Background: an optimization exercise with open tools, aiming at small area, a short achievable clock period and few clock cycles per item. Do not read the settings as production practice.
At most, simulation tests tie the RTL to the original design; equivalence was not proved.
Not every run is shown, and edits may drop behaviour that the tests do not exercise.
The RTL of runs 2 and 4 to 6 was laid out without a check of its function.

$ cat flow/run.sh
#!/bin/bash
# synth_recipe.tcl (not shown) runs the flow's synth.tcl, then flattens the netlist and writes it again
# the make line also repeats each setting of config.mk as NAME=value (left out here)
make -C /OpenROAD-flow-scripts/flow DESIGN_CONFIG=/design/flow/config.mk WORK_HOME=/design/flow/orfs CLKGATE_MAP_FILE= SYNTH_SCRIPT=/design/flow/synth_recipe.tcl finish
$ cat flow/config.mk
export PLATFORM = sky130hd
export DESIGN_NAME = MODULE_STATIC_PROCESS
export DESIGN_NICKNAME = MODULE_STATIC_PROCESS
export VERILOG_FILES = /design/flow/design.v
export SDC_FILE = /design/flow/constraint.sdc
export NUM_CORES = 4
export LEC_CHECK = 0
export CAP_MARGIN = 20
export CORE_MARGIN = 2
export CORE_UTILIZATION = 40
export PLACE_DENSITY = 0.6
export SLEW_MARGIN = 20
$ cat flow/constraint.sdc
create_clock -name core_clock -period 29.0 [get_ports {clk}]
set_input_delay 5.8000 -clock core_clock [delete_from_list [all_inputs] [get_ports {clk}]]
set_output_delay 5.8000 -clock core_clock [all_outputs]
set_load 0.01 [all_outputs]
$ cat flow/design.v
`timescale 1ns/1ps
module MODULE_STATIC_PROCESS (
    input clk,
    input rst,
    input [3:0] state_info,
    input [11:0] read_from_aux,
    input [11:0] read_from_ram,
    output reg [11:0] write2aux,
    output reg [11:0] write2ram,
    output reg [9:0] write2aux_addr,
    output reg [9:0] read_from_aux_addr,
    output reg [18:0] write2ram_addr,
    output reg[18:0] read_from_ram_addr,
    output reg ena_write_ram,
    output done
);
reg [18:0] cnt;
reg done_;
assign done=done_;
reg [4:0] cnt_buffer;
reg [11:0] color_buffer;
reg [11:0] buffer;
reg [11:0] color_reduced;
reg [15:0] color_cnt_1;
reg [15:0] color_cnt_2;
reg [15:0] color_cnt_3;
reg [15:0] color_cnt_4;
reg [15:0] color_cnt_5;
reg [15:0] color_cnt_6;
reg [15:0] color_cnt_7;
reg [15:0] color_cnt_8;
reg [15:0] color_cnt_9;
reg [15:0] color_cnt_10;
reg [15:0] color_cnt_11;
reg [15:0] color_cnt_12;
reg [15:0] color_cnt_13;
reg [15:0] color_cnt_14;
reg [15:0] color_cnt_15;
reg [15:0] color_cnt_16;
reg is_read_done;
always @(posedge clk) 
begin
    if(!rst)
    begin
      cnt=0;
      done_=0;
      cnt_buffer=0;
      color_buffer=0;
      buffer=0;
      color_reduced=0;
      color_cnt_1=0;
      color_cnt_2=0;
      color_cnt_3=0;
      color_cnt_4=0;
      color_cnt_5=0;
      color_cnt_6=0;
      color_cnt_7=0;
      color_cnt_8=0;
      color_cnt_9=0;
      color_cnt_10=0;
      color_cnt_11=0;
      color_cnt_12=0;
      color_cnt_13=0;
      color_cnt_14=0;
      color_cnt_15=0;
      color_cnt_16=0;
      is_read_done=0;
      write2aux=0;
      write2ram=0;
      write2aux_addr=0;
      read_from_aux_addr=0;
      write2ram_addr=0;
      read_from_ram_addr=0;
      ena_write_ram=0;
    end
    else if(done_==0&&(state_info==4'b1000||state_info==4'b1001))
    begin
      if(cnt_buffer==4'b0000)
      begin
        if(state_info==4'b1000)
          color_buffer=(read_from_ram[11:8]*8'd30+read_from_ram[7:4]*8'd59+read_from_ram[3:0]*8'd11)*9/8'd100;
        else if(state_info==4'b1001)
          color_buffer=(read_from_ram[11:8]*8'd30+read_from_ram[7:4]*8'd59+read_from_ram[3:0]*8'd11)*8/8'd100;
        read_from_ram_addr=cnt-641;
        cnt_buffer=cnt_buffer+1;
      end
      else if(cnt_buffer==4'b0001)  
      begin
        if(cnt%640==0||cnt<640)
            color_buffer=color_buffer-0;
        else
        begin
          color_reduced=(read_from_ram[11:8]*8'd30+read_from_ram[7:4]*8'd59+read_from_ram[3:0]*8'd11)/8'd100;
          if(color_buffer<color_reduced)
            color_buffer=0;
          else
            color_buffer=color_buffer-color_reduced;
        end
        read_from_ram_addr=cnt-640;
        cnt_buffer=cnt_buffer+1;
      end
      else if(cnt_buffer==4'b0010)  
      begin
        if(cnt<640)
            color_buffer=color_buffer-0;
        else
        begin
          color_reduced=(read_from_ram[11:8]*8'd30+read_from_ram[7:4]*8'd59+read_from_ram[3:0]*8'd11)/8'd100;
          if(color_buffer<color_reduced)
            color_buffer=0;
          else
            color_buffer=color_buffer-color_reduced;
        end
        read_from_ram_addr=cnt-639;
        cnt_buffer=cnt_buffer+1;
      end
      else if(cnt_buffer==4'b0011)  
      begin
        if(cnt<640||(cnt-639)%640==0)
            color_buffer=color_buffer-0;
        else
        begin
          color_reduced=(read_from_ram[11:8]*8'd30+read_from_ram[7:4]*8'd59+read_from_ram[3:0]*8'd11)/8'd100;
          if(color_buffer<color_reduced)
            color_buffer=0;
          else
            color_buffer=color_buffer-color_reduced;
        end
        read_from_ram_addr=cnt-1;
        cnt_buffer=cnt_buffer+1;
      end
      else if(cnt_buffer==4'b0100)  
      begin
        if(cnt%640==0)
            color_buffer=color_buffer-0;
        else
        begin
        color_reduced=(read_from_ram[11:8]*8'd30+read_from_ram[7:4]*8'd59+read_from_ram[3:0]*8'd11)/8'd100;
          if(color_buffer<color_reduced)
            color_buffer=0;
          else
            color_buffer=color_buffer-color_reduced;
        end
        read_from_ram_addr=cnt+1;
        cnt_buffer=cnt_buffer+1;
      end
      else if(cnt_buffer==4'b0101)  
      begin
        if(cnt>=639&&(cnt-639)%640==0)
          color_buffer=color_buffer-0;
        else 
        begin
          color_reduced=(read_from_ram[11:8]*8'd30+read_from_ram[7:4]*8'd59+read_from_ram[3:0]*8'd11)/8'd100;
          if(color_buffer<color_reduced)
            color_buffer=0;
          else
            color_buffer=color_buffer-color_reduced;
        end
        read_from_ram_addr=cnt+640-1;
        cnt_buffer=cnt_buffer+1;
      end
      else if(cnt_buffer==4'b0110)  
      begin
        if(cnt%640==0||cnt>640*479)
            color_buffer=color_buffer-0;
        else 
        begin
          color_reduced=(read_from_ram[11:8]*8'd30+read_from_ram[7:4]*8'd59+read_from_ram[3:0]*8'd11)/8'd100;
          if(color_buffer<color_reduced)
            color_buffer=0;
          else
            color_buffer=color_buffer-color_reduced;
        end
        read_from_ram_addr=cnt+640;
        cnt_buffer=cnt_buffer+1;
      end
      else if(cnt_buffer==4'b0111) 
      begin
        if(cnt>640*479)
            color_buffer=color_buffer-0;
        else
        begin
          color_reduced=(read_from_ram[11:8]*8'd30+read_from_ram[7:4]*8'd59+read_from_ram[3:0]*8'd11)/8'd100;
          if(color_buffer<color_reduced)
            color_buffer=0;
          else
            color_buffer=color_buffer-color_reduced;
        end
        read_from_aux_addr=(cnt-1)%640;  
        read_from_ram_addr=cnt+640+1;
        cnt_buffer=cnt_buffer+1;
      end
      else if(cnt_buffer==4'b1000)   
      begin
        if(cnt>640*479||(cnt>=630&&(cnt-639)%640==0))
            color_buffer=color_buffer-0;
        else
        begin
          color_reduced=(read_from_ram[11:8]*8'd30+read_from_ram[7:4]*8'd59+read_from_ram[3:0]*8'd11)/8'd100;
          if(color_buffer<color_reduced)
            color_buffer=0;
          else
            color_buffer=color_buffer-color_reduced;
        end
        color_buffer={color_buffer[3:0],color_buffer[3:0],color_buffer[3:0]};
        cnt=cnt+1;
        ena_write_ram=1;
        read_from_ram_addr=cnt; 
        cnt_buffer=0;
        write2ram_addr=cnt-640-2;
        read_from_aux_addr=(cnt-2)%640;
        write2ram=read_from_aux;   
        write2aux_addr=(cnt-2)%640;
        write2aux=buffer;
        buffer=color_buffer;
        if(cnt==640*480)
        begin
            done_=1;
            ena_write_ram=0;
            cnt=0;
            cnt_buffer=0;
        end
      end
    end
    else if(done_==0&& state_info==4'b1010)
    begin
          if(cnt_buffer==4'b0000)
          begin
            color_buffer=(read_from_ram[11:8]*8'd30+read_from_ram[7:4]*8'd59+read_from_ram[3:0]*8'd11)*4/8'd100;
            read_from_ram_addr=cnt-641;
            cnt_buffer=cnt_buffer+1;
          end
          else if(cnt_buffer==4'b0001)  
          begin
            if(cnt%640==0||cnt<640)
                color_buffer=color_buffer+0;
            else
            begin
              color_reduced=(read_from_ram[11:8]*8'd30+read_from_ram[7:4]*8'd59+read_from_ram[3:0]*8'd11)/8'd100;
              color_buffer=color_buffer+color_reduced;
            end
            read_from_ram_addr=cnt-640;
            cnt_buffer=cnt_buffer+1;
          end
          else if(cnt_buffer==4'b0010)  
          begin
            if(cnt<640)
                color_buffer=color_buffer-0;
            else
            begin
              color_reduced=(read_from_ram[11:8]*8'd30+read_from_ram[7:4]*8'd59+read_from_ram[3:0]*8'd11)*2/8'd100;
              color_buffer=color_buffer+color_reduced;
            end
            read_from_ram_addr=cnt-639;
            cnt_buffer=cnt_buffer+1;
          end
          else if(cnt_buffer==4'b0011)  
          begin
            if(cnt<640||(cnt-639)%640==0)
                color_buffer=color_buffer-0;
            else
            begin
              color_reduced=(read_from_ram[11:8]*8'd30+read_from_ram[7:4]*8'd59+read_from_ram[3:0]*8'd11)/8'd100;
              color_buffer=color_buffer+color_reduced;
            end
            read_from_ram_addr=cnt-1;
            cnt_buffer=cnt_buffer+1;
          end
          else if(cnt_buffer==4'b0100)  
          begin
            if(cnt%640==0)
                color_buffer=color_buffer-0;
            else
            begin
              color_reduced=(read_from_ram[11:8]*8'd30+read_from_ram[7:4]*8'd59+read_from_ram[3:0]*8'd11)*2/8'd100;
              color_buffer=color_buffer+color_reduced;
            end
            read_from_ram_addr=cnt+1;
            cnt_buffer=cnt_buffer+1;
          end
          else if(cnt_buffer==4'b0101)  
          begin
            if(cnt>=639&&(cnt-639)%640==0)
              color_buffer=color_buffer-0;
            else 
            begin
              color_reduced=(read_from_ram[11:8]*8'd30+read_from_ram[7:4]*8'd59+read_from_ram[3:0]*8'd11)*2/8'd100;
              color_buffer=color_buffer+color_reduced;
            end
            read_from_ram_addr=cnt+640-1;
            cnt_buffer=cnt_buffer+1;
          end
          else if(cnt_buffer==4'b0110)  
          begin
            if(cnt%640==0||cnt>640*479)
                color_buffer=color_buffer-0;
            else 
            begin
              color_reduced=(read_from_ram[11:8]*8'd30+read_from_ram[7:4]*8'd59+read_from_ram[3:0]*8'd11)/8'd100;
              color_buffer=color_buffer+color_reduced;
            end
            read_from_ram_addr=cnt+640;
            cnt_buffer=cnt_buffer+1;
          end
          else if(cnt_buffer==4'b0111) 
          begin
            if(cnt>640*479)
                color_buffer=color_buffer-0;
            else
            begin
              color_reduced=(read_from_ram[11:8]*8'd30+read_from_ram[7:4]*8'd59+read_from_ram[3:0]*8'd11)*2/8'd100;
              color_buffer=color_buffer+color_reduced;
            end
            read_from_aux_addr=(cnt-1)%640;  
            read_from_ram_addr=cnt+640+1;
            cnt_buffer=cnt_buffer+1;
          end
          else if(cnt_buffer==4'b1000)   
          begin
            if(cnt>640*479||(cnt>=630&&(cnt-639)%640==0))
                color_buffer=color_buffer-0;
            else
            begin
              color_reduced=(read_from_ram[11:8]*8'd30+read_from_ram[7:4]*8'd59+read_from_ram[3:0]*8'd11)/8'd100;
              color_buffer=color_buffer+color_reduced;
            end
            color_buffer=color_buffer/16;
            color_buffer={color_buffer[3:0],color_buffer[3:0],color_buffer[3:0]};
            cnt=cnt+1;
            ena_write_ram=1;
            read_from_ram_addr=cnt;  
            cnt_buffer=0;
            write2ram_addr=cnt-640-2; 
            read_from_aux_addr=(cnt-2)%640;
            write2ram=read_from_aux;   
            write2aux_addr=(cnt-2)%640;
            write2aux=buffer;
            buffer=color_buffer;
            if(cnt==640*480)
            begin
                done_=1;
                ena_write_ram=0;
                    cnt=0;
                cnt_buffer=0;
            end
          end
    end
    else if(done_==0&& state_info==4'b1011)
    begin
          if(cnt_buffer==4'b0000)
          begin
            color_buffer=12'b000000000111;
            read_from_ram_addr=cnt-641;
            cnt_buffer=cnt_buffer+1;
          end
          else if(cnt_buffer==4'b0001)  
          begin
            if(cnt%640==0||cnt<640)
                color_buffer=color_buffer+0;
            else
            begin
              color_reduced=(read_from_ram[11:8]*8'd30+read_from_ram[7:4]*8'd59+read_from_ram[3:0]*8'd11)/8'd100;
              color_buffer=color_buffer+color_reduced;
            end
            read_from_ram_addr=cnt-640;
            cnt_buffer=cnt_buffer+1;
          end
          else if(cnt_buffer==4'b0010)  
          begin
            color_buffer=color_buffer-0;
            read_from_ram_addr=cnt-639;
            cnt_buffer=cnt_buffer+1;
          end
          else if(cnt_buffer==4'b0011)  
          begin
            color_buffer=color_buffer-0;
            read_from_ram_addr=cnt-1;
            cnt_buffer=cnt_buffer+1;
          end
          else if(cnt_buffer==4'b0100)  
          begin
            color_buffer=color_buffer-0;
            read_from_ram_addr=cnt+1;
            cnt_buffer=cnt_buffer+1;
          end
          else if(cnt_buffer==4'b0101)  
          begin
            color_buffer=color_buffer-0;
            read_from_ram_addr=cnt+640-1;
            cnt_buffer=cnt_buffer+1;
          end
          else if(cnt_buffer==4'b0110)  
          begin
            color_buffer=color_buffer-0;
            read_from_ram_addr=cnt+640;
            cnt_buffer=cnt_buffer+1;
          end
          else if(cnt_buffer==4'b0111) 
          begin
            color_buffer=color_buffer-0;
            read_from_aux_addr=(cnt-1)%640;  
            read_from_ram_addr=cnt+640+1;
            cnt_buffer=cnt_buffer+1;
          end
          else if(cnt_buffer==4'b1000)   
          begin
            if(cnt>640*479||(cnt>=630&&(cnt-639)%640==0))
                color_buffer=color_buffer-0;
            else
            begin
              color_reduced=(read_from_ram[11:8]*8'd30+read_from_ram[7:4]*8'd59+read_from_ram[3:0]*8'd11)/8'd100;
              if(color_buffer>color_reduced)
                color_buffer=color_buffer-color_reduced;
              else
                color_buffer=0;
            end
            color_buffer={color_buffer[3:0],color_buffer[3:0],color_buffer[3:0]};
            cnt=cnt+1;
            ena_write_ram=1;
            read_from_ram_addr=cnt;  
            cnt_buffer=0;
            write2ram_addr=cnt-640-2; 
            read_from_aux_addr=(cnt-2)%640;
            write2ram=read_from_aux;   
            write2aux_addr=(cnt-2)%640;
            write2aux=buffer;
            buffer=color_buffer;
            if(cnt==640*480)
            begin
                done_=1;
                ena_write_ram=0;
                    cnt=0;
                cnt_buffer=0;
            end
          end
    end
    else if(done_==1'b1&&state_info<4'b1000)
    begin
      done_=1'b0;
      read_from_aux_addr=0;
      read_from_ram_addr=0;
      cnt=0;
      color_cnt_1=0;
      color_cnt_2=0;
      color_cnt_3=0;
      color_cnt_4=0;
      color_cnt_5=0;
      color_cnt_6=0;
      color_cnt_7=0;
      color_cnt_8=0;
      color_cnt_9=0;
      color_cnt_10=0;
      color_cnt_11=0;
      color_cnt_12=0;
      color_cnt_13=0;
      color_cnt_14=0;
      color_cnt_15=0;
      color_cnt_16=0;
      is_read_done=0;
    end
    else if(done_==1'b0 && state_info==4'b1100)
    begin
      if(cnt==480*640&&is_read_done==0)
      begin
        is_read_done=1;
        cnt=0;
      end
      if(is_read_done==0&&cnt<480*640)
      begin
        read_from_ram_addr=cnt;
        color_reduced=(read_from_ram[11:8]*8'd30+read_from_ram[7:4]*8'd59+read_from_ram[3:0]*8'd11)/8'd100;
        if(color_reduced[3:0]==4'b0000)
          color_cnt_1=color_cnt_1+1;
        else if(color_reduced[3:0]==4'b0001)
          color_cnt_2=color_cnt_2+1;
        else if(color_reduced[3:0]==4'b0010)
          color_cnt_3=color_cnt_3+1;
        else if(color_reduced[3:0]==4'b0011)
          color_cnt_4=color_cnt_4+1;
        else if(color_reduced[3:0]==4'b0100)
          color_cnt_5=color_cnt_5+1;
        else if(color_reduced[3:0]==4'b0101)
          color_cnt_6=color_cnt_6+1;
        else if(color_reduced[3:0]==4'b0110)
          color_cnt_7=color_cnt_7+1;
        else if(color_reduced[3:0]==4'b0111)
          color_cnt_8=color_cnt_8+1;
        else if(color_reduced[3:0]==4'b1000)
          color_cnt_9=color_cnt_9+1;
        else if(color_reduced[3:0]==4'b1001)
          color_cnt_10=color_cnt_10+1;
        else if(color_reduced[3:0]==4'b1010)
          color_cnt_11=color_cnt_11+1;
        else if(color_reduced[3:0]==4'b1011)
          color_cnt_12=color_cnt_12+1;
        else if(color_reduced[3:0]==4'b1100)
          color_cnt_13=color_cnt_13+1;
        else if(color_reduced[3:0]==4'b1101)
          color_cnt_14=color_cnt_14+1;
        else if(color_reduced[3:0]==4'b1110)
          color_cnt_15=color_cnt_15+1;
        else if(color_reduced[3:0]==4'b1111)
          color_cnt_16=color_cnt_16+1;
        cnt=cnt+1;
      end
      else if(is_read_done==1&&done_==0)
      begin
        if(cnt==640*480)
        begin
          done_=1;
          ena_write_ram=0;
        end
        else
        begin
          ena_write_ram=1;
          write2ram_addr=cnt;
          if(cnt%640<40)  
          begin
            if((480-(cnt/640))<color_cnt_1/160)
              write2ram=12'hFFD;
            else
              write2ram=12'b000000000000;
          end
          else if(cnt%640<80)
          begin
            if((480-(cnt/640))<color_cnt_2/160)
              write2ram=12'hFF0;
            else
              write2ram=12'b000000000000;
          end
          else if(cnt%640<120)
          begin
            if((480-(cnt/640))<color_cnt_3/160)
              write2ram=12'hFFF;
            else
              write2ram=12'b000000000000;
          end
          else if(cnt%640<160)
          begin
            if((480-(cnt/640))<color_cnt_4/160)
              write2ram=12'h0f0;
            else
              write2ram=12'b000000000000;
          end
          else if(cnt%640<200)
          begin
            if((480-(cnt/640))<color_cnt_5/160)
              write2ram=12'hFFE;
            else
              write2ram=12'b000000000000;
          end
          else if(cnt%640<240)
          begin
            if((480-(cnt/640))<color_cnt_6/160)
              write2ram=12'hCFC;
            else
              write2ram=12'b000000000000;
          end
          else if(cnt%640<280)
          begin
            if((480-(cnt/640))<color_cnt_7/160)
              write2ram=12'hfed;
            else
              write2ram=12'b000000000000;
          end
          else if(cnt%640<320)
          begin
            if((480-(cnt/640))<color_cnt_8/160)
              write2ram=12'h9ff;
            else
              write2ram=12'b000000000000;
          end
          else if(cnt%640<360)
          begin
            if((480-(cnt/640))<color_cnt_9/160)
              write2ram=12'hfdb;
            else
              write2ram=12'b000000000000;
          end
          else if(cnt%640<400)
          begin
            if((480-(cnt/640))<color_cnt_10/160)
              write2ram=12'hbff;
            else
              write2ram=12'b000000000000;
          end
          else if(cnt%640<440)
          begin
            if((480-(cnt/640))<color_cnt_11/160)
              write2ram=12'hfeb;
            else
              write2ram=12'b000000000000;
          end
          else if(cnt%640<480)
          begin
            if((480-(cnt/640))<color_cnt_12/160)
              write2ram=12'h8cf;
            else
              write2ram=12'b000000000000;
          end
          else if(cnt%640<520)
          begin
            if((480-(cnt/640))<color_cnt_13/160)
              write2ram=12'heef;
            else
              write2ram=12'b000000000000;
          end
          else if(cnt%640<560)
          begin
            if((480-(cnt/640))<color_cnt_14/160)
              write2ram=12'h9f9;
            else
              write2ram=12'b000000000000;
          end
          else if(cnt%640<600)
          begin
            if((480-(cnt/640))<color_cnt_15/160)
              write2ram=12'hfee;
            else
              write2ram=12'b000000000000;
          end
          else if(cnt%640<640)
          begin
            if((480-(cnt/640))<color_cnt_16/160)
              write2ram=12'hfcc;
            else
              write2ram=12'b000000000000;
          end
          cnt=cnt+1;
        end
      end
    end
end
endmodule  
run_1/power_grid.png
Pins as bars on the die edge. Tap cells in gray.
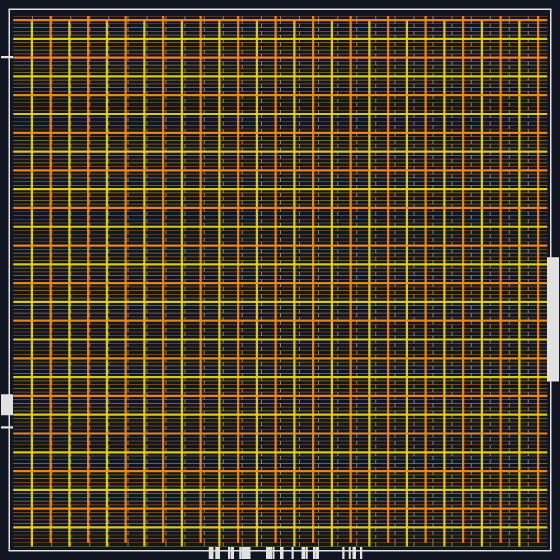
- VSS: yellow
- VDD: orange
- met1 rails: 142
- signal pins: 114

run_1/placement_by_type.png
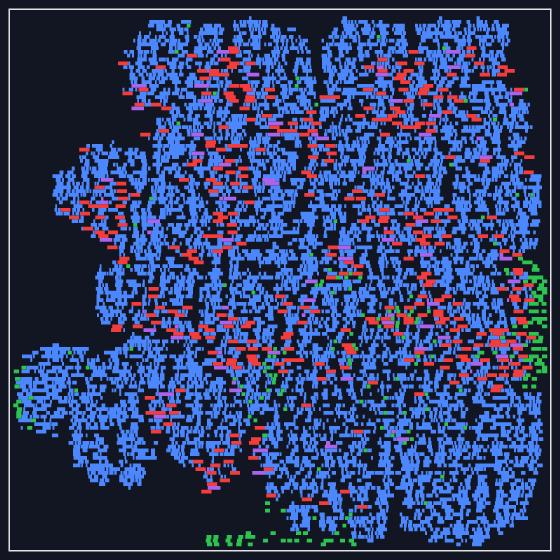
- combinational and other logic: blue (cells 7,978; share of their area 82%)
- flops: red (cells 373; share of their area 12%)
- clock drivers and dummy loads: purple (cells 91; share of their area 2.9%)
- other buffers and delay cells: green (cells 226; share of their area 3.2%)

==> results.sh, run 1 <==
export IMPL_final_util=0.431
export IMPL_synth_mux_area_frac=0.0250
export IMPL_gp_congestion=1.03
export IMPL_worstSetupPathType="primary input to flop"
export IMPL_cp_start_kind="primary input"
export IMPL_synth_compound_area_frac=0.318
export IMPL_cts_buffers=49
export IMPL_clockBufferDepth=3
export IMPL_synth_xor_area_frac=0.103
export IMPL_critPathMaxStageDelay_ns=0.68
export IMPL_syn_cell_area_um2=59800
export IMPL_cts_tree="yes"
export IMPL_syn_instance_count=8903
export IMPL_clk_latency_ns=0.67
export IMPL_n_antenna_cell=0
export IMPL_ant_nets=0
export IMPL_ys_warn_count=1
export IMPL_track_usage=0.262
export IMPL_async_reset_ff_frac=0
export IMPL_root_buffer="clkbuf_16"
export IMPL_first_pass_iters=9
export IMPL_coreArea_um2=148000
export IMPL_fin_cells=10598
export IMPL_start_util=0.404
export IMPL_finalSetupViolations=0
export IMPL_final_hold_violation_count=0
export IMPL_rsz0062_at_grt="no"
export IMPL_io_buffers=113
export IMPL_dieArea_um2=153000
export IMPL_grt_pass1_vias=61211
export IMPL_clk_pin_slew_ns=0.06
export IMPL_grt_pass1_wl_um=333000
export IMPL_nets=8964
export IMPL_endpoint_kind="flop"
export IMPL_synth_seq_area_share=0.125
export IMPL_synth_top_family_by_area="compound AO/OA/AOI/OAI gates"
export IMPL_cts_htree_levels=2
export IMPL_syn_nets=9239
export IMPL_rows=141
export IMPL_synth_edff_count=0
export IMPL_synthAdderAreaFrac=0.0822
export IMPL_ctsHoldBuffers=0
export IMPL_worst_pin_slew_ns=1.13
export IMPL_worstPathMaxFanout=13
export IMPL_cts_setup_buffers=0
export IMPL_post_dp_hpwl_um=154000
export IMPL_drc=0
export IMPL_avgSynthCellArea_um2=6.72
export IMPL_slew_violations=0
export IMPL_whs_ns=0.448
export IMPL_wirelength_um=211000
export IMPL_cts_resized=0
export IMPL_relSlewSlack=0.239
export IMPL_period_needed_ns=22.28
export IMPL_vias=67102
export IMPL_cp_data_required_time_ns=29.49
export IMPL_grt_max_degree=91
export IMPL_synth_ff_type="dfxtp_1"
export IMPL_ios=114
export IMPL_wire_per_inst_um=19.9
export IMPL_tns_ns=0
export IMPL_drt_iter0_markers=7397
export IMPL_area_growth_synth_to_final_pct=6.85
export IMPL_cts_sinks=373
export IMPL_die_w_um=391
export IMPL_max_freq_mhz=44.9
export IMPL_synth_cell_types=143
export IMPL_reg2reg_from="cnt[1]$_SDFFE_PN0P_"
export IMPL_grt_overflow_total=0
export IMPL_hp_start="buffer[9]$_SDFFE_PN0P_"
export IMPL_max_cap_viol_count=0
export IMPL_startpoint="read_from_ram[10]"
export IMPL_die_h_um=391
export IMPL_fin_skew_ns=0.0390
export IMPL_arrival_ns=22.77
export IMPL_vias_per_cell=6.33
export IMPL_min_path_type="flop to flop"
export IMPL_min_period_over_period=0.768
export IMPL_layout_drive_gt1_share=0.0564
export IMPL_dp_cells=10505
export IMPL_crit_top_cell="a21oi_1"
export IMPL_antenna_found_initial=3
export IMPL_ys_ff_latch=373
export IMPL_synth_simple_area_share=0.287
export IMPL_outcome="no timing/DRC/antenna violations"
export IMPL_fill_cells=15399
export IMPL_slowest_stage="nor4_2"
Testbench counts for the RTL of run 1, summed over its fixed seeds: cycles 27,033,624, frames 16.
run_1/clk_routes.png
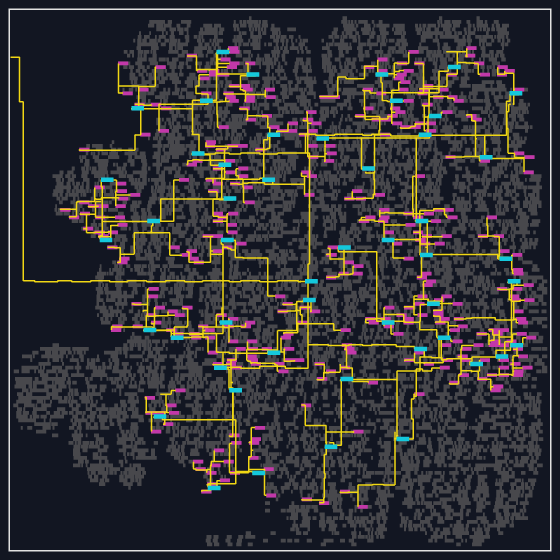
- clock drivers: cyan (count 49)
- flip-flops: magenta (count 373)
- clock wires: yellow (length 7,390 µm)
- routed clock nets: 50

==> run 1: synthesized netlist by cell type (all sizes together) (43+ instances only) <==
master | number | share of area
dfxtp | 373 | 0.12
o211ai | 120 | 0.016
nand3 | 301 | 0.025
a221oi | 64 | 0.0095
nor2 | 1055 | 0.067
nor4 | 97 | 0.011
a21o | 98 | 0.012
maj3 | 85 | 0.014
inv | 325 | 0.020
or2 | 91 | 0.0095
buf | 82 | 0.0082
o21a | 70 | 0.0088
ha | 274 | 0.057
or3 | 103 | 0.011
o2111ai | 46 | 0.0067
o21ai | 657 | 0.055
nor3 | 310 | 0.027
o221ai | 58 | 0.0086
o22ai | 99 | 0.010
nand2 | 862 | 0.054
mux2i | 108 | 0.018
nor2b | 89 | 0.0093
clkbuf | 465 | 0.029
xnor2 | 485 | 0.072
nand4 | 110 | 0.012
xor2 | 205 | 0.030
a21boi | 59 | 0.0074
a2111oi | 47 | 0.0079
nor3b | 43 | 0.0054
a21oi | 704 | 0.059
nand2b | 111 | 0.012
and3 | 113 | 0.012
o31ai | 56 | 0.0071
and2 | 92 | 0.0096
a22oi | 58 | 0.0073
a211oi | 150 | 0.020
a31oi | 132 | 0.014
==> run 1: area by class of cell <==
type / count / area, µm² / share of cell area
Multi-Input combinational cell: 7623 / 49000 / 0.766
Clock buffer: 61 / 1360 / 0.0213
Sequential cell: 373 / 7470 / 0.117
Tap cell: 1930 / 2410 / 0.0378
Inverter: 355 / 1330 / 0.0208
Timing Repair Buffer: 226 / 1970 / 0.0308
Clock inverter: 30 / 393 / 0.00614
==> run 1: metrics by stage <==
step	instance area, µm²	setup WS (ns)
after global placement	62100	6.44
after CTS	63900	6.73
after detailed placement	62100	6.08
after global routing	63900	5.44
final	63900	6.72
after floorplan	59800	8.79
==> run 1: worst max-delay path: cells and delay by family <==
kind	cells	cell delay [ns]
AO/OA/AOI/OAI	27	5.94
adder cells (fa/ha/maj)	14	5.57
AND/OR/NAND/NOR	11	3.66
buffers and inverters	6	1.13
XOR/XNOR	1	0.65
==> run 1: logic make-up after synthesis <==
logic type / count (synthesis)
multiplexers: 144
buffers and inverters: 907
adder cells (fa/ha/maj): 391
AND/OR/NAND/NOR: 3537
AO/OA/AOI/OAI: 2859
flip-flops: 373
XOR/XNOR: 692
==> run 1: final timing paths <==
kind	cells past startpoint	end	slack, ns
setup reg to reg	44	write2ram[6]$_SDFFE_PN0P_	14.41
hold reg to reg	2	write2aux[9]$_SDFFE_PN0P_	0.45
hold / removal	2	write2aux[9]$_SDFFE_PN0P_	0.45
setup / recovery	59	color_buffer[0]$_SDFFE_PN0P_	6.72
==> run 1: cells in the final DEF, fill, tap and decap left out, drive strengths merged, types with 92 or more instances in the layout <==
cell type and n:
mux2i 108, or3 103, a31oi 132, buf 113, clkdlybuf4s50 112, a21o 98
a211oi 150, xor2 205, o22ai 99, and3 113, a21oi 704, nand2b 111
nor2 1055, inv 329, and2 92, xnor2 485, ha 274, nor3 310
nand4 110, nand2 862, nand3 301, o211ai 120, dfxtp 373, nor4 97
o21ai 657
==> run 1: metal layers <==
layer / wire length (µm) / vias up / part of all wire / global-route usage
met5: 7 / - / 0.000033 / 0
met4: 7440 / 2 / 0.035 / 0.0864
met3: 17700 / 479 / 0.084 / 0.0509
met2: 92400 / 2670 / 0.44 / 0.419
met1: 93200 / 31663 / 0.44 / 0.351
li1: - / 32288 / - / -
==> run 2: a larger rewrite; changed files in full <==
==> flow/design.v <==
`timescale 1ns/1ps
module MODULE_STATIC_PROCESS (
    input clk,
    input rst,
    input [3:0] state_info,
    input [11:0] read_from_aux,
    input [11:0] read_from_ram,
    output reg [11:0] write2aux,
    output reg [11:0] write2ram,
    output reg [9:0] write2aux_addr,
    output reg [9:0] read_from_aux_addr,
    output reg [18:0] write2ram_addr,
    output reg [18:0] read_from_ram_addr,
    output reg ena_write_ram,
    output done
);
localparam [2:0] S_IDLE = 3'd0, S_FILT = 3'd1, S_HCLR = 3'd2, S_HCNT = 3'd3,
                 S_TL   = 3'd4, S_TC   = 3'd5, S_TW   = 3'd6, S_DONE = 3'd7;
reg [2:0] state;
reg       done_r;
assign done = done_r;
reg [3:0] st;             
reg [1:0] op;             
wire op_blur   = (op == 2'd2);
wire op_emboss = (op == 2'd3);
wire [18:0] t = read_from_ram_addr;
reg [11:0] px;
wire [3:0] R = px[11:8], G = px[7:4], B = px[3:0];
wire [47:0]  hR_T, hB_T;
wire [63:0]  hG_T;
wire [111:0] rR_T, rG_T, rB_T;
genvar gi;
generate
  for (gi = 0; gi < 16; gi = gi + 1) begin : tabs
    assign hR_T[gi*3 +: 3] = (30 * gi) / 100;
    assign hG_T[gi*4 +: 4] = (59 * gi) / 100;
    assign hB_T[gi*3 +: 3] = (11 * gi) / 100;
    assign rR_T[gi*7 +: 7] = (30 * gi) % 100;
    assign rG_T[gi*7 +: 7] = (59 * gi) % 100;
    assign rB_T[gi*7 +: 7] = (11 * gi) % 100;
  end
endgenerate
wire [2:0] hR = hR_T[R*3 +: 3], hB = hB_T[B*3 +: 3];
wire [3:0] hG = hG_T[G*4 +: 4];
wire [6:0] rR = rR_T[R*7 +: 7], rG = rG_T[G*7 +: 7], rB = rB_T[B*7 +: 7];
wire [8:0] sr = rR + rG + rB;
wire c2 = (sr >= 9'd200), c1 = (sr >= 9'd100);
wire [6:0] m1 = c2 ? sr - 9'd200 : c1 ? sr - 9'd100 : sr;
wire [3:0] g1 = hR + hG + hB + {c2, c1 & ~c2};
reg [3:0] pg;             
reg [6:0] pm;             
reg [3:0] e2;
integer j;
always @* begin
  e2 = 4'd0;
  case (op)
    2'd0: for (j = 1; j < 9; j = j + 1) if (pm >= (100 * j + 8) / 9) e2 = j;
    2'd1: for (j = 1; j < 8; j = j + 1) if (pm >= (100 * j + 7) / 8) e2 = j;
    2'd2: for (j = 1; j < 4; j = j + 1) if (pm >= 25 * j) e2 = j;
    default: e2 = 4'd0;
  endcase
end
reg [11:0] ea;
reg [3:0]  eg, ee;
reg        ez, ew, et;    
reg        row1;
wire [3:0] nTg = ea[11:8], nMg = ea[7:4], nBg = eg;
wire       nTh = ea[3],    nMh = ea[1],   nBh = ee[1];
wire [3:0] nMe = op_blur ? {2'b00, ea[1:0]} : ea[3:0];
wire [4:0] sT = op_blur ? {nTg, nTh} : {1'b0, nTg};
wire [4:0] sM = op_blur ? {nMg, nMh} : {1'b0, nMg};
wire [4:0] sB = op_blur ? {nBg, nBh} : {1'b0, nBg};
wire [3:0] dT = et ? 4'd0 : nTg;
wire [6:0] pN = dT + sM + nBg;                           
wire [6:0] plN = op_emboss ? {3'd0, dT} : pN;            
wire [6:0] prN = op_emboss ? {3'd0, nBg} : pN;           
wire [6:0] udN = op_emboss ? 7'd0 : (et ? 5'd0 : sT) + sB;
reg  [7:0] vN;
always @* begin
  case (op)
    2'd0: vN = nMg * 4'd9 + nMe;
    2'd1: vN = {1'b0, nMg, nMe[2:0]};
    2'd2: vN = {2'b00, nMg, nMe[1:0]};
    default: vN = 8'd7;
  endcase
end
reg [6:0] pl1, ud1, pl0;
reg [7:0] v1;
reg       z1, w1;
wire [6:0] aL = z1 ? 7'd0 : pl0;
wire [6:0] bR = w1 ? 7'd0 : prN;
wire [7:0] vc = op_emboss ? v1 + aL : v1;
wire [7:0] ts = op_emboss ? bR : aL + bR + ud1;
wire [7:0] dif = vc - ts;
wire [7:0] sm  = vc + ts;
wire [3:0] res = op_blur ? sm[7:4] : ((vc < ts) ? 4'd0 : dif[3:0]);
reg [3:0]  hi [0:15];
reg [3:0]  hg;            
reg [3:0]  wd2a;          
reg [11:0] wd2d;
reg        hv3, hfirst;
wire [11:0] hbase = (hg == write2aux_addr[3:0]) ? write2aux :
                    (hg == wd2a) ? wd2d : ea;
wire [12:0] hnew = hbase + (hfirst ? 13'd2 : 13'd1);
wire [3:0]  bin = read_from_aux_addr[3:0];
reg  [11:0] dcnt;         
reg         rowok, firstrow, tc1;
reg  [5:0]  col;
wire [11:0] dnext = (tc1 ? {1'b0, hi[bin], ea[11:5]} : dcnt) - 12'd5;
reg [11:0] colour;
always @* begin
  case (bin)
    4'd0: colour = 12'hFFD;  4'd1: colour = 12'hFF0;
    4'd2: colour = 12'hFFF;  4'd3: colour = 12'h0F0;
    4'd4: colour = 12'hFFE;  4'd5: colour = 12'hCFC;
    4'd6: colour = 12'hFED;  4'd7: colour = 12'h9FF;
    4'd8: colour = 12'hFDB;  4'd9: colour = 12'hBFF;
    4'd10: colour = 12'hFEB; 4'd11: colour = 12'h8CF;
    4'd12: colour = 12'hEEF; 4'd13: colour = 12'h9F9;
    4'd14: colour = 12'hFEE; default: colour = 12'hFCC;
  endcase
end
localparam [18:0] T_WON  = 19'd644;       
localparam [18:0] T_WOFF = 19'd307202;    
always @(posedge clk) begin
  px <= read_from_ram;
  st <= rst ? state_info : 4'd0;
  ea <= read_from_aux;
  pg <= g1;
  pm <= m1;
  wd2a <= write2aux_addr[3:0];
  wd2d <= write2aux;
  if (!rst) begin
    state <= S_IDLE;
    done_r <= 1'b0;
    ena_write_ram <= 1'b0;
    read_from_ram_addr <= 19'd0;
    read_from_aux_addr <= 10'd0;
  end else begin
    case (state)
      S_IDLE: begin
        read_from_aux_addr <= 10'd0;
        write2ram_addr <= 19'd0;
        if (st[3] && !st[2]) begin
          op <= st[1:0];
          state <= S_FILT;
          read_from_ram_addr <= 19'd1;
          row1 <= 1'b0;
        end else if (st == 4'd12) begin
          op <= 2'd3;
          state <= S_HCLR;
          write2aux_addr <= 10'd0;
          write2aux <= 12'd0;
        end
      end
      S_FILT: begin
        read_from_ram_addr <= t + 19'd1;
        if (t[18:1] != 18'd0)
          read_from_aux_addr <= (read_from_aux_addr == 10'd639) ? 10'd0 : read_from_aux_addr + 10'd1;
        if (t == 19'd641) row1 <= 1'b1;
        if (t == 19'd1281) row1 <= 1'b0;
        eg <= pg;
        ee <= e2;
        ez <= (read_from_aux_addr == 10'd0);
        ew <= (read_from_aux_addr == 10'd639);
        et <= row1;
        write2aux_addr <= read_from_aux_addr;
        write2aux <= {read_from_aux[7:4], pg, op_blur ? {read_from_aux[1], 1'b0, e2[1:0]} : e2};
        pl1 <= plN; ud1 <= udN; v1 <= vN; z1 <= ez; w1 <= ew;
        pl0 <= pl1;
        write2ram <= {res, res, res};
        if (ena_write_ram) write2ram_addr <= write2ram_addr + 19'd1;
        if (t == T_WON) ena_write_ram <= 1'b1;
        if (t == T_WOFF) begin
          ena_write_ram <= 1'b0;
          done_r <= 1'b1;
          state <= S_DONE;
        end
      end
      S_HCLR: begin
        hv3 <= 1'b0;
        hi[write2aux_addr[3:0]] <= 4'd0;
        if (write2aux_addr[3:0] == 4'd15) state <= S_HCNT;
        else write2aux_addr <= write2aux_addr + 10'd1;
      end
      S_HCNT: begin
        read_from_ram_addr <= t + 19'd1;
        ena_write_ram <= (t < 19'd307200);
        if (ena_write_ram) write2ram_addr <= write2ram_addr + 19'd1;
        write2ram <= 12'd0;
        read_from_aux_addr <= (t == 19'd307202) ? 10'd0 : {6'd0, g1};
        hg <= read_from_aux_addr[3:0];
        hfirst <= (t == 19'd2);
        hv3 <= (t >= 19'd2 && t <= 19'd307200);
        if (hv3) begin
          write2aux <= hnew[11:0];
          write2aux_addr <= {6'd0, hg};
          if (hnew[12]) hi[hg] <= hi[hg] + 4'd1;
        end
        if (t == 19'd307202) state <= S_TL;
      end
      S_TL: begin
        tc1 <= 1'b1;
        firstrow <= 1'b1;
        col <= 6'd0;
        write2ram_addr <= 19'd306559 + {bin, 5'd0} + {bin, 3'd0};
        state <= S_TC;
      end
      S_TC: begin
        dcnt <= dnext;
        tc1 <= 1'b0;
        rowok <= ~dnext[11];
        if (!tc1) state <= S_TW;
      end
      S_TW: begin
        if (rowok) begin
          ena_write_ram <= 1'b1;
          write2ram <= colour;
          write2ram_addr <= write2ram_addr + ((col == 6'd0 && !firstrow) ? -19'd679 : 19'd1);
          if (col == 6'd39) begin
            col <= 6'd0;
            firstrow <= 1'b0;
            dcnt <= dnext;
            rowok <= ~dnext[11];
          end else begin
            col <= col + 6'd1;
          end
        end else begin
          ena_write_ram <= 1'b0;
          if (bin == 4'd15) begin
            done_r <= 1'b1;
            state <= S_DONE;
          end else begin
            read_from_aux_addr <= read_from_aux_addr + 10'd1;
            state <= S_TL;
          end
        end
      end
      S_DONE: begin
        if (!st[3]) begin
          done_r <= 1'b0;
          state <= S_IDLE;
          read_from_ram_addr <= 19'd0;
        end
      end
    endcase
  end
end
endmodule
run_2/clk_routes.png
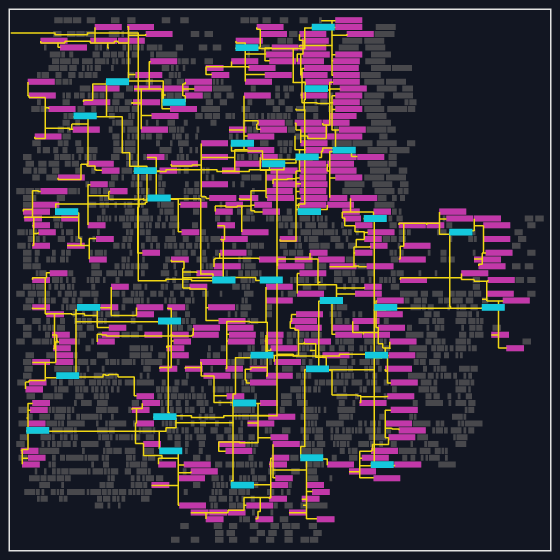
- flip-flops: magenta (count 290)
- clock drivers: cyan (count 34)
- clock wires: yellow (length 3,910 µm)
- routed clock nets: 35

run_2/worst_path.png
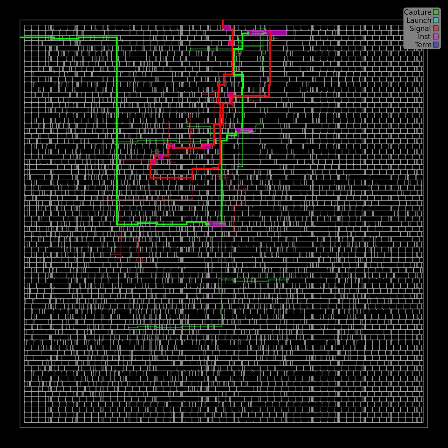
total negative setup slack: 0 ns
Final Util: 0.465
Worst Slack Setup Final: 20.13 ns
minimum clock period: 8.87 ns
Post-Layout Cell Count: 2,432

run_2/placement.png
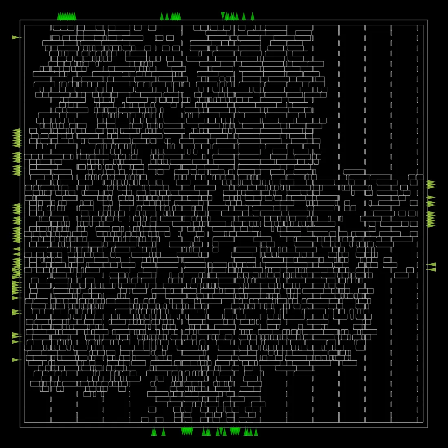
num rows: 77
FFs & Latches: 290
filler cell count: 4,089
Tap Cells: 592
Seq area share: 0.373

run_2/wires.png
Bar = 50 µm.
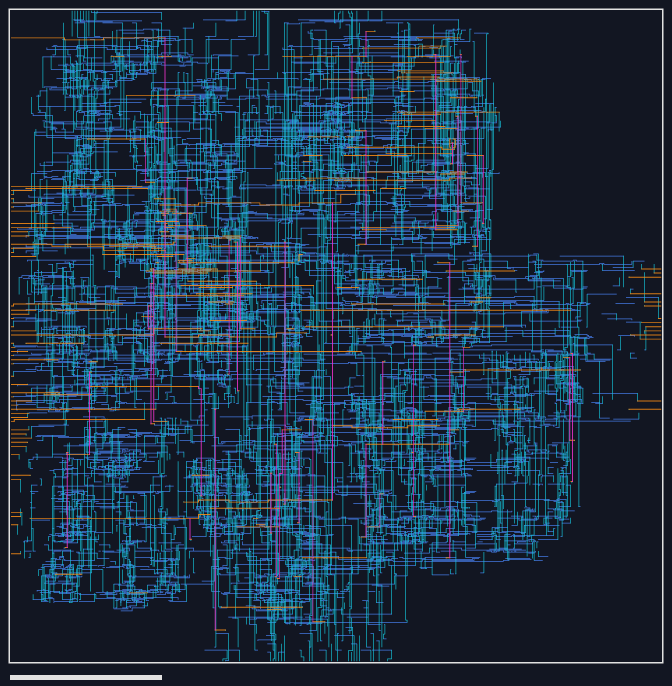
- metal 1: blue (wire length 20.2 mm)
- metal 2: cyan (wire length 20.6 mm)
- metal 4: magenta (wire length 1,570 µm)
- metal 3: orange (wire length 2,920 µm)
DR vias: 13,300
Detailed Route WL: 45,300 µm
Total GRT Usage: 0.195
average wire per standard cell: 18.6 µm

==> run 2 against run 1 <==
Cell count shrank 77%. Routed wire length shrank 79%. Critical path type unchanged. Synthesized cell count down 81%.
==> results.sh, run 2 <==
export IMPL_outcome="no timing/DRC/antenna violations"
export IMPL_grt_overflow_total=0
export IMPL_vias_per_cell=5.47
export IMPL_ys_ff_latch=290
export IMPL_synth_ff_type="edfxtp_1"
export IMPL_cts_htree_levels=2
export IMPL_synth_seq_area_share=0.429
export IMPL_relSlewSlack=0.325
export IMPL_synth_top_area_frac=0.309
export IMPL_die_w_um=215
export IMPL_final_hold_violation_count=0
export IMPL_arrival_ns=9.01
export IMPL_gp_congestion=0.867
export IMPL_yosys_area_top_type="edfxtp_1"
export IMPL_min_path_type="flop to flop"
export IMPL_nets=1989
export IMPL_clockBufferDepth=3
export IMPL_coreArea_um2=44000
export IMPL_dieArea_um2=46200
export IMPL_whs_ns=0.417
export IMPL_syn_nets=1908
export IMPL_syn_instance_count=1733
export IMPL_placed_cell_area_um2=19400
export IMPL_cts_setup_buffers=0
export IMPL_post_dp_hpwl_um=33500
export IMPL_cp_data_required_time_ns=29.14
export IMPL_cts_sinks=290
export IMPL_endpoint_kind="flop"
export IMPL_ctsHoldBuffers=0
export IMPL_max_cap_viol_count=0
export IMPL_fin_skew_ns=0.0257
export IMPL_final_area_um2=20500
export IMPL_finalSetupViolations=0
export IMPL_first_pass_iters=7
export IMPL_root_buffer="clkbuf_16"
export IMPL_syn_cell_area_um2=17800
export IMPL_cp_start_kind="primary input"
export IMPL_synth_cell_types=85
export IMPL_ant_nets=0
export IMPL_rsz0062_at_grt="no"
export IMPL_cts_tree="yes"
export IMPL_io_buffers=113
export IMPL_antenna_found_initial=1
export IMPL_grt_pass1_vias=12985
export IMPL_clk_pin_slew_ns=0.06
export IMPL_yosys_cell_count_top_type="edfxtp_1"
export IMPL_min_period_over_period=0.306
export IMPL_worstSetupPathType="primary input to flop"
export IMPL_largest_reg_flops=64
export IMPL_grt_pass1_wl_um=71600
export IMPL_layout_drive_gt1_share=0.0750
export IMPL_grt_max_degree=37
export IMPL_drc=0
export IMPL_synth_area_leaders="edfxtp_1 (31%), dfxtp_1 (12%), ha_1 (8.2%), mux4_2 (4.7%), nand2_1 (3.3%)"
export IMPL_layout_common_cells="edfxtp_1 (183), nand2_1 (158), nor2_1 (135)"
export IMPL_area_growth_synth_to_final_pct=15.1
export IMPL_max_freq_mhz=113
export IMPL_die_h_um=215
export IMPL_synth_edff_count=183
export IMPL_synth_common_cells="edfxtp_1 (183), nand2_1 (158), nor2_1 (138), ha_1 (117), dfxtp_1 (107)"
export IMPL_drt_iter0_markers=1164
export IMPL_avgSynthCellArea_um2=10.3
export IMPL_worstPathMaxFanout=23
export IMPL_cts_buffers=34
export IMPL_start_util=0.404
export IMPL_clk_latency_ns=0.53
export IMPL_slew_violations=0
export IMPL_cts_resized=0
export IMPL_ios=114
export IMPL_ys_warn_count=1
export IMPL_layout_commonest_cell="edfxtp_1"
[run 2: cell count changes in the layout (fill, tap and decap cells not counted), moves of 149 or more]
cell | previous run | this run
inv_1 | 321 | 101
o21ai_0 | 636 | 100
nor2_1 | 1042 | 135
nand2_1 | 860 | 158
a21oi_1 | 697 | 87
edfxtp_1 | 0 | 183
ha_1 | 274 | 117
xor2_1 | 202 | 53
xnor2_1 | 473 | 56
nor3_1 | 298 | 35
dfxtp_1 | 373 | 106
nand3_1 | 298 | 41
[run 2: cell type report]
class,count,area (µm²),area share
clock inverter,13,95.1,0.00464
timing repair buffer,124,1210,0.0593
clock buffer,48,935,0.0457
antenna,1,2.50,0.000122
inverter,104,390,0.0191
multi-input combinational,1260,9460,0.462
tap,592,741,0.0362
sequential,290,7640,0.373
[run 2: cells by family after synthesis]
group	share of synthesized area
buf+inv	0.0409
compound gates	0.132
flops	0.429
fa+ha+maj	0.114
xor+xnor	0.0550
mux	0.0791
simple gates	0.150
[run 2: final timing paths]
kind / slack [ns] / startpoint / cells after the start / end
min: 0.42 / pl1[0]$_DFFE_PP_ / 0 / pl0[0]$_DFFE_PP_
max: 20.13 / rst / 9 / hi[8][1]$_DFFE_PP_
min reg2reg: 0.42 / pl1[0]$_DFFE_PP_ / 0 / pl0[0]$_DFFE_PP_
max reg2reg: 22.00 / op[0]$_SDFFCE_PN1P_ / 22 / write2ram[7]$_DFFE_PP_
[run 2: worst max-delay path, cell delays in order]
cell and delay (ns):
clkdlybuf4s50_1 0.46, buf_4 0.28, nand2b_1 0.17, or2_2 0.33, inv_2 0.18, nand2_1 0.11, a211oi_2 0.70, nand2_1 0.23
o32ai_1 0.73
[run 2: metal layers]
| metal | vias to the layer above | track usage | routed length [µm] |
|---|---|---|---|
| met4 | 0 | 0.0755 | 1570 |
| met2 | 378 | 0.308 | 20600 |
| met5 | - | 0 | 0 |
| met1 | 6407 | 0.265 | 20200 |
| met3 | 88 | 0.0364 | 2920 |
| li1 | 6427 | - | - |
[run 2: stage by stage]
step | cells | util | worst slack [ns]
2_1_floorplan | 1733 | - | 20.54
3_3_place_gp | 2370 | 0.441 | 19.69
3_5_place_dp | 2370 | 0.441 | 19.64
4_1_cts | 2431 | 0.465 | 20.20
5_1_grt | 2431 | 0.465 | 19.90
6_report | 2432 | 0.465 | 20.13
==> run 3: a larger rewrite; changed files in full <==
==> flow/design.v <==
`timescale 1ns/1ps
module MODULE_STATIC_PROCESS (
    input clk,
    input rst,
    input [3:0] state_info,
    input [11:0] read_from_aux,
    input [11:0] read_from_ram,
    output reg [11:0] write2aux,
    output reg [11:0] write2ram,
    output reg [9:0] write2aux_addr,
    output reg [9:0] read_from_aux_addr,
    output reg [18:0] write2ram_addr,
    output reg [18:0] read_from_ram_addr,
    output reg ena_write_ram,
    output done
);
localparam [2:0] S_IDLE = 3'd0, S_FILT = 3'd1, S_HCLR = 3'd2, S_HCNT = 3'd3,
                 S_TL   = 3'd4, S_TC   = 3'd5, S_TW   = 3'd6, S_DONE = 3'd7;
reg [2:0] state;
reg       done_r;
assign done = done_r;
reg [1:0] op;             
wire op_blur   = (op == 2'd2);
wire op_emboss = (op == 2'd3);
wire [18:0] t = read_from_ram_addr;
reg [11:0] px;
wire [10:0] S = px[11:8] * 7'd30 + px[7:4] * 7'd59 + px[3:0] * 7'd11;
wire [3:0]  g1 = S / 11'd100;
wire [6:0]  m1 = S - g1 * 7'd100;
reg  [3:0]  e1;
always @* begin
  case (op)
    2'd0: e1 = ({4'd0, m1} * 11'd9) / 11'd100;
    2'd1: e1 = ({4'd0, m1} * 11'd8) / 11'd100;
    2'd2: e1 = m1 / 7'd25;
    default: e1 = 4'd0;
  endcase
end
reg [11:0] ea;
reg [3:0]  eg, ee;
reg        lf, rf;        
reg        topf;          
reg [11:0] c1a;
reg [3:0]  c1g, c1e;
reg [3:0]  c0tg, c0mg, c0bg;
reg        c0mh;
wire [3:0] LU = c0tg, L = c0mg, LD = c0bg;
wire [3:0] U  = c1a[11:8], CG = c1a[7:4], D = c1g;
wire [3:0] UR = ea[11:8], R = ea[7:4], DR = eg;
wire       Uh = c1a[3], Lh = c0mh, Rh = ea[1], Dh = c1e[1];
wire [3:0] CE = op_blur ? {2'b00, c1a[1:0]} : c1a[3:0];
wire mLU = ~(lf | topf);
wire mU  = ~topf;
wire mUR = ~(rf | topf);
wire mL  = ~lf;
wire mR  = ~rf;
wire mDR = ~rf;
wire [4:0] sU = op_blur ? {U, Uh} : {1'b0, U};
wire [4:0] sL = op_blur ? {L, Lh} : {1'b0, L};
wire [4:0] sR = op_blur ? {R, Rh} : {1'b0, R};
wire [4:0] sD = op_blur ? {D, Dh} : {1'b0, D};
reg [7:0] vc;
reg [7:0] tsum;
always @* begin
  case (op)
    2'd0: vc = CG * 4'd9 + CE;
    2'd1: vc = {1'b0, CG, CE[2:0]};
    2'd2: vc = {2'b00, CG, CE[1:0]};
    default: vc = 8'd7 + (mLU ? LU : 4'd0);
  endcase
  if (op_emboss)
    tsum = mDR ? DR : 4'd0;
  else
    tsum = (mLU ? LU : 4'd0) + (mU ? sU : 5'd0) + (mUR ? UR : 4'd0)
         + (mL ? sL : 5'd0) + (mR ? sR : 5'd0) + (mL ? LD : 4'd0)
         + sD + (mDR ? DR : 4'd0);
end
wire [7:0] dif = vc - tsum;
wire [7:0] sm  = vc + tsum;
wire [3:0] res = op_blur ? sm[7:4] : ((vc < tsum) ? 4'd0 : dif[3:0]);
reg [3:0]  hi [0:15];
reg [11:0] hr;            
reg [3:0]  hg;            
reg [9:0]  wd2a;          
reg [11:0] wd2d;
reg        hv3, hfirst;
wire [11:0] hbase = (hg == write2aux_addr[3:0]) ? write2aux :
                    (hg == wd2a[3:0]) ? wd2d : hr;
wire [12:0] hnew = hbase + (hfirst ? 13'd2 : 13'd1);
reg [15:0] cnt16;
reg [16:0] thr;
reg        rowok, firstrow;
reg [5:0]  col;
wire [3:0] bin = read_from_aux_addr[3:0];
wire [16:0] thr_n = thr + 17'd160;
reg [11:0] colour;
always @* begin
  case (bin)
    4'd0: colour = 12'hFFD;  4'd1: colour = 12'hFF0;
    4'd2: colour = 12'hFFF;  4'd3: colour = 12'h0F0;
    4'd4: colour = 12'hFFE;  4'd5: colour = 12'hCFC;
    4'd6: colour = 12'hFED;  4'd7: colour = 12'h9FF;
    4'd8: colour = 12'hFDB;  4'd9: colour = 12'hBFF;
    4'd10: colour = 12'hFEB; 4'd11: colour = 12'h8CF;
    4'd12: colour = 12'hEEF; 4'd13: colour = 12'h9F9;
    4'd14: colour = 12'hFEE; default: colour = 12'hFCC;
  endcase
end
localparam [18:0] T_WON  = 19'd643;       
localparam [18:0] T_WOFF = 19'd307201;    
localparam [18:0] T_TOP  = 19'd1282;      
always @(posedge clk) begin
  px <= read_from_ram;
  wd2a <= write2aux_addr;
  wd2d <= write2aux;
  if (!rst) begin
    state <= S_IDLE;
    done_r <= 1'b0;
    ena_write_ram <= 1'b0;
    read_from_ram_addr <= 19'd0;
    read_from_aux_addr <= 10'd0;
  end else begin
    case (state)
      S_IDLE: begin
        read_from_aux_addr <= 10'd0;
        if (state_info[3] && state_info[2:0] < 3'd4) begin
          op <= state_info[1:0];
          state <= S_FILT;
          read_from_ram_addr <= 19'd1;
          topf <= 1'b1;
        end else if (state_info == 4'd12) begin
          op <= 2'd3;
          state <= S_HCLR;
          write2aux_addr <= 10'd0;
          write2aux <= 12'd0;
        end
      end
      S_FILT: begin
        read_from_ram_addr <= t + 19'd1;
        read_from_aux_addr <= (read_from_aux_addr == 10'd639) ? 10'd0 : read_from_aux_addr + 10'd1;
        lf <= (read_from_aux_addr == 10'd1);
        rf <= (read_from_aux_addr == 10'd0);
        ea <= read_from_aux;
        eg <= g1;
        ee <= e1;
        write2aux_addr <= read_from_aux_addr;
        write2aux <= {read_from_aux[7:4], g1, op_blur ? {read_from_aux[1], 1'b0, e1[1:0]} : e1};
        c1a <= ea; c1g <= eg; c1e <= ee;
        c0tg <= c1a[11:8]; c0mg <= c1a[7:4]; c0bg <= c1g;
        c0mh <= c1a[1];
        if (t == T_TOP) topf <= 1'b0;
        write2ram <= {res, res, res};
        write2ram_addr <= ena_write_ram ? write2ram_addr + 19'd1 : 19'd0;
        if (t == T_WON) ena_write_ram <= 1'b1;
        if (t == T_WOFF) begin
          ena_write_ram <= 1'b0;
          done_r <= 1'b1;
          state <= S_DONE;
        end
      end
      S_HCLR: begin
        hv3 <= 1'b0;
        hi[write2aux_addr[3:0]] <= 4'd0;
        if (write2aux_addr[3:0] == 4'd15) state <= S_HCNT;
        else write2aux_addr <= write2aux_addr + 10'd1;
      end
      S_HCNT: begin
        read_from_ram_addr <= t + 19'd1;
        ena_write_ram <= (t < 19'd307200);
        write2ram_addr <= t;
        write2ram <= 12'd0;
        read_from_aux_addr <= (t == 19'd307202) ? 10'd0 : {6'd0, g1};
        hr <= read_from_aux;
        hg <= read_from_aux_addr[3:0];
        hfirst <= (t == 19'd2);
        hv3 <= (t >= 19'd2 && t <= 19'd307200);
        if (hv3) begin
          write2aux <= hnew[11:0];
          write2aux_addr <= {6'd0, hg};
          if (hnew[12]) hi[hg] <= hi[hg] + 4'd1;
        end
        if (t == 19'd307202) state <= S_TL;
      end
      S_TL: begin
        cnt16 <= {hi[bin], read_from_aux};
        thr <= 17'd320;
        firstrow <= 1'b1;
        col <= 6'd0;
        write2ram_addr <= 19'd306559 + {bin, 5'd0} + {bin, 3'd0};
        state <= S_TC;
      end
      S_TC: begin
        rowok <= (thr <= {1'b0, cnt16});
        state <= S_TW;
      end
      S_TW: begin
        if (rowok) begin
          ena_write_ram <= 1'b1;
          write2ram <= colour;
          write2ram_addr <= write2ram_addr + ((col == 6'd0 && !firstrow) ? -19'd679 : 19'd1);
          if (col == 6'd39) begin
            col <= 6'd0;
            firstrow <= 1'b0;
            thr <= thr_n;
            rowok <= (thr_n <= {1'b0, cnt16});
          end else begin
            col <= col + 6'd1;
          end
        end else begin
          ena_write_ram <= 1'b0;
          if (bin == 4'd15) begin
            done_r <= 1'b1;
            state <= S_DONE;
          end else begin
            read_from_aux_addr <= read_from_aux_addr + 10'd1;
            state <= S_TL;
          end
        end
      end
      S_DONE: begin
        if (!state_info[3]) begin
          done_r <= 1'b0;
          state <= S_IDLE;
          read_from_ram_addr <= 19'd0;
          read_from_aux_addr <= 10'd0;
        end
      end
    endcase
  end
end
endmodule
run_3/placement.png
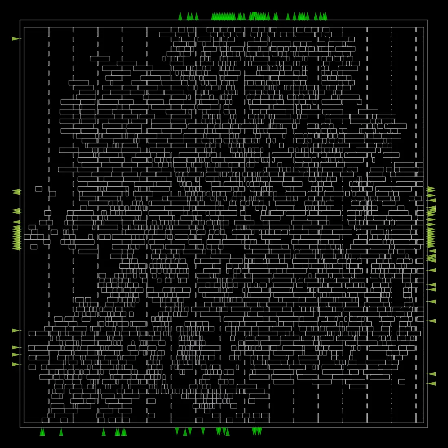
filler cell count: 4,674
Post-Layout Cell Count: 2,769
num rows: 82
Seq area share: 0.351
Final Util: 0.466

run_3/wires.png
Bar = 50 µm.
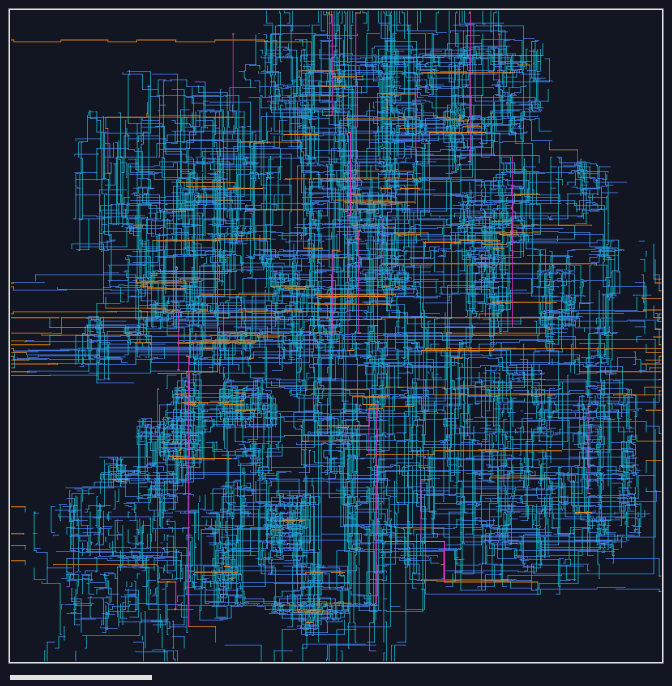
- metal 2: cyan (wire length 25.3 mm)
- metal 3: orange (wire length 3,050 µm)
- metal 1: blue (wire length 24.3 mm)
- metal 4: magenta (wire length 1,190 µm)

run_3/clk_routes.png
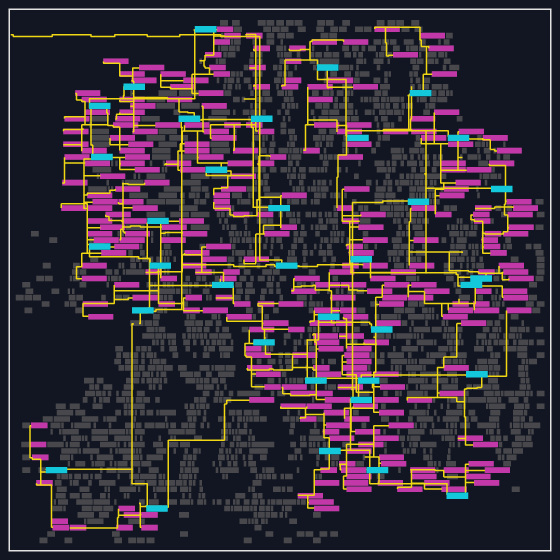
- flip-flops: magenta (count 299)
- clock drivers: cyan (count 35)
- clock wires: yellow (length 4,370 µm)
- routed clock nets: 36
- flops lie: spread over the die

run_3/power_grid.png
Pins as bars on the die edge. Tap cells in gray.
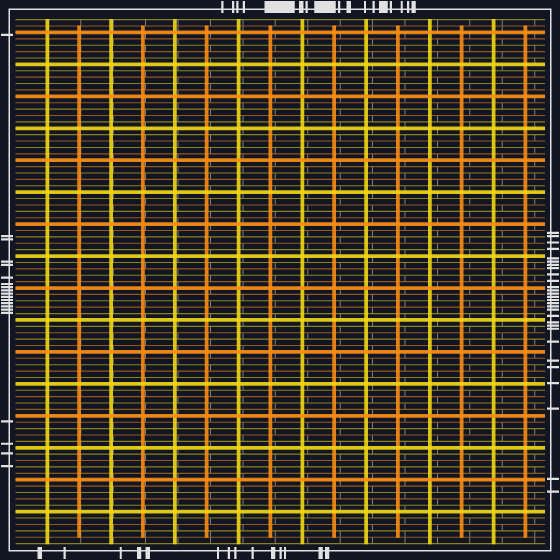
- VSS: yellow
- VDD: orange
- met4 straps: 16
- signal pins: 114
- met5 straps: 16
- rows: 82

==> run 3 against run 2 <==
Critical path depth increased by 45. Final area increased by 15%. First-iteration DRC count decreased by 2.1%. Synthesized cell count increased by 14%. Worst setup slack got worse by 4.9 ns. Register-to-register slack got worse by 6.8 ns. Flip-flop and latch count increased by 9. Cell count increased by 14%. Worst hold slack got worse by 0.010 ns. Routed wire length increased by 19%.
==> results.sh, run 3 <==
export IMPL_cp_data_required_time_ns=29.29
export IMPL_cp_start_kind="flop"
export IMPL_placed_cell_area_um2=22300
export IMPL_clk_pin_slew_ns=0.06
export IMPL_worstHoldPathCells=0
export IMPL_async_reset_ff_frac=0
export IMPL_nets=2308
export IMPL_clk_latency_ns=0.55
export IMPL_drc=0
export IMPL_crit_family="adder cells"
export IMPL_min_period_over_period=0.475
export IMPL_arrival_ns=14.07
export IMPL_ys_warn_count=1
export IMPL_root_buffer="clkbuf_16"
export IMPL_critPathMaxStageDelay_ns=0.53
export IMPL_fin_skew_ns=0.0205
export IMPL_outcome="no timing/DRC/antenna violations"
export IMPL_die_w_um=230
export IMPL_grt_pass1_wl_um=85400
export IMPL_grt_overflow_total=0
export IMPL_gp_congestion=0.892
export IMPL_layout_commonest_cell="edfxtp_1"
export IMPL_ios=114
export IMPL_layout_drive_gt1_share=0.0835
export IMPL_post_dp_hpwl_um=40300
export IMPL_worstPathMaxFanout=12
export IMPL_cts_sinks=299
export IMPL_syn_instance_count=1967
export IMPL_cts_tree="yes"
export IMPL_dp_cells=2705
export IMPL_met3_usage=0.0298
export IMPL_wirelength_um=53900
export IMPL_syn_cell_area_um2=20400
export IMPL_cts_buffers=35
export IMPL_layout_common_cells="edfxtp_1 (223), nand2_1 (177), inv_1 (169)"
export IMPL_cts_htree_levels=2
export IMPL_start_util=0.406
export IMPL_grt_max_degree=50
export IMPL_final_area_um2=23400
export IMPL_area_growth_synth_to_final_pct=14.9
export IMPL_synth_cell_types=97
export IMPL_die_h_um=230
export IMPL_synth_area_leaders="edfxtp_1 (33%), ha_1 (9.1%), dfxtp_1 (7.5%), fa_1 (5.9%), mux4_2 (4.7%)"
export IMPL_first_pass_iters=6
export IMPL_grt_pass1_vias=15357
export IMPL_max_freq_mhz=72.6
export IMPL_tns_ns=0
export IMPL_period_needed_ns=13.78
export IMPL_synth_edff_count=223
export IMPL_crit_cells=54
export IMPL_critical_path_buf_inv_count=7
export IMPL_cts_setup_buffers=0
export IMPL_io_buffers=113
export IMPL_whs_ns=0.407
export IMPL_slew_violations=0
export IMPL_crit_top_cell="fa_1"
export IMPL_synth_common_cells="edfxtp_1 (223), nand2_1 (177), inv_1 (169), nor2_1 (154), ha_1 (148)"
export IMPL_syn_nets=2205
export IMPL_drt_iter0_markers=1139
export IMPL_synth_ff_type="edfxtp_1"
export IMPL_reg2reg_depth=54
export IMPL_yosys_area_top_type="edfxtp_1"
export IMPL_vias=15356
export IMPL_wire_per_inst_um=19.5
export IMPL_rsz0062_at_grt="no"
export IMPL_final_hold_violation_count=0
export IMPL_track_usage=0.204
export IMPL_min_path_type="flop to flop"
export IMPL_largest_reg_flops=64
export IMPL_yosys_cell_count_top_type="edfxtp_1"
export IMPL_dieArea_um2=52800
export IMPL_coreArea_um2=50300
export IMPL_ctsHoldBuffers=0
export IMPL_antenna_found_initial=1
export IMPL_slowest_stage="fa_1"
export IMPL_endpoint_kind="flop"
export IMPL_met2_usage=0.334
export IMPL_synth_top_area_frac=0.328
Testbench counts for the RTL of run 3, summed over its fixed seeds: cycles 5,409,376, frames 16.
## run 3: cell families (layout without fill, tap and decap cells)
logic type      after synthesis  count (layout)  share of synthesized area
compound gates              415             415                      0.135
mux                          76              76                     0.0651
simple gates                591             591                      0.140
flops                       299             299                      0.403
buf+inv                     245             375                     0.0468
fa+ha+maj                   210             210                      0.151
xor+xnor                    131             131                     0.0595
## run 3: final cells by class
class	count	area (µm²)	area share
clock buffers	49	1020	0.0436
clock inverters	15	126	0.00539
well taps	672	841	0.0359
repair buffers	138	1320	0.0563
inverters	173	657	0.0280
multi-input cells	1423	11300	0.480
flip-flops and latches	299	8220	0.351
## run 3: routing by layer
layer | vias up | wire length, µm
met3 | 72 | 3050
met2 | 448 | 25300
met5 | - | 0
li1 | 7283 | -
met4 | 0 | 1190
met1 | 7553 | 24300
## run 3: per-stage QoR
stage	worst slack (ns)
finish	15.22
global route	14.37
CTS	15.28
detailed placement	15.28
global placement	15.66
floorplan	16.50
## run 3: final timing paths
check	start	to	slack [ns]
setup / recovery	px[10]$_DFF_P_	write2aux[0]$_SDFFCE_PP0P_	15.22
hold / removal	write2aux[9]$_SDFFCE_PP0P_	wd2d[9]$_DFF_P_	0.41
setup reg to reg	px[10]$_DFF_P_	write2aux[0]$_SDFFCE_PP0P_	15.22
hold reg to reg	write2aux[9]$_SDFFCE_PP0P_	wd2d[9]$_DFF_P_	0.41
## run 3: worst register-to-register path, delay by kind of cell, from the launching register on
family	cells	cell delay (ns)
DFF	1	0.48
xor gates and xnor gates	5	0.67
AOI/OAI and AO/OA	19	4.15
adders and majority gates	11	4.48
muxes	1	0.19
and+or+nand+nor	11	2.98
buffers and inverters	7	0.56
## Run 4: files that changed since run 3, shown whole
==> flow/design.v <==
`timescale 1ns/1ps
module MODULE_STATIC_PROCESS (
    input clk,
    input rst,
    input [3:0] state_info,
    input [11:0] read_from_aux,
    input [11:0] read_from_ram,
    output reg [11:0] write2aux,
    output reg [11:0] write2ram,
    output reg [9:0] write2aux_addr,
    output reg [9:0] read_from_aux_addr,
    output reg [18:0] write2ram_addr,
    output reg [18:0] read_from_ram_addr,
    output reg ena_write_ram,
    output done
);
localparam [2:0] S_IDLE = 3'd0, S_FILT = 3'd1, S_HCLR = 3'd2, S_HCNT = 3'd3,
                 S_TA   = 3'd4, S_TC   = 3'd5, S_TW   = 3'd6, S_DONE = 3'd7;
reg [2:0] state;
reg       done_r;
assign done = done_r;
reg [3:0] st;             
reg [1:0] op;             
wire op_blur   = (op == 2'd2);
wire op_emboss = (op == 2'd3);
wire [18:0] t = read_from_ram_addr;
wire [9:0]  ra = read_from_aux_addr;
wire in_filt = (state == S_FILT);
wire in_hcnt = (state == S_HCNT);
reg [11:0] px;
wire [3:0] R = px[11:8], G = px[7:4], B = px[3:0];
wire [47:0]  hR_T, hB_T;
wire [63:0]  hG_T;
wire [111:0] rR_T, rG_T, rB_T;
genvar gi;
generate
  for (gi = 0; gi < 16; gi = gi + 1) begin : tabs
    assign hR_T[gi*3 +: 3] = (30 * gi) / 100;
    assign hG_T[gi*4 +: 4] = (59 * gi) / 100;
    assign hB_T[gi*3 +: 3] = (11 * gi) / 100;
    assign rR_T[gi*7 +: 7] = (30 * gi) % 100;
    assign rG_T[gi*7 +: 7] = (59 * gi) % 100;
    assign rB_T[gi*7 +: 7] = (11 * gi) % 100;
  end
endgenerate
wire [2:0] hR = hR_T[R*3 +: 3], hB = hB_T[B*3 +: 3];
wire [3:0] hG = hG_T[G*4 +: 4];
wire [6:0] rR = rR_T[R*7 +: 7], rG = rG_T[G*7 +: 7], rB = rB_T[B*7 +: 7];
wire [8:0] sr = rR + rG + rB;
wire c2 = (sr >= 9'd200), c1 = (sr >= 9'd100);
wire [6:0] m1 = c2 ? sr - 9'd200 : c1 ? sr - 9'd100 : sr;
wire [3:0] g1 = hR + hG + hB + {c2, c1 & ~c2};
reg [3:0] pg;             
reg [6:0] pm;             
reg [3:0] e2;
integer j;
always @* begin
  e2 = 4'd0;
  case (op)
    2'd0: for (j = 1; j < 9; j = j + 1) if (pm >= (100 * j + 8) / 9) e2 = j;
    2'd1: for (j = 1; j < 8; j = j + 1) if (pm >= (100 * j + 7) / 8) e2 = j;
    2'd2: for (j = 1; j < 4; j = j + 1) if (pm >= 25 * j) e2 = j;
    default: e2 = 4'd0;
  endcase
end
reg [11:0] ea;
reg [3:0]  eg, ee;
reg        ez, ew, et;    
reg        row1;
wire [3:0] nTg = ea[11:8], nMg = ea[7:4], nBg = eg;
wire       nTh = ea[3],    nMh = ea[1],   nBh = ee[1];
wire [3:0] nMe = op_blur ? {2'b00, ea[1:0]} : ea[3:0];
wire [4:0] sT = op_blur ? {nTg, nTh} : {1'b0, nTg};
wire [4:0] sM = op_blur ? {nMg, nMh} : {1'b0, nMg};
wire [4:0] sB = op_blur ? {nBg, nBh} : {1'b0, nBg};
wire [3:0] dT = et ? 4'd0 : nTg;
wire [6:0] pN = dT + sM + nBg;                            
wire [6:0] plN = ew ? 7'd0 : op_emboss ? {3'd0, dT} : pN;
wire [6:0] prN = ez ? 7'd0 : op_emboss ? {3'd0, nBg} : pN;
wire [6:0] udN = (et ? 5'd0 : sT) + sB;
reg  [7:0] vN;
always @* begin
  case (op)
    2'd0: vN = nMg * 4'd9 + nMe;
    2'd1: vN = {1'b0, nMg, nMe[2:0]};
    default: vN = {2'b00, nMg, nMe[1:0]};
  endcase
end
wire [8:0] wN = op_emboss ? 9'd7 : op_blur ? vN + udN : vN - udN;
reg [8:0] w1;
reg [6:0] pl1, pl0;
wire [8:0] acc = (op_blur | op_emboss) ? w1 + pl0 : w1 - pl0;
wire [8:0] tot = op_blur ? acc + prN : acc - prN;
wire [3:0] res = op_blur ? tot[7:4] : (tot[8] ? 4'd0 : tot[3:0]);
reg        cp;            
reg [3:0]  cpb;           
reg        hb1;           
reg [3:0]  hbb;           
reg        hv1, hv2, hv3, hfirst;
reg [4:0]  hg;            
reg [4:0]  wd2a;          
reg [11:0] wd2d;
wire [11:0] hbase = (hg == write2aux_addr[4:0]) ? write2aux :
                    (hg == wd2a) ? wd2d : ea;
wire [12:0] hnew = hbase + (hfirst ? 13'd2 : 13'd1);
wire        hcarry = hv3 & ~hg[4] & hnew[12];
wire        hold = in_hcnt & cp;
wire [3:0]  bin = ra[3:0];
reg  [11:0] dcnt;         
reg         rowok, firstrow, tc1;
reg  [5:0]  col;
wire [11:0] dnext = (tc1 ? {1'b0, ea[3:0], dcnt[6:0]} : dcnt) - 12'd5;
wire [191:0] colour_T = {12'hFCC, 12'hFEE, 12'h9F9, 12'hEEF, 12'h8CF, 12'hFEB,
                         12'hBFF, 12'hFDB, 12'h9FF, 12'hFED, 12'hCFC, 12'hFFE,
                         12'h0F0, 12'hFFF, 12'hFF0, 12'hFFD};
wire [11:0] colour = colour_T[bin*12 +: 12];
localparam [18:0] T_WON  = 19'd644;       
localparam [18:0] T_WOFF = 19'd307202;    
localparam [18:0] T_HEND = 19'd307206;    
always @(posedge clk) begin
  px <= read_from_ram;
  ea <= read_from_aux;
  pg <= g1;
  pm <= m1;
  eg <= pg;
  ee <= e2;
  ez <= (ra == 10'd0);
  ew <= (ra == 10'd639);
  et <= row1;
  w1 <= wN;
  pl1 <= plN;
  pl0 <= pl1;
  wd2a <= write2aux_addr[4:0];
  wd2d <= write2aux;
  hg <= ra[4:0];
  hv2 <= hv1;
  hv3 <= hv2;
  hfirst <= (t == 19'd2);
  hb1 <= hold;
  hbb <= cpb;
  if (hcarry) cpb <= hg[3:0];
  cp <= in_hcnt & hcarry;
  hv1 <= hold | (in_hcnt & (t <= 19'd307198));
  case (state)
    S_FILT: write2ram <= {res, res, res};
    S_TW:   write2ram <= colour;
    default: write2ram <= 12'd0;
  endcase
  case (state)
    S_FILT: begin
      write2aux_addr <= ra;
      write2aux <= {read_from_aux[7:4], pg, op_blur ? {read_from_aux[1], 1'b0, e2[1:0]} : e2};
    end
    S_HCLR: begin
      if (write2aux_addr[4:0] != 5'd31) write2aux_addr <= write2aux_addr + 10'd1;
      write2aux <= 12'd0;
    end
    S_HCNT: if (hv3) begin
      write2aux_addr <= {5'd0, hg};
      write2aux <= hnew[11:0];
    end
    S_IDLE: begin
      write2aux_addr <= 10'd0;
      write2aux <= 12'd0;
    end
    default: ;
  endcase
  case (state)
    S_IDLE: begin
      read_from_aux_addr <= 10'd0;
      write2ram_addr <= 19'd0;
      row1 <= 1'b0;
      read_from_ram_addr <= (st[3] && !st[2]) ? 19'd1 : 19'd0;
      if (st[3]) op <= st[1:0];
    end
    S_FILT: begin
      read_from_ram_addr <= t + 19'd1;
      if (t[18:1] != 18'd0)
        read_from_aux_addr <= (ra == 10'd639) ? 10'd0 : ra + 10'd1;
      if (t == 19'd641) row1 <= 1'b1;
      if (t == 19'd1281) row1 <= 1'b0;
      if (ena_write_ram) write2ram_addr <= write2ram_addr + 19'd1;
    end
    S_HCLR: read_from_ram_addr <= 19'd0;
    S_HCNT: begin
      if (!cp) read_from_ram_addr <= t + 19'd1;
      write2ram_addr <= t;
      read_from_aux_addr <= (t == T_HEND) ? 10'd0 : {5'd0, hb1, hb1 ? hbb : g1};
    end
    S_TA: begin
      read_from_aux_addr <= {5'd0, 1'b1, bin};
      tc1 <= 1'b1;
      firstrow <= 1'b1;
      col <= 6'd0;
      write2ram_addr <= 19'd306559 + {bin, 5'd0} + {bin, 3'd0};
    end
    S_TC: begin
      if (read_from_aux_addr[4]) begin
        dcnt <= {5'd0, ea[11:5]};
        read_from_aux_addr <= {6'd0, bin};
      end else begin
        dcnt <= dnext;
        tc1 <= 1'b0;
        rowok <= ~dnext[11];
      end
    end
    S_TW: begin
      if (rowok) begin
        write2ram_addr <= write2ram_addr + ((col == 6'd0 && !firstrow) ? -19'd679 : 19'd1);
        if (col == 6'd39) begin
          col <= 6'd0;
          firstrow <= 1'b0;
          dcnt <= dnext;
          rowok <= ~dnext[11];
        end else begin
          col <= col + 6'd1;
        end
      end else begin
        read_from_aux_addr <= {6'd0, bin + 4'd1};
      end
    end
    S_DONE: read_from_ram_addr <= 19'd0;
    default: ;
  endcase
end
always @(posedge clk) begin
  if (!rst) begin
    st <= 4'd0;
    state <= S_IDLE;
    done_r <= 1'b0;
    ena_write_ram <= 1'b0;
  end else begin
    st <= state_info;
    case (state)
      S_IDLE:
        if (st[3] && !st[2]) state <= S_FILT;
        else if (st == 4'd12) state <= S_HCLR;
      S_FILT: begin
        if (t == T_WON) ena_write_ram <= 1'b1;
        if (t == T_WOFF) begin
          ena_write_ram <= 1'b0;
          done_r <= 1'b1;
          state <= S_DONE;
        end
      end
      S_HCLR:
        if (write2aux_addr[4:0] == 5'd31) state <= S_HCNT;
      S_HCNT: begin
        ena_write_ram <= (t < 19'd307200);
        if (t == T_HEND) state <= S_TA;
      end
      S_TA: state <= S_TC;
      S_TC: if (!tc1) state <= S_TW;
      S_TW: begin
        ena_write_ram <= rowok;
        if (!rowok) begin
          if (bin == 4'd15) begin
            done_r <= 1'b1;
            state <= S_DONE;
          end else begin
            state <= S_TA;
          end
        end
      end
      S_DONE:
        if (!st[3]) begin
          done_r <= 1'b0;
          state <= S_IDLE;
        end
      default: ;
    endcase
  end
end
endmodule
run_4/placement_by_type.png
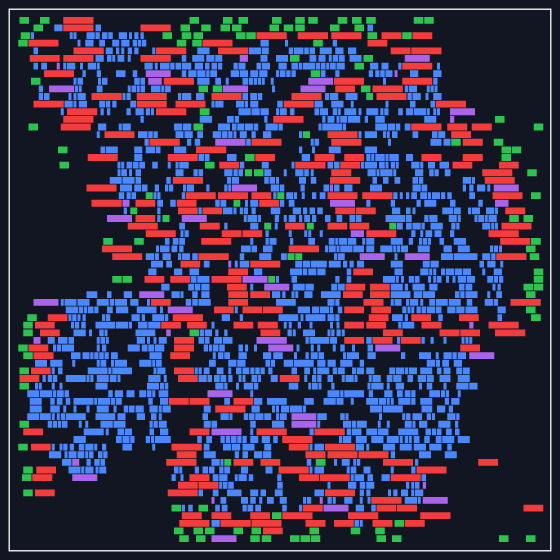
- clock drivers and dummy loads: purple (cells 49; share of their area 5.7%)
- combinational and other logic: blue (cells 1,284; share of their area 54%)
- flops: red (cells 215; share of their area 33%)
- other buffers and delay cells: green (cells 128; share of their area 7.7%)
core area: 35,300 µm²
design area: 16,800 µm²
Seq area share: 0.315
num rows: 69

run_4/clk_routes.png
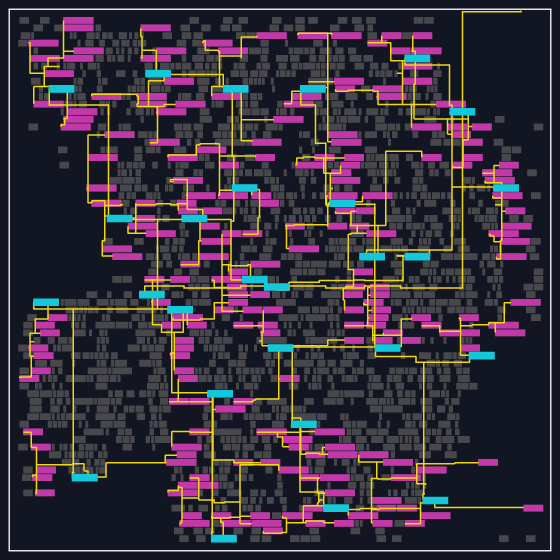
- clock drivers: cyan (count 27)
- flip-flops: magenta (count 215)
- clock wires: yellow (length 3,360 µm)
- flops lie: spread over the die

run_4/wires.png
Bar = 50 µm.
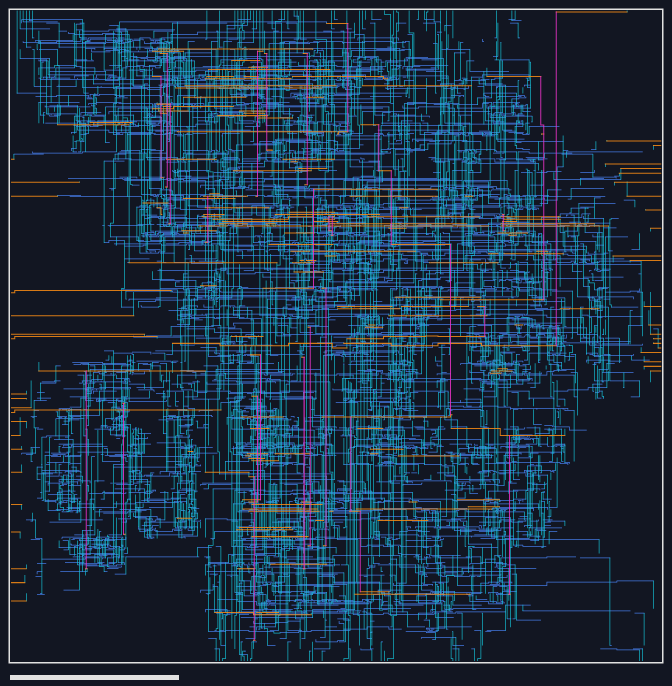
- metal 4: magenta (wire length 1,090 µm)
- metal 3: orange (wire length 2,700 µm)
- metal 1: blue (wire length 18,100 µm)
- metal 2: cyan (wire length 18,200 µm)

run_4/worst_path.png
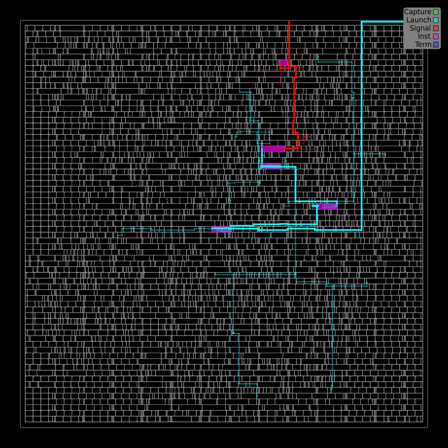
minimum clock period: 7.73 ns
Final Util: 0.475

==> run 4 against run 3 <==
Still clean. Via count is 23% lower. Critical path depth shrank 53. Flip-flop and latch count fell by 84. Register-to-register slack gained 7.5 ns. Cell count decreased by 23%. Synthesized cell count down 21%. Worst hold slack got worse by 0.078 ns.
==> results.sh, run 4 <==
export IMPL_clk_latency_ns=0.56
export IMPL_worstSetupPathType="flop to output pin"
export IMPL_fill_cells=3346
export IMPL_synth_ff_type="dfxtp_1"
export IMPL_cts_resized=0
export IMPL_cp_start_kind="flop"
export IMPL_layout_common_cells="nor2_1 (135), nand2_1 (123), dfxtp_1 (117)"
export IMPL_cts_buffers=27
export IMPL_wirelength_um=40100
export IMPL_slowest_stage="edfxtp_1"
export IMPL_area_growth_synth_to_final_pct=17.7
export IMPL_r2r_end="read_from_aux_addr[3]$_SDFFCE_PN0P_"
export IMPL_grt_max_degree=45
export IMPL_io_buffers=113
export IMPL_vias_per_cell=5.54
export IMPL_dieArea_um2=37100
export IMPL_cts_htree_levels=1
export IMPL_grt_overflow_total=0
export IMPL_synth_seq_area_share=0.371
export IMPL_worstHoldPathCells=0
export IMPL_n_antenna_cell=0
export IMPL_startpoint="read_from_aux_addr[2]$_SDFFCE_PN0P_"
export IMPL_max_freq_mhz=129
export IMPL_vias=11840
export IMPL_outcome="no timing/DRC/antenna violations"
export IMPL_drt_iter0_markers=796
export IMPL_final_hold_violation_count=0
export IMPL_reg2reg_depth=26
export IMPL_grt_pass1_wl_um=61800
export IMPL_ant_nets=0
export IMPL_synth_area_leaders="edfxtp_1 (21%), dfxtp_1 (16%), ha_1 (10%), xnor2_1 (4.2%), nor2_1 (3.6%)"
export IMPL_drc=0
export IMPL_cts_sinks=215
export IMPL_grt_pass1_vias=11056
export IMPL_arrival_ns=1.93
export IMPL_min_period_over_period=0.266
export IMPL_tns_ns=0
export IMPL_critical_path_buf_inv_count=1
export IMPL_rrSetupSlack_ns=22.69
export IMPL_rsz0062_at_grt="no"
export IMPL_cts_tree="yes"
export IMPL_post_dp_hpwl_um=29900
export IMPL_ios=114
export IMPL_worstPathMaxFanout=19
export IMPL_clockBufferDepth=3
export IMPL_yosys_area_top_type="edfxtp_1"
export IMPL_die_w_um=193
export IMPL_avgSynthCellArea_um2=9.14
export IMPL_relSlewSlack=0.186
export IMPL_cp_data_required_time_ns=23.20
export IMPL_endpoint_kind="output pin"
export IMPL_syn_instance_count=1558
export IMPL_first_pass_iters=5
export IMPL_slew_violations=0
export IMPL_whs_ns=0.330
export IMPL_worstHoldEndpoint="pl0[1]$_DFF_P_"
export IMPL_synth_cell_types=88
export IMPL_syn_nets=1726
export IMPL_synth_top_area_frac=0.207
export IMPL_ys_ff_latch=215
export IMPL_start_util=0.403
export IMPL_hp_start="pl1[1]$_SDFF_PP0_"
export IMPL_ctsHoldBuffers=0
export IMPL_cts_setup_buffers=0
export IMPL_async_reset_ff_frac=0
export IMPL_worst_pin_slew_ns=1.21
export IMPL_nets=1824
export IMPL_synth_edff_count=98
export IMPL_layout_drive_gt1_share=0.0549
export IMPL_critPathMaxStageDelay_ns=0.71
export IMPL_min_path_type="flop to flop"
export IMPL_layout_commonest_cell="nor2_1"
export IMPL_reg2reg_from="px[9]$_DFF_P_"
export IMPL_track_usage=0.214
export IMPL_yosys_cell_count_top_type="nor2_1"
export IMPL_crit_family="flip-flops"
export IMPL_synth_common_cells="nor2_1 (135), nand2_1 (123), dfxtp_1 (117), ha_1 (116), inv_1 (111)"
export IMPL_antenna_found_initial=0
export IMPL_fin_skew_ns=0.0131
export IMPL_max_cap_viol_count=0
export IMPL_clk_pin_slew_ns=0.06
export IMPL_ys_warn_count=1
export IMPL_crit_chain="clkdlybuf4s50_1"
export IMPL_finalSetupViolations=0
export IMPL_wire_per_inst_um=18.8
export IMPL_gp_congestion=0.933
export IMPL_die_h_um=193
export IMPL_syn_cell_area_um2=14200
export IMPL_root_buffer="clkbuf_16"
## run 4: cell families (layout without fill, tap and decap cells)
logic type	after synthesis	count (layout)	synth area share
adder cells (fa/ha/maj)	138	138	0.133
flip-flops	215	215	0.371
AO/OA/AOI/OAI	380	380	0.174
buffers and inverters	171	289	0.0459
AND/OR/NAND/NOR	487	487	0.168
XOR/XNOR	126	126	0.0785
multiplexers	41	41	0.0296
## run 4: stage by stage
stage | instances | cell area, µm² | setup slack, ns | util
after detailed placement | 2088 | 15800 | 21.83 | 0.448
after global placement | 2088 | 15800 | 21.87 | 0.448
after CTS | 2137 | 16800 | 21.25 | 0.475
final | 2137 | 16800 | 21.27 | 0.475
after global routing | 2137 | 16800 | 21.16 | 0.475
after floorplan | 1558 | 14200 | 22.68 | -
## run 4: layer usage
| layer | part of all wire | GRT usage | up-vias | routed length [µm] |
|---|---|---|---|---|
| met5 | 0 | 0 | - | 0 |
| met4 | 0.027 | 0.0602 | 0 | 1090 |
| met3 | 0.067 | 0.0355 | 61 | 2700 |
| met2 | 0.45 | 0.344 | 365 | 18200 |
| met1 | 0.45 | 0.296 | 5617 | 18100 |
| li1 | - | - | 5797 | - |
## run 4: cell type report
class / count / area, µm² / area share
Sequential cell: 215 / 5290 / 0.315
Inverter: 112 / 420 / 0.0251
Clock inverter: 10 / 136 / 0.00813
Multi-Input combinational cell: 1172 / 8310 / 0.496
Tap cell: 461 / 577 / 0.0344
Clock buffer: 39 / 793 / 0.0473
Timing Repair Buffer: 128 / 1240 / 0.0742
## run 4: worst max-delay path by stage
| stage | endpoint | slack, ns | cells after the start |
|---|---|---|---|
| floorplan | read_from_aux_addr[0] | 22.68 | 0 |
| global placement | read_from_aux_addr[2] | 21.87 | 1 |
| detailed placement | read_from_aux_addr[2] | 21.83 | 1 |
| CTS | read_from_aux_addr[2] | 21.25 | 1 |
| global route | read_from_aux_addr[3] | 21.16 | 1 |
| finish | read_from_aux_addr[2] | 21.27 | 1 |
## run 4: worst reg2reg max path, stage by stage (launching register included)
cell	delay (ns)
dfxtp_1	0.46
inv_1	0.12
ha_1	0.31
inv_1	0.04
o21ai_0	0.12
o21ai_0	0.14
fa_1	0.62
inv_1	0.06
ha_1	0.30
a21o_1	0.18
a21oi_1	0.17
xor2_1	0.47
ha_1	0.31
inv_1	0.07
o311ai_0	0.42
a32oi_2	0.18
inv_1	0.16
fa_1	0.42
inv_1	0.07
ha_1	0.13
inv_1	0.04
fa_1	0.36
xor2_1	0.16
xnor2_1	0.14
xnor2_1	0.19
mux2i_1	0.29
o22ai_1	0.12
## Run 5: what changed since run 4
==> flow/flow/run.sh (new file) <==
#!/bin/bash
# Standard ORFS layout, with timing repair asked to leave 21.5 ns of setup
# slack at the design's 29 ns clock (the margin ORFS documents for finding a
# design's minimum period without editing the SDC).
set -euo pipefail
bash standard.sh SETUP_SLACK_MARGIN=21.5 finish > standard.log 2>&1
==> flow/standard.sh (new file) <==
#!/bin/bash
# synth_recipe.tcl (not shown) runs the flow's synth.tcl, then flattens the netlist and writes it again
# the make line also repeats each setting of config.mk as NAME=value (left out here)
make -C /OpenROAD-flow-scripts/flow DESIGN_CONFIG=/design/flow/config.mk WORK_HOME=/design/flow/orfs CLKGATE_MAP_FILE= SYNTH_SCRIPT=/design/flow/synth_recipe.tcl "${@:-finish}"
removed: flow/run.sh
run_5/worst_path.png
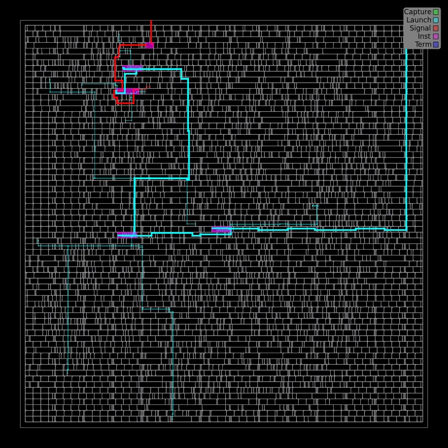
Worst Slack Setup Final: 21.54 ns
Final Util: 0.482
minimum clock period: 7.46 ns
Post-Layout Cell Count: 2,172

run_5/placement.png
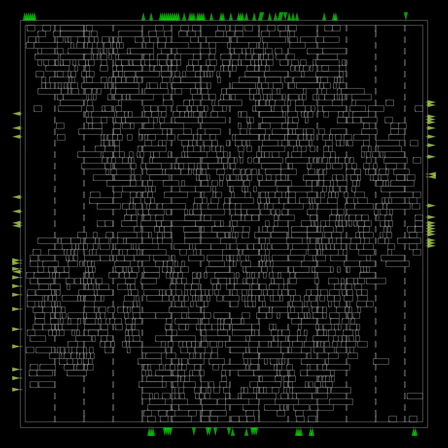
filler cell count: 3,332
Tap Cells: 461
FFs & Latches: 215
Seq area share: 0.310

run_5/clk_routes.png
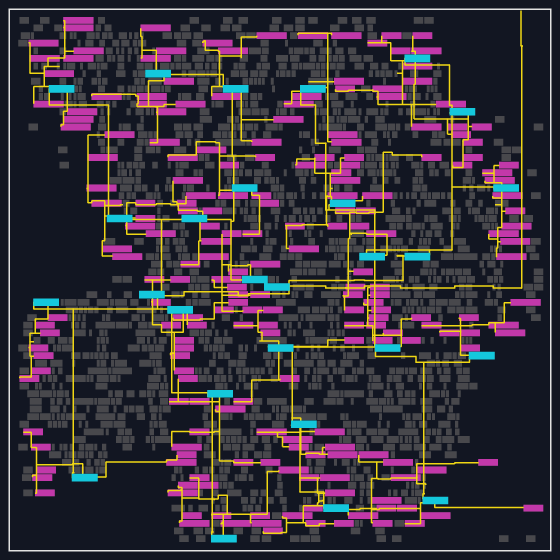
- clock wires: yellow (length 3,350 µm)
- clock drivers: cyan (count 27)
- flip-flops: magenta (count 215)
- flops lie: spread over the die
Final Skew: 0.0128 ns

run_5/power_grid.png
Pins as bars on the die edge. Tap cells in gray.
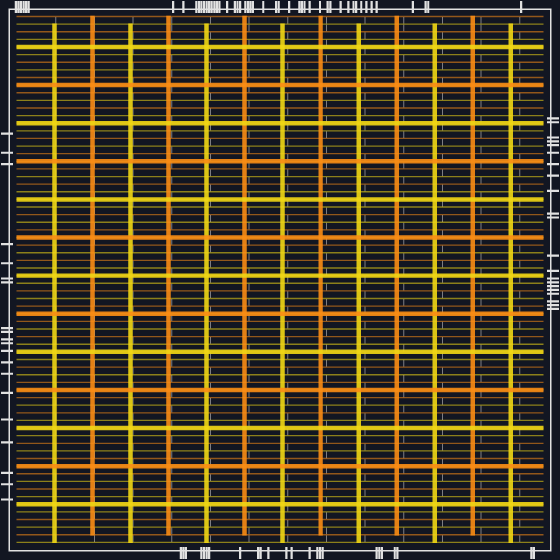
- VSS: yellow
- VDD: orange
- tap cells: 461
- met5 straps: 13
- signal pins: 114
- rows: 69
- met1 rails: 70

==> run 5 against run 4 <==
Still clean. Global-route usage grew 0.24 points. Worst setup slack improved by 0.27 ns. Core utilization grew 0.75 points. Register-to-register slack worse by 0.02 ns. Synthesized cell count is the same. Count of clock-buffer cells in the layout unchanged. Non-clock buffer count grew 35. Area after synthesis did not move. Cell count rose by 1.6%. Critical endpoint is now read_from_ram_addr[4].
==> results.sh, run 5 <==
export IMPL_final_hold_violation_count=0
export IMPL_min_path_type="flop to flop"
export IMPL_async_reset_ff_frac=0
export IMPL_endpoint_kind="output pin"
export IMPL_die_h_um=193
export IMPL_clk_pin_slew_ns=0.06
export IMPL_avgSynthCellArea_um2=9.14
export IMPL_track_usage=0.216
export IMPL_synth_top_area_frac=0.207
export IMPL_ys_ff_latch=215
export IMPL_gp_congestion=0.933
export IMPL_synth_edff_count=98
export IMPL_first_pass_iters=5
export IMPL_vias=11935
export IMPL_outcome="no timing/DRC/antenna violations"
export IMPL_layout_common_cells="nor2_1 (135), nand2_1 (123), dfxtp_1 (117)"
export IMPL_drc=0
export IMPL_yosys_area_top_type="edfxtp_1"
export IMPL_hp_start="pl1[1]$_SDFF_PP0_"
export IMPL_area_growth_synth_to_final_pct=19.6
export IMPL_crit_chain="clkdlybuf4s50_1"
export IMPL_cts_buffers=27
export IMPL_synth_ff_type="dfxtp_1"
export IMPL_syn_nets=1726
export IMPL_grt_pass1_wl_um=62300
export IMPL_die_w_um=193
export IMPL_rows=69
export IMPL_syn_instance_count=1558
export IMPL_ant_nets=0
export IMPL_coreArea_um2=35300
export IMPL_r2r_end="read_from_aux_addr[3]$_SDFFCE_PN0P_"
export IMPL_max_freq_mhz=134
export IMPL_io_buffers=113
export IMPL_yosys_cell_count_top_type="nor2_1"
export IMPL_cp_start_kind="flop"
export IMPL_cts_htree_levels=1
export IMPL_placed_cell_area_um2=15800
export IMPL_root_buffer="clkbuf_16"
export IMPL_wire_per_inst_um=18.7
export IMPL_crit_family="buffers and inverters"
export IMPL_wirelength_um=40700
export IMPL_synth_area_leaders="edfxtp_1 (21%), dfxtp_1 (16%), ha_1 (10%), xnor2_1 (4.2%), nor2_1 (3.6%)"
export IMPL_cts_sinks=215
export IMPL_cp_data_required_time_ns=23.20
export IMPL_ios=114
export IMPL_rsz0062_at_grt="no"
export IMPL_slew_violations=0
export IMPL_critPathMaxStageDelay_ns=0.60
export IMPL_layout_commonest_cell="nor2_1"
export IMPL_synth_cell_types=88
export IMPL_dp_cells=2088
export IMPL_ctsHoldBuffers=0
export IMPL_vias_per_cell=5.49
export IMPL_clockBufferDepth=3
export IMPL_finalSetupViolations=0
export IMPL_dp_slack_ns=21.83
export IMPL_nets=1859
export IMPL_reg2reg_from="px[9]$_DFF_P_"
export IMPL_critical_path_buf_inv_count=1
export IMPL_grt_pass1_vias=11135
export IMPL_relSlewSlack=0.230
export IMPL_cts_tree="yes"
export IMPL_reg2reg_depth=26
export IMPL_antenna_found_initial=0
export IMPL_worstPathMaxFanout=6
export IMPL_worst_pin_slew_ns=1.15
export IMPL_syn_cell_area_um2=14200
export IMPL_clk_latency_ns=0.55
export IMPL_worstSetupPathType="flop to output pin"
export IMPL_slowest_stage="clkdlybuf4s50_1"
export IMPL_n_antenna_cell=0
export IMPL_start_util=0.403
export IMPL_tns_ns=0
export IMPL_ys_warn_count=1
export IMPL_worstHoldEndpoint="pl0[1]$_DFF_P_"
export IMPL_synth_common_cells="nor2_1 (135), nand2_1 (123), dfxtp_1 (117), ha_1 (116), inv_1 (111)"
export IMPL_drt_iter0_markers=840
export IMPL_final_area_um2=17000
export IMPL_dieArea_um2=37100
export IMPL_grt_max_degree=45
export IMPL_post_dp_hpwl_um=29900
export IMPL_max_cap_viol_count=0
export IMPL_min_period_over_period=0.257
export IMPL_whs_ns=0.330
export IMPL_worstHoldPathCells=0
export IMPL_grt_overflow_total=0
export IMPL_arrival_ns=1.66
export IMPL_layout_drive_gt1_share=0.0742
export IMPL_rrSetupSlack_ns=22.67
export IMPL_synth_seq_area_share=0.371
[run 5: cell count changes in the layout (fill, tap and decap cells not counted)]
cell	previous run	this run
clkdlybuf4s50_1	113	112
dlymetal6s2s_1	0	1
buf_4	15	50
[run 5: repair_timing]
action | 4_1_cts | 5_1_grt
buffers inserted | 10 | 25
resized for setup | 0 | 1
endpoints found under the setup margin | 10 | 13
[run 5: kinds of logic (layout without fill, tap and decap cells)]
logic type,Yosys count,after routing,synth area share
xor+xnor,126,126,0.0785
buf+inv,171,324,0.0459
mux,41,41,0.0296
compound gates,380,380,0.174
flops,215,215,0.371
simple gates,487,487,0.168
fa+ha+maj,138,138,0.133
[run 5: how the worst max path moves through the flow]
| stage | end | start | cells after the start | slack (ns) |
|---|---|---|---|---|
| 6_report | read_from_ram_addr[4] | read_from_ram_addr[4]$_SDFFCE_PP0P_ | 1 | 21.54 |
| 3_3_place_gp | read_from_aux_addr[2] | read_from_aux_addr[2]$_SDFFCE_PN0P_ | 1 | 21.87 |
| 2_1_floorplan | read_from_aux_addr[0] | read_from_aux_addr[0]$_SDFFCE_PN0P_ | 0 | 22.68 |
| 3_5_place_dp | read_from_aux_addr[2] | read_from_aux_addr[2]$_SDFFCE_PN0P_ | 1 | 21.83 |
| 4_1_cts | read_from_ram_addr[7] | read_from_ram_addr[7]$_SDFFCE_PP0P_ | 1 | 21.50 |
| 5_1_grt | read_from_ram_addr[11] | read_from_ram_addr[11]$_SDFFCE_PP0P_ | 1 | 21.50 |
[run 5: layout make-up]
type	count	area (µm²)
repair buffers	163	1510
multi-input cells	1172	8310
clock inverters	10	136
flip-flops and latches	215	5290
well taps	461	577
inverters	112	420
fillers	3332	18300
clock buffers	39	793
[run 5: routing by layer]
metal | part of all wire | routed length [µm] | vias to the layer above | global-route usage
li1 | - | - | 5866 | -
met1 | 0.45 | 18300 | 5618 | 0.297
met2 | 0.45 | 18500 | 384 | 0.350
met3 | 0.068 | 2770 | 67 | 0.0366
met4 | 0.029 | 1160 | 0 | 0.0611
met5 | 0 | 0 | - | 0
## Run 6: what changed since run 5
==> flow/flow/run.sh (replaced) <==
#!/bin/bash
# Standard ORFS layout, with timing repair asked to leave extra setup slack
# at the design's 29 ns clock (the margin ORFS documents for finding a
# design's minimum period without editing the SDC), and port buffers of a
# stronger cell.
set -euo pipefail
bash standard.sh SETUP_SLACK_MARGIN=23 "BUFFER_PORTS_ARGS=-buffer_cell sky130_fd_sc_hd__buf_4" finish > standard.log 2>&1
run_6/power_grid.png
Pins as bars on the die edge. Tap cells in gray.
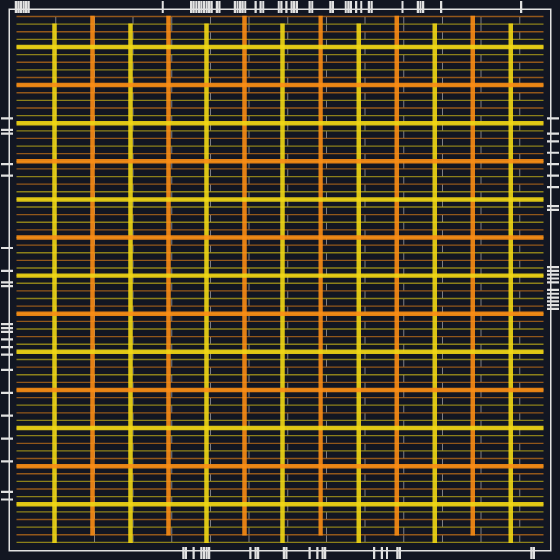
- VSS: yellow
- VDD: orange
- rows: 69
- met1 rails: 70
- tap cells: 461

run_6/wires.png
Bar = 50 µm.
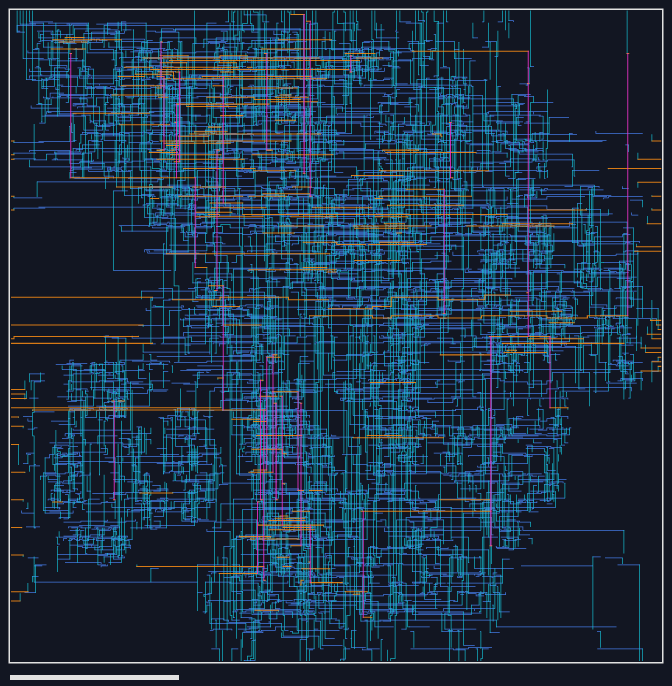
- metal 1: blue (wire length 19,000 µm)
- metal 4: magenta (wire length 1,080 µm)
- metal 2: cyan (wire length 19,000 µm)
- metal 3: orange (wire length 2,780 µm)

run_6/placement_by_type.png
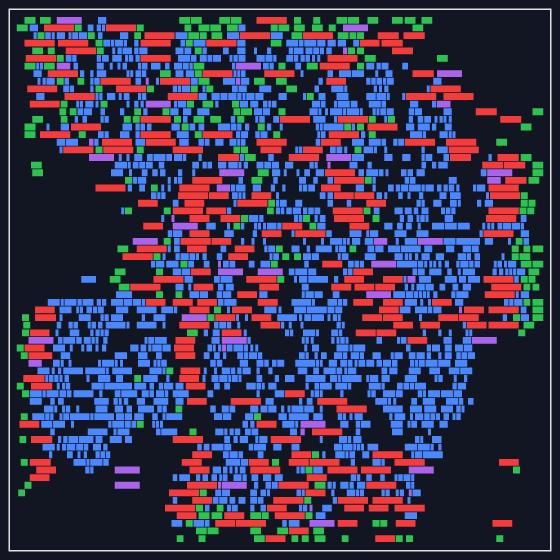
- other buffers and delay cells: green (cells 224; share of their area 12%)
- combinational and other logic: blue (cells 1,284; share of their area 52%)
- clock drivers and dummy loads: purple (cells 46; share of their area 4.7%)
- flops: red (cells 215; share of their area 31%)

run_6/placement.png
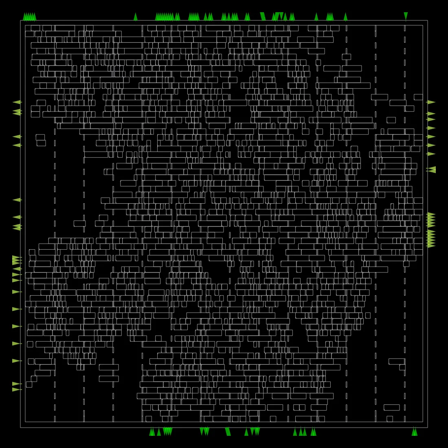
Post-Layout Cell Count: 2,230
filler cell count: 3,252
Final Util: 0.497

==> run 6 against run 5 <==
Count of clock-buffer cells in the layout increased by 1. Area after synthesis unchanged. Via count increased by 2.8%. Maximum frequency increased by 6.1%. Flip-flop and latch count unchanged. Final area increased by 2.9%. Synthesized cell count unchanged. Worst hold slack got worse by 0.0034 ns. Worst setup slack improved by 0.43 ns. Critical path type unchanged. Critical endpoint is now write2aux_addr[4].
==> results.sh, run 6 <==
export IMPL_grt_max_degree=44
export IMPL_synthAdderAreaFrac=0.133
export IMPL_max_cap_viol_count=0
export IMPL_nets=1918
export IMPL_cts_sinks=215
export IMPL_yosys_area_top_type="edfxtp_1"
export IMPL_layout_common_cells="buf_4 (143), nor2_1 (134), nand2_1 (119)"
export IMPL_track_usage=0.224
export IMPL_dp_cells=2089
export IMPL_syn_nets=1726
export IMPL_io_buffers=113
export IMPL_die_w_um=193
export IMPL_area_growth_synth_to_final_pct=23.1
export IMPL_synth_mux_area_frac=0.0296
export IMPL_synth_top_area_frac=0.207
export IMPL_slowest_stage="edfxtp_1"
export IMPL_max_freq_mhz=142
export IMPL_synth_cell_types=88
export IMPL_syn_instance_count=1558
export IMPL_gp_congestion=0.886
export IMPL_synth_seq_area_share=0.371
export IMPL_drc=0
export IMPL_synth_edff_count=98
export IMPL_avgSynthCellArea_um2=9.14
export IMPL_period_needed_ns=7.03
export IMPL_layout_commonest_cell="buf_4"
export IMPL_first_pass_iters=5
export IMPL_crit_family="flip-flops"
export IMPL_cts_buffers=25
export IMPL_synth_top_family_by_area="compound AO/OA/AOI/OAI gates"
export IMPL_n_antenna_cell=0
export IMPL_outcome="no timing/DRC/antenna violations"
export IMPL_arrival_ns=1.23
export IMPL_synth_simple_area_share=0.168
export IMPL_relSlewSlack=0.294
export IMPL_worstPathMaxFanout=2
export IMPL_worstHoldPathCells=0
export IMPL_post_dp_hpwl_um=29900
export IMPL_clk_latency_ns=0.56
export IMPL_crit_chain="buf_6"
export IMPL_finalSetupViolations=0
export IMPL_critPathMaxStageDelay_ns=0.50
export IMPL_drt_iter0_markers=1010
export IMPL_grt_pass1_wl_um=64600
export IMPL_coreArea_um2=35300
export IMPL_layout_drive_gt1_share=0.192
export IMPL_ctsHoldBuffers=0
export IMPL_grt_pass1_vias=11668
export IMPL_tns_ns=0
export IMPL_antenna_found_initial=0
export IMPL_cp_data_required_time_ns=23.20
export IMPL_start_util=0.403
export IMPL_reg2reg_depth=23
export IMPL_ys_ff_latch=215
export IMPL_slew_violations=0
export IMPL_min_path_type="flop to flop"
export IMPL_ys_warn_count=1
export IMPL_synth_ff_type="dfxtp_1"
export IMPL_seqCellArea_um2=5310
export IMPL_synth_area_leaders="edfxtp_1 (21%), dfxtp_1 (16%), ha_1 (10%), xnor2_1 (4.2%), nor2_1 (3.6%)"
export IMPL_syn_cell_area_um2=14200
export IMPL_yosys_cell_count_top_type="nor2_1"
export IMPL_synth_common_cells="nor2_1 (135), nand2_1 (123), dfxtp_1 (117), ha_1 (116), inv_1 (111)"
export IMPL_root_buffer="clkbuf_16"
export IMPL_wirelength_um=41900
export IMPL_critical_path_buf_inv_count=1
export IMPL_wire_per_inst_um=18.8
export IMPL_synth_xor_area_frac=0.0785
export IMPL_min_period_over_period=0.242
export IMPL_multi_input_area_um2=8440
export IMPL_grt_overflow_total=0
export IMPL_rsz0062_at_grt="yes"
export IMPL_die_h_um=193
export IMPL_whs_ns=0.326
export IMPL_ant_nets=0
export IMPL_fin_skew_ns=0.0165
export IMPL_endpoint_kind="output pin"
export IMPL_rows=69
export IMPL_dieArea_um2=37100
export IMPL_clockBufferDepth=3
export IMPL_async_reset_ff_frac=0
export IMPL_final_hold_violation_count=0
export IMPL_cts_htree_levels=1
export IMPL_vias_per_cell=5.50
export IMPL_vias=12265
export IMPL_synth_compound_area_frac=0.174
export IMPL_ios=114
export IMPL_worstSetupPathType="flop to output pin"
export IMPL_cts_tree="yes"
export IMPL_crit_cells=1
export IMPL_cp_start_kind="flop"
export IMPL_clk_pin_slew_ns=0.06
export IMPL_worst_pin_slew_ns=1.05
==> run 6: cells by family (layout without fill, tap and decap cells) <==
| kind of cell | Yosys count | count (layout) |
|---|---|---|
| AND/OR/NAND/NOR | 487 | 487 |
| AO/OA/AOI/OAI | 380 | 380 |
| flip-flops | 215 | 215 |
| buffers and inverters | 171 | 382 |
| adder cells (fa/ha/maj) | 138 | 138 |
| XOR/XNOR | 126 | 126 |
| multiplexers | 41 | 41 |
==> run 6: final timing paths <==
path	from	to	slack [ns]
worst min register to register	pl1[1]$_SDFF_PP0_	pl0[1]$_DFF_P_	0.33
worst max-delay path	write2aux_addr[4]$_DFFE_PP_	write2aux_addr[4]	21.97
worst min-delay path	pl1[1]$_SDFF_PP0_	pl0[1]$_DFF_P_	0.33
worst max register to register	px[7]$_DFF_P_	read_from_aux_addr[3]$_SDFFCE_PN0P_	23.26
==> run 6: layout make-up <==
class	count	share of cell area
multi-input combinational	1172	0.481
inverter	112	0.0240
timing repair buffer	224	0.113
tap	461	0.0329
clock inverter	6	0.00193
clock buffer	40	0.0435
sequential	215	0.303
==> run 6: stage by stage <==
step | setup WS [ns] | cell area (µm²)
after floorplan | 22.68 | 14300
after global placement | 22.32 | 15600
after detailed placement | 22.29 | 15600
after CTS | 21.96 | 17200
after global routing | 21.95 | 17500
final | 21.97 | 17500
==> run 6: layer usage <==
layer  vias to the layer above  part of all wire  GRT usage
li1                       5975                 -          -
met1                      5820              0.45      0.314
met2                       395              0.45      0.355
met3                        75             0.066     0.0402
met4                         0             0.026     0.0584
met5                         -                 0          0
==> run 6: what timing repair did <==
action,in CTS,in global routing
gates resized for setup,80,29
pin swaps,2,5
setup endpoints to repair,99,89
setup buffers,70,25
==> run 6: worst reg2reg max path, stage by stage (launching register included) <==
cell	delay [ns]
dfxtp_1	0.66
nor2_1	0.14
a21oi_1	0.16
o22ai_1	0.12
fa_1	0.61
inv_1	0.05
ha_1	0.32
a211oi_2	0.24
nor2_1	0.10
o31ai_2	0.26
o311a_1	0.33
o311ai_2	0.15
a32oi_2	0.30
inv_2	0.08
fa_1	0.43
inv_1	0.07
ha_1	0.13
inv_1	0.05
fa_1	0.36
xor2_1	0.16
xnor2_1	0.25
xnor2_2	0.14
mux2i_1	0.26
o22ai_1	0.12
## Run 7: what changed since run 6
--- a/flow/design.v
+++ b/flow/design.v
@@ -88,7 +88,10 @@
 end
-wire [8:0] wN = op_emboss ? 9'd7 : op_blur ? vN + udN : vN - udN;
+wire subL = ~op[1];               
+wire subR = ~op_blur;
+wire [8:0] wN = op_emboss ? 9'd8 : vN + ({2'b00, udN} ^ {9{subL}}) + {subL, subL};
+wire [8:0] lN = {2'b00, plN} ^ {9{subL}};
+wire [8:0] rN = {2'b00, prN} ^ {9{subR}};
 reg [8:0] w1;
-reg [6:0] pl1, pl0;
-wire [8:0] acc = (op_blur | op_emboss) ? w1 + pl0 : w1 - pl0;
-wire [8:0] tot = op_blur ? acc + prN : acc - prN;
+reg [8:0] pl1, pl0;
+wire [8:0] tot = w1 + pl0 + rN;
 wire [3:0] res = op_blur ? tot[7:4] : (tot[8] ? 4'd0 : tot[3:0]);
@@ -98,15 +101,14 @@
 reg [3:0]  hbb;           
-reg        hv1, hv2, hv3, hfirst;
-reg [4:0]  hg;            
-reg [4:0]  wd2a;          
-reg [11:0] wd2d;
-wire [11:0] hbase = (hg == write2aux_addr[4:0]) ? write2aux :
-                    (hg == wd2a) ? wd2d : ea;
-wire [12:0] hnew = hbase + (hfirst ? 13'd2 : 13'd1);
-wire        hcarry = hv3 & ~hg[4] & hnew[12];
+reg        hv1, hv2;
+wire [11:0] hbase = ({1'b0, ra[4:0]} == write2aux_addr[5:0]) ? write2aux : read_from_aux;
+wire [12:0] hnew = hbase + 13'd1;
+wire        hcarry = hv2 & ~ra[4] & hnew[12];
 wire        hold = in_hcnt & cp;
+wire        hclr_last = (state == S_HCLR) && (write2aux_addr[4:0] == 5'd31);
 wire [3:0]  bin = ra[3:0];
-reg  [11:0] dcnt;         
+wire        tw_jump = (state == S_TW) && (t[17:12] == 6'd0) && !firstrow;
+wire [18:0] wa_next = write2ram_addr + (tw_jump ? -19'd679 : 19'd1);
+wire [11:0] dcnt = t[11:0];
+wire [5:0]  col = t[17:12];
 reg         rowok, firstrow, tc1;
-reg  [5:0]  col;
 wire [11:0] dnext = (tc1 ? {1'b0, ea[3:0], dcnt[6:0]} : dcnt) - 12'd5;
@@ -130,15 +132,10 @@
   w1 <= wN;
-  pl1 <= plN;
+  pl1 <= lN;
   pl0 <= pl1;
-  wd2a <= write2aux_addr[4:0];
-  wd2d <= write2aux;
-  hg <= ra[4:0];
   hv2 <= hv1;
-  hv3 <= hv2;
-  hfirst <= (t == 19'd2);
   hb1 <= hold;
   hbb <= cpb;
-  if (hcarry) cpb <= hg[3:0];
+  cpb <= ra[3:0];
   cp <= in_hcnt & hcarry;
-  hv1 <= hold | (in_hcnt & (t <= 19'd307198));
+  hv1 <= hold | (in_hcnt & (t <= 19'd307198)) | hclr_last;
   case (state)
@@ -157,6 +154,2 @@
     end
-    S_HCNT: if (hv3) begin
-      write2aux_addr <= {5'd0, hg};
-      write2aux <= hnew[11:0];
-    end
     S_IDLE: begin
@@ -165,3 +158,6 @@
     end
-    default: ;
+    default: begin
+      write2aux_addr <= (in_hcnt & hv2) ? {5'd0, ra[4:0]} : 10'd32;
+      write2aux <= hnew[11:0];
+    end
   endcase
@@ -181,5 +177,8 @@
       if (t == 19'd1281) row1 <= 1'b0;
-      if (ena_write_ram) write2ram_addr <= write2ram_addr + 19'd1;
-    end
-    S_HCLR: read_from_ram_addr <= 19'd0;
+      if (ena_write_ram) write2ram_addr <= wa_next;
+    end
+    S_HCLR: begin
+      read_from_ram_addr <= 19'd0;
+      read_from_aux_addr <= {6'd0, g1};
+    end
     S_HCNT: begin
@@ -193,3 +192,3 @@
       firstrow <= 1'b1;
-      col <= 6'd0;
+      read_from_ram_addr[17:12] <= 6'd0;
       write2ram_addr <= 19'd306559 + {bin, 5'd0} + {bin, 3'd0};
@@ -198,6 +197,6 @@
       if (read_from_aux_addr[4]) begin
-        dcnt <= {5'd0, ea[11:5]};
+        read_from_ram_addr[11:0] <= {5'd0, ea[11:5]};
         read_from_aux_addr <= {6'd0, bin};
       end else begin
-        dcnt <= dnext;
+        read_from_ram_addr[11:0] <= dnext;
         tc1 <= 1'b0;
@@ -208,13 +207,13 @@
       if (rowok) begin
-        write2ram_addr <= write2ram_addr + ((col == 6'd0 && !firstrow) ? -19'd679 : 19'd1);
+        write2ram_addr <= wa_next;
         if (col == 6'd39) begin
-          col <= 6'd0;
+          read_from_ram_addr[17:12] <= 6'd0;
           firstrow <= 1'b0;
-          dcnt <= dnext;
+          read_from_ram_addr[11:0] <= dnext;
           rowok <= ~dnext[11];
         end else begin
-          col <= col + 6'd1;
+          read_from_ram_addr[17:12] <= col + 6'd1;
         end
       end else begin
-        read_from_aux_addr <= {6'd0, bin + 4'd1};
+        read_from_aux_addr <= ra + 10'd1;
       end
==> flow/flow/run.sh (replaced) <==
#!/bin/bash
# Standard ORFS layout, with timing repair asked to leave extra setup slack
# at the design's 29 ns clock (the margin ORFS documents for finding a
# design's minimum period without editing the SDC), and port buffers of a
# stronger cell than the default pick.
set -euo pipefail
bash standard.sh SETUP_SLACK_MARGIN=22 "BUFFER_PORTS_ARGS=-buffer_cell sky130_fd_sc_hd__buf_4" finish > standard.log 2>&1
run_7/power_grid.png
Pins as bars on the die edge. Tap cells in gray.
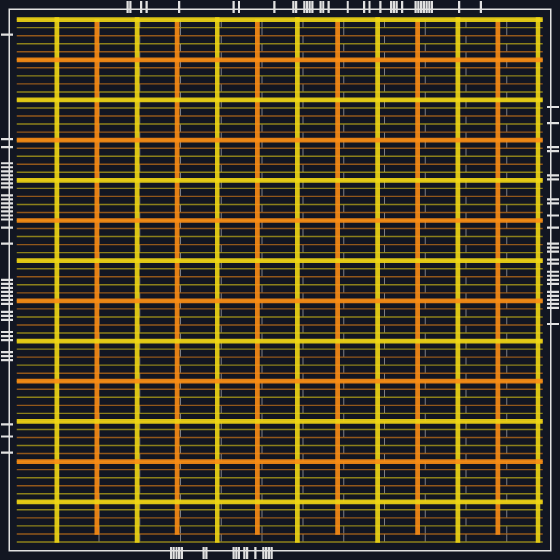
- VSS: yellow
- VDD: orange
- met5 straps: 13
- met1 rails: 66
- tap cells: 402
- met4 straps: 13
Die W: 183 µm
core area: 31,500 µm²
Die Height: 183 µm

run_7/placement.png
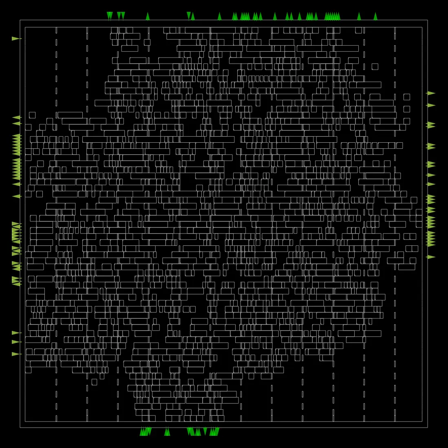
Final Util: 0.472
num rows: 65
FFs & Latches: 175

run_7/wires.png
Bar = 50 µm.
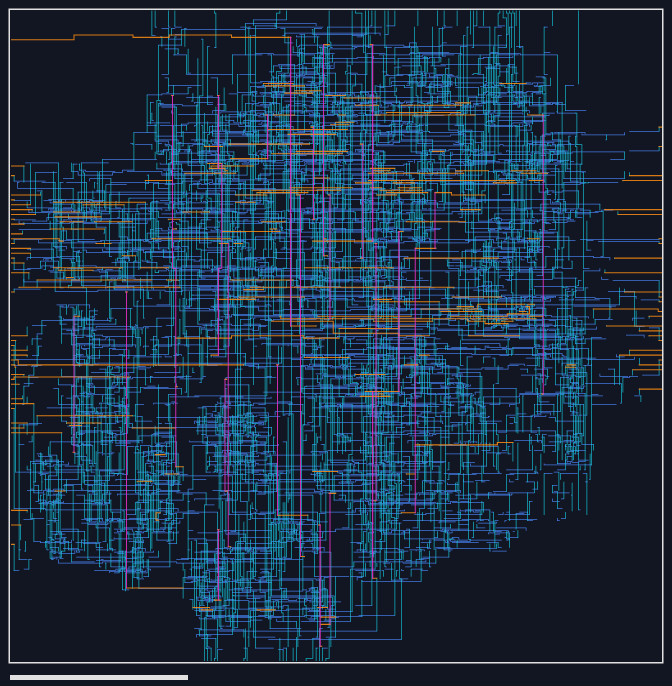
- metal 3: orange (wire length 2,170 µm)
- metal 4: magenta (wire length 1,290 µm)
- metal 1: blue (wire length 16,800 µm)
- metal 2: cyan (wire length 16,600 µm)
Detailed Route WL: 36,900 µm
DR vias: 11,241

run_7/placement_by_type.png
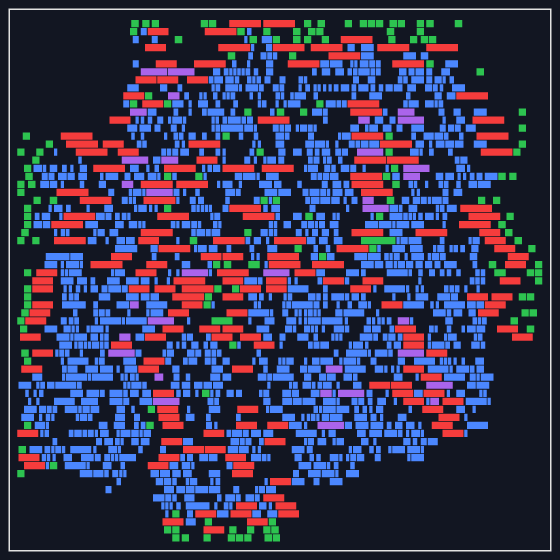
- other buffers and delay cells: green (cells 151; share of their area 8.2%)
- combinational and other logic: blue (cells 1,220; share of their area 59%)
- flops: red (cells 175; share of their area 29%)
- clock drivers and dummy loads: purple (cells 32; share of their area 4.3%)
Seq area share: 0.279
design area: 14,800 µm²

==> run 7 against run 6 <==
Worst hold slack worse by 0.0036 ns. Critical endpoint is now read_from_aux_addr[6]. Global-route usage decreased by 0.29 points. Register-to-register slack lost 0.80 ns. Sequential share of layout area shrank 2.4 points. Via count decreased by 8.3%. Still clean on timing, DRC and antenna. Routed wire length is 12% lower. Count of clock-buffer cells in the layout shrank 23. First-iteration DRC count down 14%. Critical path depth unchanged.
==> results.sh, run 7 <==
export IMPL_reg2reg_depth=24
export IMPL_placed_cell_area_um2=14000
export IMPL_fin_cells=1981
export IMPL_slew_violations=0
export IMPL_r2r_end="read_from_aux_addr[3]$_DFFE_PP_"
export IMPL_area_growth_synth_to_final_pct=16.1
export IMPL_io_buffers=113
export IMPL_ctsHoldBuffers=0
export IMPL_nets=1736
export IMPL_relSlewSlack=0.416
export IMPL_syn_instance_count=1462
export IMPL_dp_slack_ns=21.72
export IMPL_outcome="no timing/DRC/antenna violations"
export IMPL_worstHoldEndpoint="hv2$_DFF_P_"
export IMPL_cts_buffers=17
export IMPL_grt_max_degree=45
export IMPL_worstPathMaxFanout=6
export IMPL_ios=114
export IMPL_critical_path_buf_inv_count=1
export IMPL_grt_overflow_total=0
export IMPL_layout_common_cells="buf_4 (147), inv_1 (122), nor2_1 (119)"
export IMPL_async_reset_ff_frac=0
export IMPL_synth_seq_area_share=0.324
export IMPL_tns_ns=0
export IMPL_post_dp_hpwl_um=27300
export IMPL_rrSetupSlack_ns=22.46
export IMPL_critPathMaxStageDelay_ns=0.52
export IMPL_synth_ff_type="dfxtp_1"
export IMPL_syn_cell_area_um2=12800
export IMPL_dieArea_um2=33400
export IMPL_ys_warn_count=1
export IMPL_crit_family="flip-flops"
export IMPL_synth_cell_types=77
export IMPL_first_pass_iters=7
export IMPL_avgSynthCellArea_um2=8.74
export IMPL_worstSetupPathType="flop to output pin"
export IMPL_dp_cells=1922
export IMPL_ys_ff_latch=175
export IMPL_endpoint_kind="output pin"
export IMPL_layout_drive_gt1_share=0.138
export IMPL_rsz0062_at_grt="yes"
export IMPL_slowest_stage="edfxtp_1"
export IMPL_seqCellArea_um2=4140
export IMPL_fin_skew_ns=0.0124
export IMPL_synth_top_area_frac=0.174
export IMPL_track_usage=0.221
export IMPL_cts_htree_levels=4
export IMPL_ant_nets=0
export IMPL_fill_cells=3064
export IMPL_period_needed_ns=6.97
export IMPL_yosys_cell_count_top_type="inv_1"
export IMPL_yosys_area_top_type="dfxtp_1"
export IMPL_clockBufferDepth=2
export IMPL_crit_chain="buf_4"
export IMPL_vias_per_cell=5.67
export IMPL_layout_commonest_cell="buf_4"
export IMPL_worst_pin_slew_ns=0.873
export IMPL_arrival_ns=1.17
export IMPL_grt_pass1_wl_um=57800
export IMPL_cts_tree="yes"
export IMPL_synth_common_cells="inv_1 (122), nor2_1 (119), ha_1 (113), dfxtp_1 (111), a21oi_1 (108)"
export IMPL_drt_iter0_markers=873
export IMPL_max_freq_mhz=143
export IMPL_cp_start_kind="flop"
export IMPL_clk_pin_slew_ns=0.08
export IMPL_antenna_found_initial=1
export IMPL_syn_nets=1633
export IMPL_drc=0
export IMPL_hp_start="hv1$_DFF_P_"
export IMPL_min_path_type="flop to flop"
export IMPL_max_cap_viol_count=0
export IMPL_synth_edff_count=64
export IMPL_reg2reg_from="px[8]$_DFF_P_"
export IMPL_cts_sinks=175
Testbench counts for the RTL of run 7, summed over its fixed seeds: cycles 5,410,382, frames 16.
## run 7: through the flow
step	hold slack, ns	util
detailed placement	0.314	0.444
global placement	0.310	0.444
finish	0.323	0.472
global route	0.328	0.472
floorplan	0.310	-
CTS	0.324	0.470
## run 7: repair_timing
action | CTS | global route
gates cloned | 1 | 0
resized for setup | 4 | 5
setup endpoints to repair | 34 | 16
setup buffers | 23 | 2
hold endpoints to repair | 0 | 0
## run 7: cell families after synthesis
| family | Yosys count | share of synthesized area |
|---|---|---|
| compound gates | 405 | 0.202 |
| fa+ha+maj | 142 | 0.155 |
| buf+inv | 195 | 0.0580 |
| simple gates | 399 | 0.152 |
| flops | 175 | 0.324 |
| xor+xnor | 98 | 0.0671 |
| mux | 48 | 0.0414 |
## run 7: layout make-up
cell class                      count  area share
Inverter                          128      0.0324
Tap cell                          402      0.0339
Clock inverter                     15      0.0126
Timing Repair Buffer              151      0.0794
Antenna cell                        1    0.000169
Clock buffer                       17      0.0287
Multi-Input combinational cell   1092       0.534
Sequential cell                   175       0.279
## run 7: worst max path at each step
stage / from / endpoint / cells after the start
after global placement: read_from_aux[2] / write2aux[10]$_DFF_P_ / 6
after global routing: read_from_aux_addr[2]$_DFFE_PP_ / read_from_aux_addr[2] / 2
final: read_from_aux_addr[6]$_DFFE_PP_ / read_from_aux_addr[6] / 1
after floorplan: read_from_aux[2] / write2aux[10]$_DFF_P_ / 5
after detailed placement: read_from_aux[2] / write2aux[10]$_DFF_P_ / 6
after CTS: read_from_aux_addr[1]$_DFFE_PP_ / read_from_aux_addr[1] / 2
## run 7: routing by layer
layer | GRT usage | vias to the layer above | part of all wire
met5 | 0 | - | 0
met1 | 0.302 | 5376 | 0.46
met3 | 0.0334 | 61 | 0.059
li1 | - | 5422 | -
met2 | 0.351 | 382 | 0.45
met4 | 0.0912 | 0 | 0.035

## re-timing with driven ports
How much do the figures lean on ideal ports? The routed layouts below were timed once more, with nothing changed but the port constraints.
Step 1 assumes that a clkbuf_16 drives the clock port and a buf_2 every other input.
Step 2 moves the port delays by t, midway between the first and last clock arrival at a register: inputs arrive t later, outputs are due t later. That takes back most of the time a late clock gives input paths.
Slacks: no drivers / after step 1 / after step 2; pairs: no drivers / after step 1.
run | t (ns) | setup slack, ns | clock arrival spread, ns | worst data-port slew with drivers (ns)
run 1 | 0.728 | 6.724 / 6.778 / 6.050 | 0.040 / 0.040 | 0.04
run 2 | 0.576 | 20.134 / 20.170 / 19.594 | 0.025 / 0.026 | 0.05
run 3 | 0.599 | 15.219 / 15.219 / 15.219 | 0.029 / 0.028 | 0.10
run 4 | 0.601 | 21.274 / 21.222 / 21.823 | 0.018 / 0.018 | 0.04
run 5 | 0.601 | 21.540 / 21.487 / 22.089 | 0.017 / 0.017 | 0.04
run 6 | 0.605 | 21.969 / 21.915 / 22.520 | 0.016 / 0.017 | 0.04
run 7 | 0.492 | 22.029 / 21.979 / 21.692 | 0.013 / 0.013 | 0.08
After both steps setup and hold are still met in every run listed. The setup slack of run 1, which loses most, moves by +0.054 ns with the drivers and by -0.674 ns with both steps.
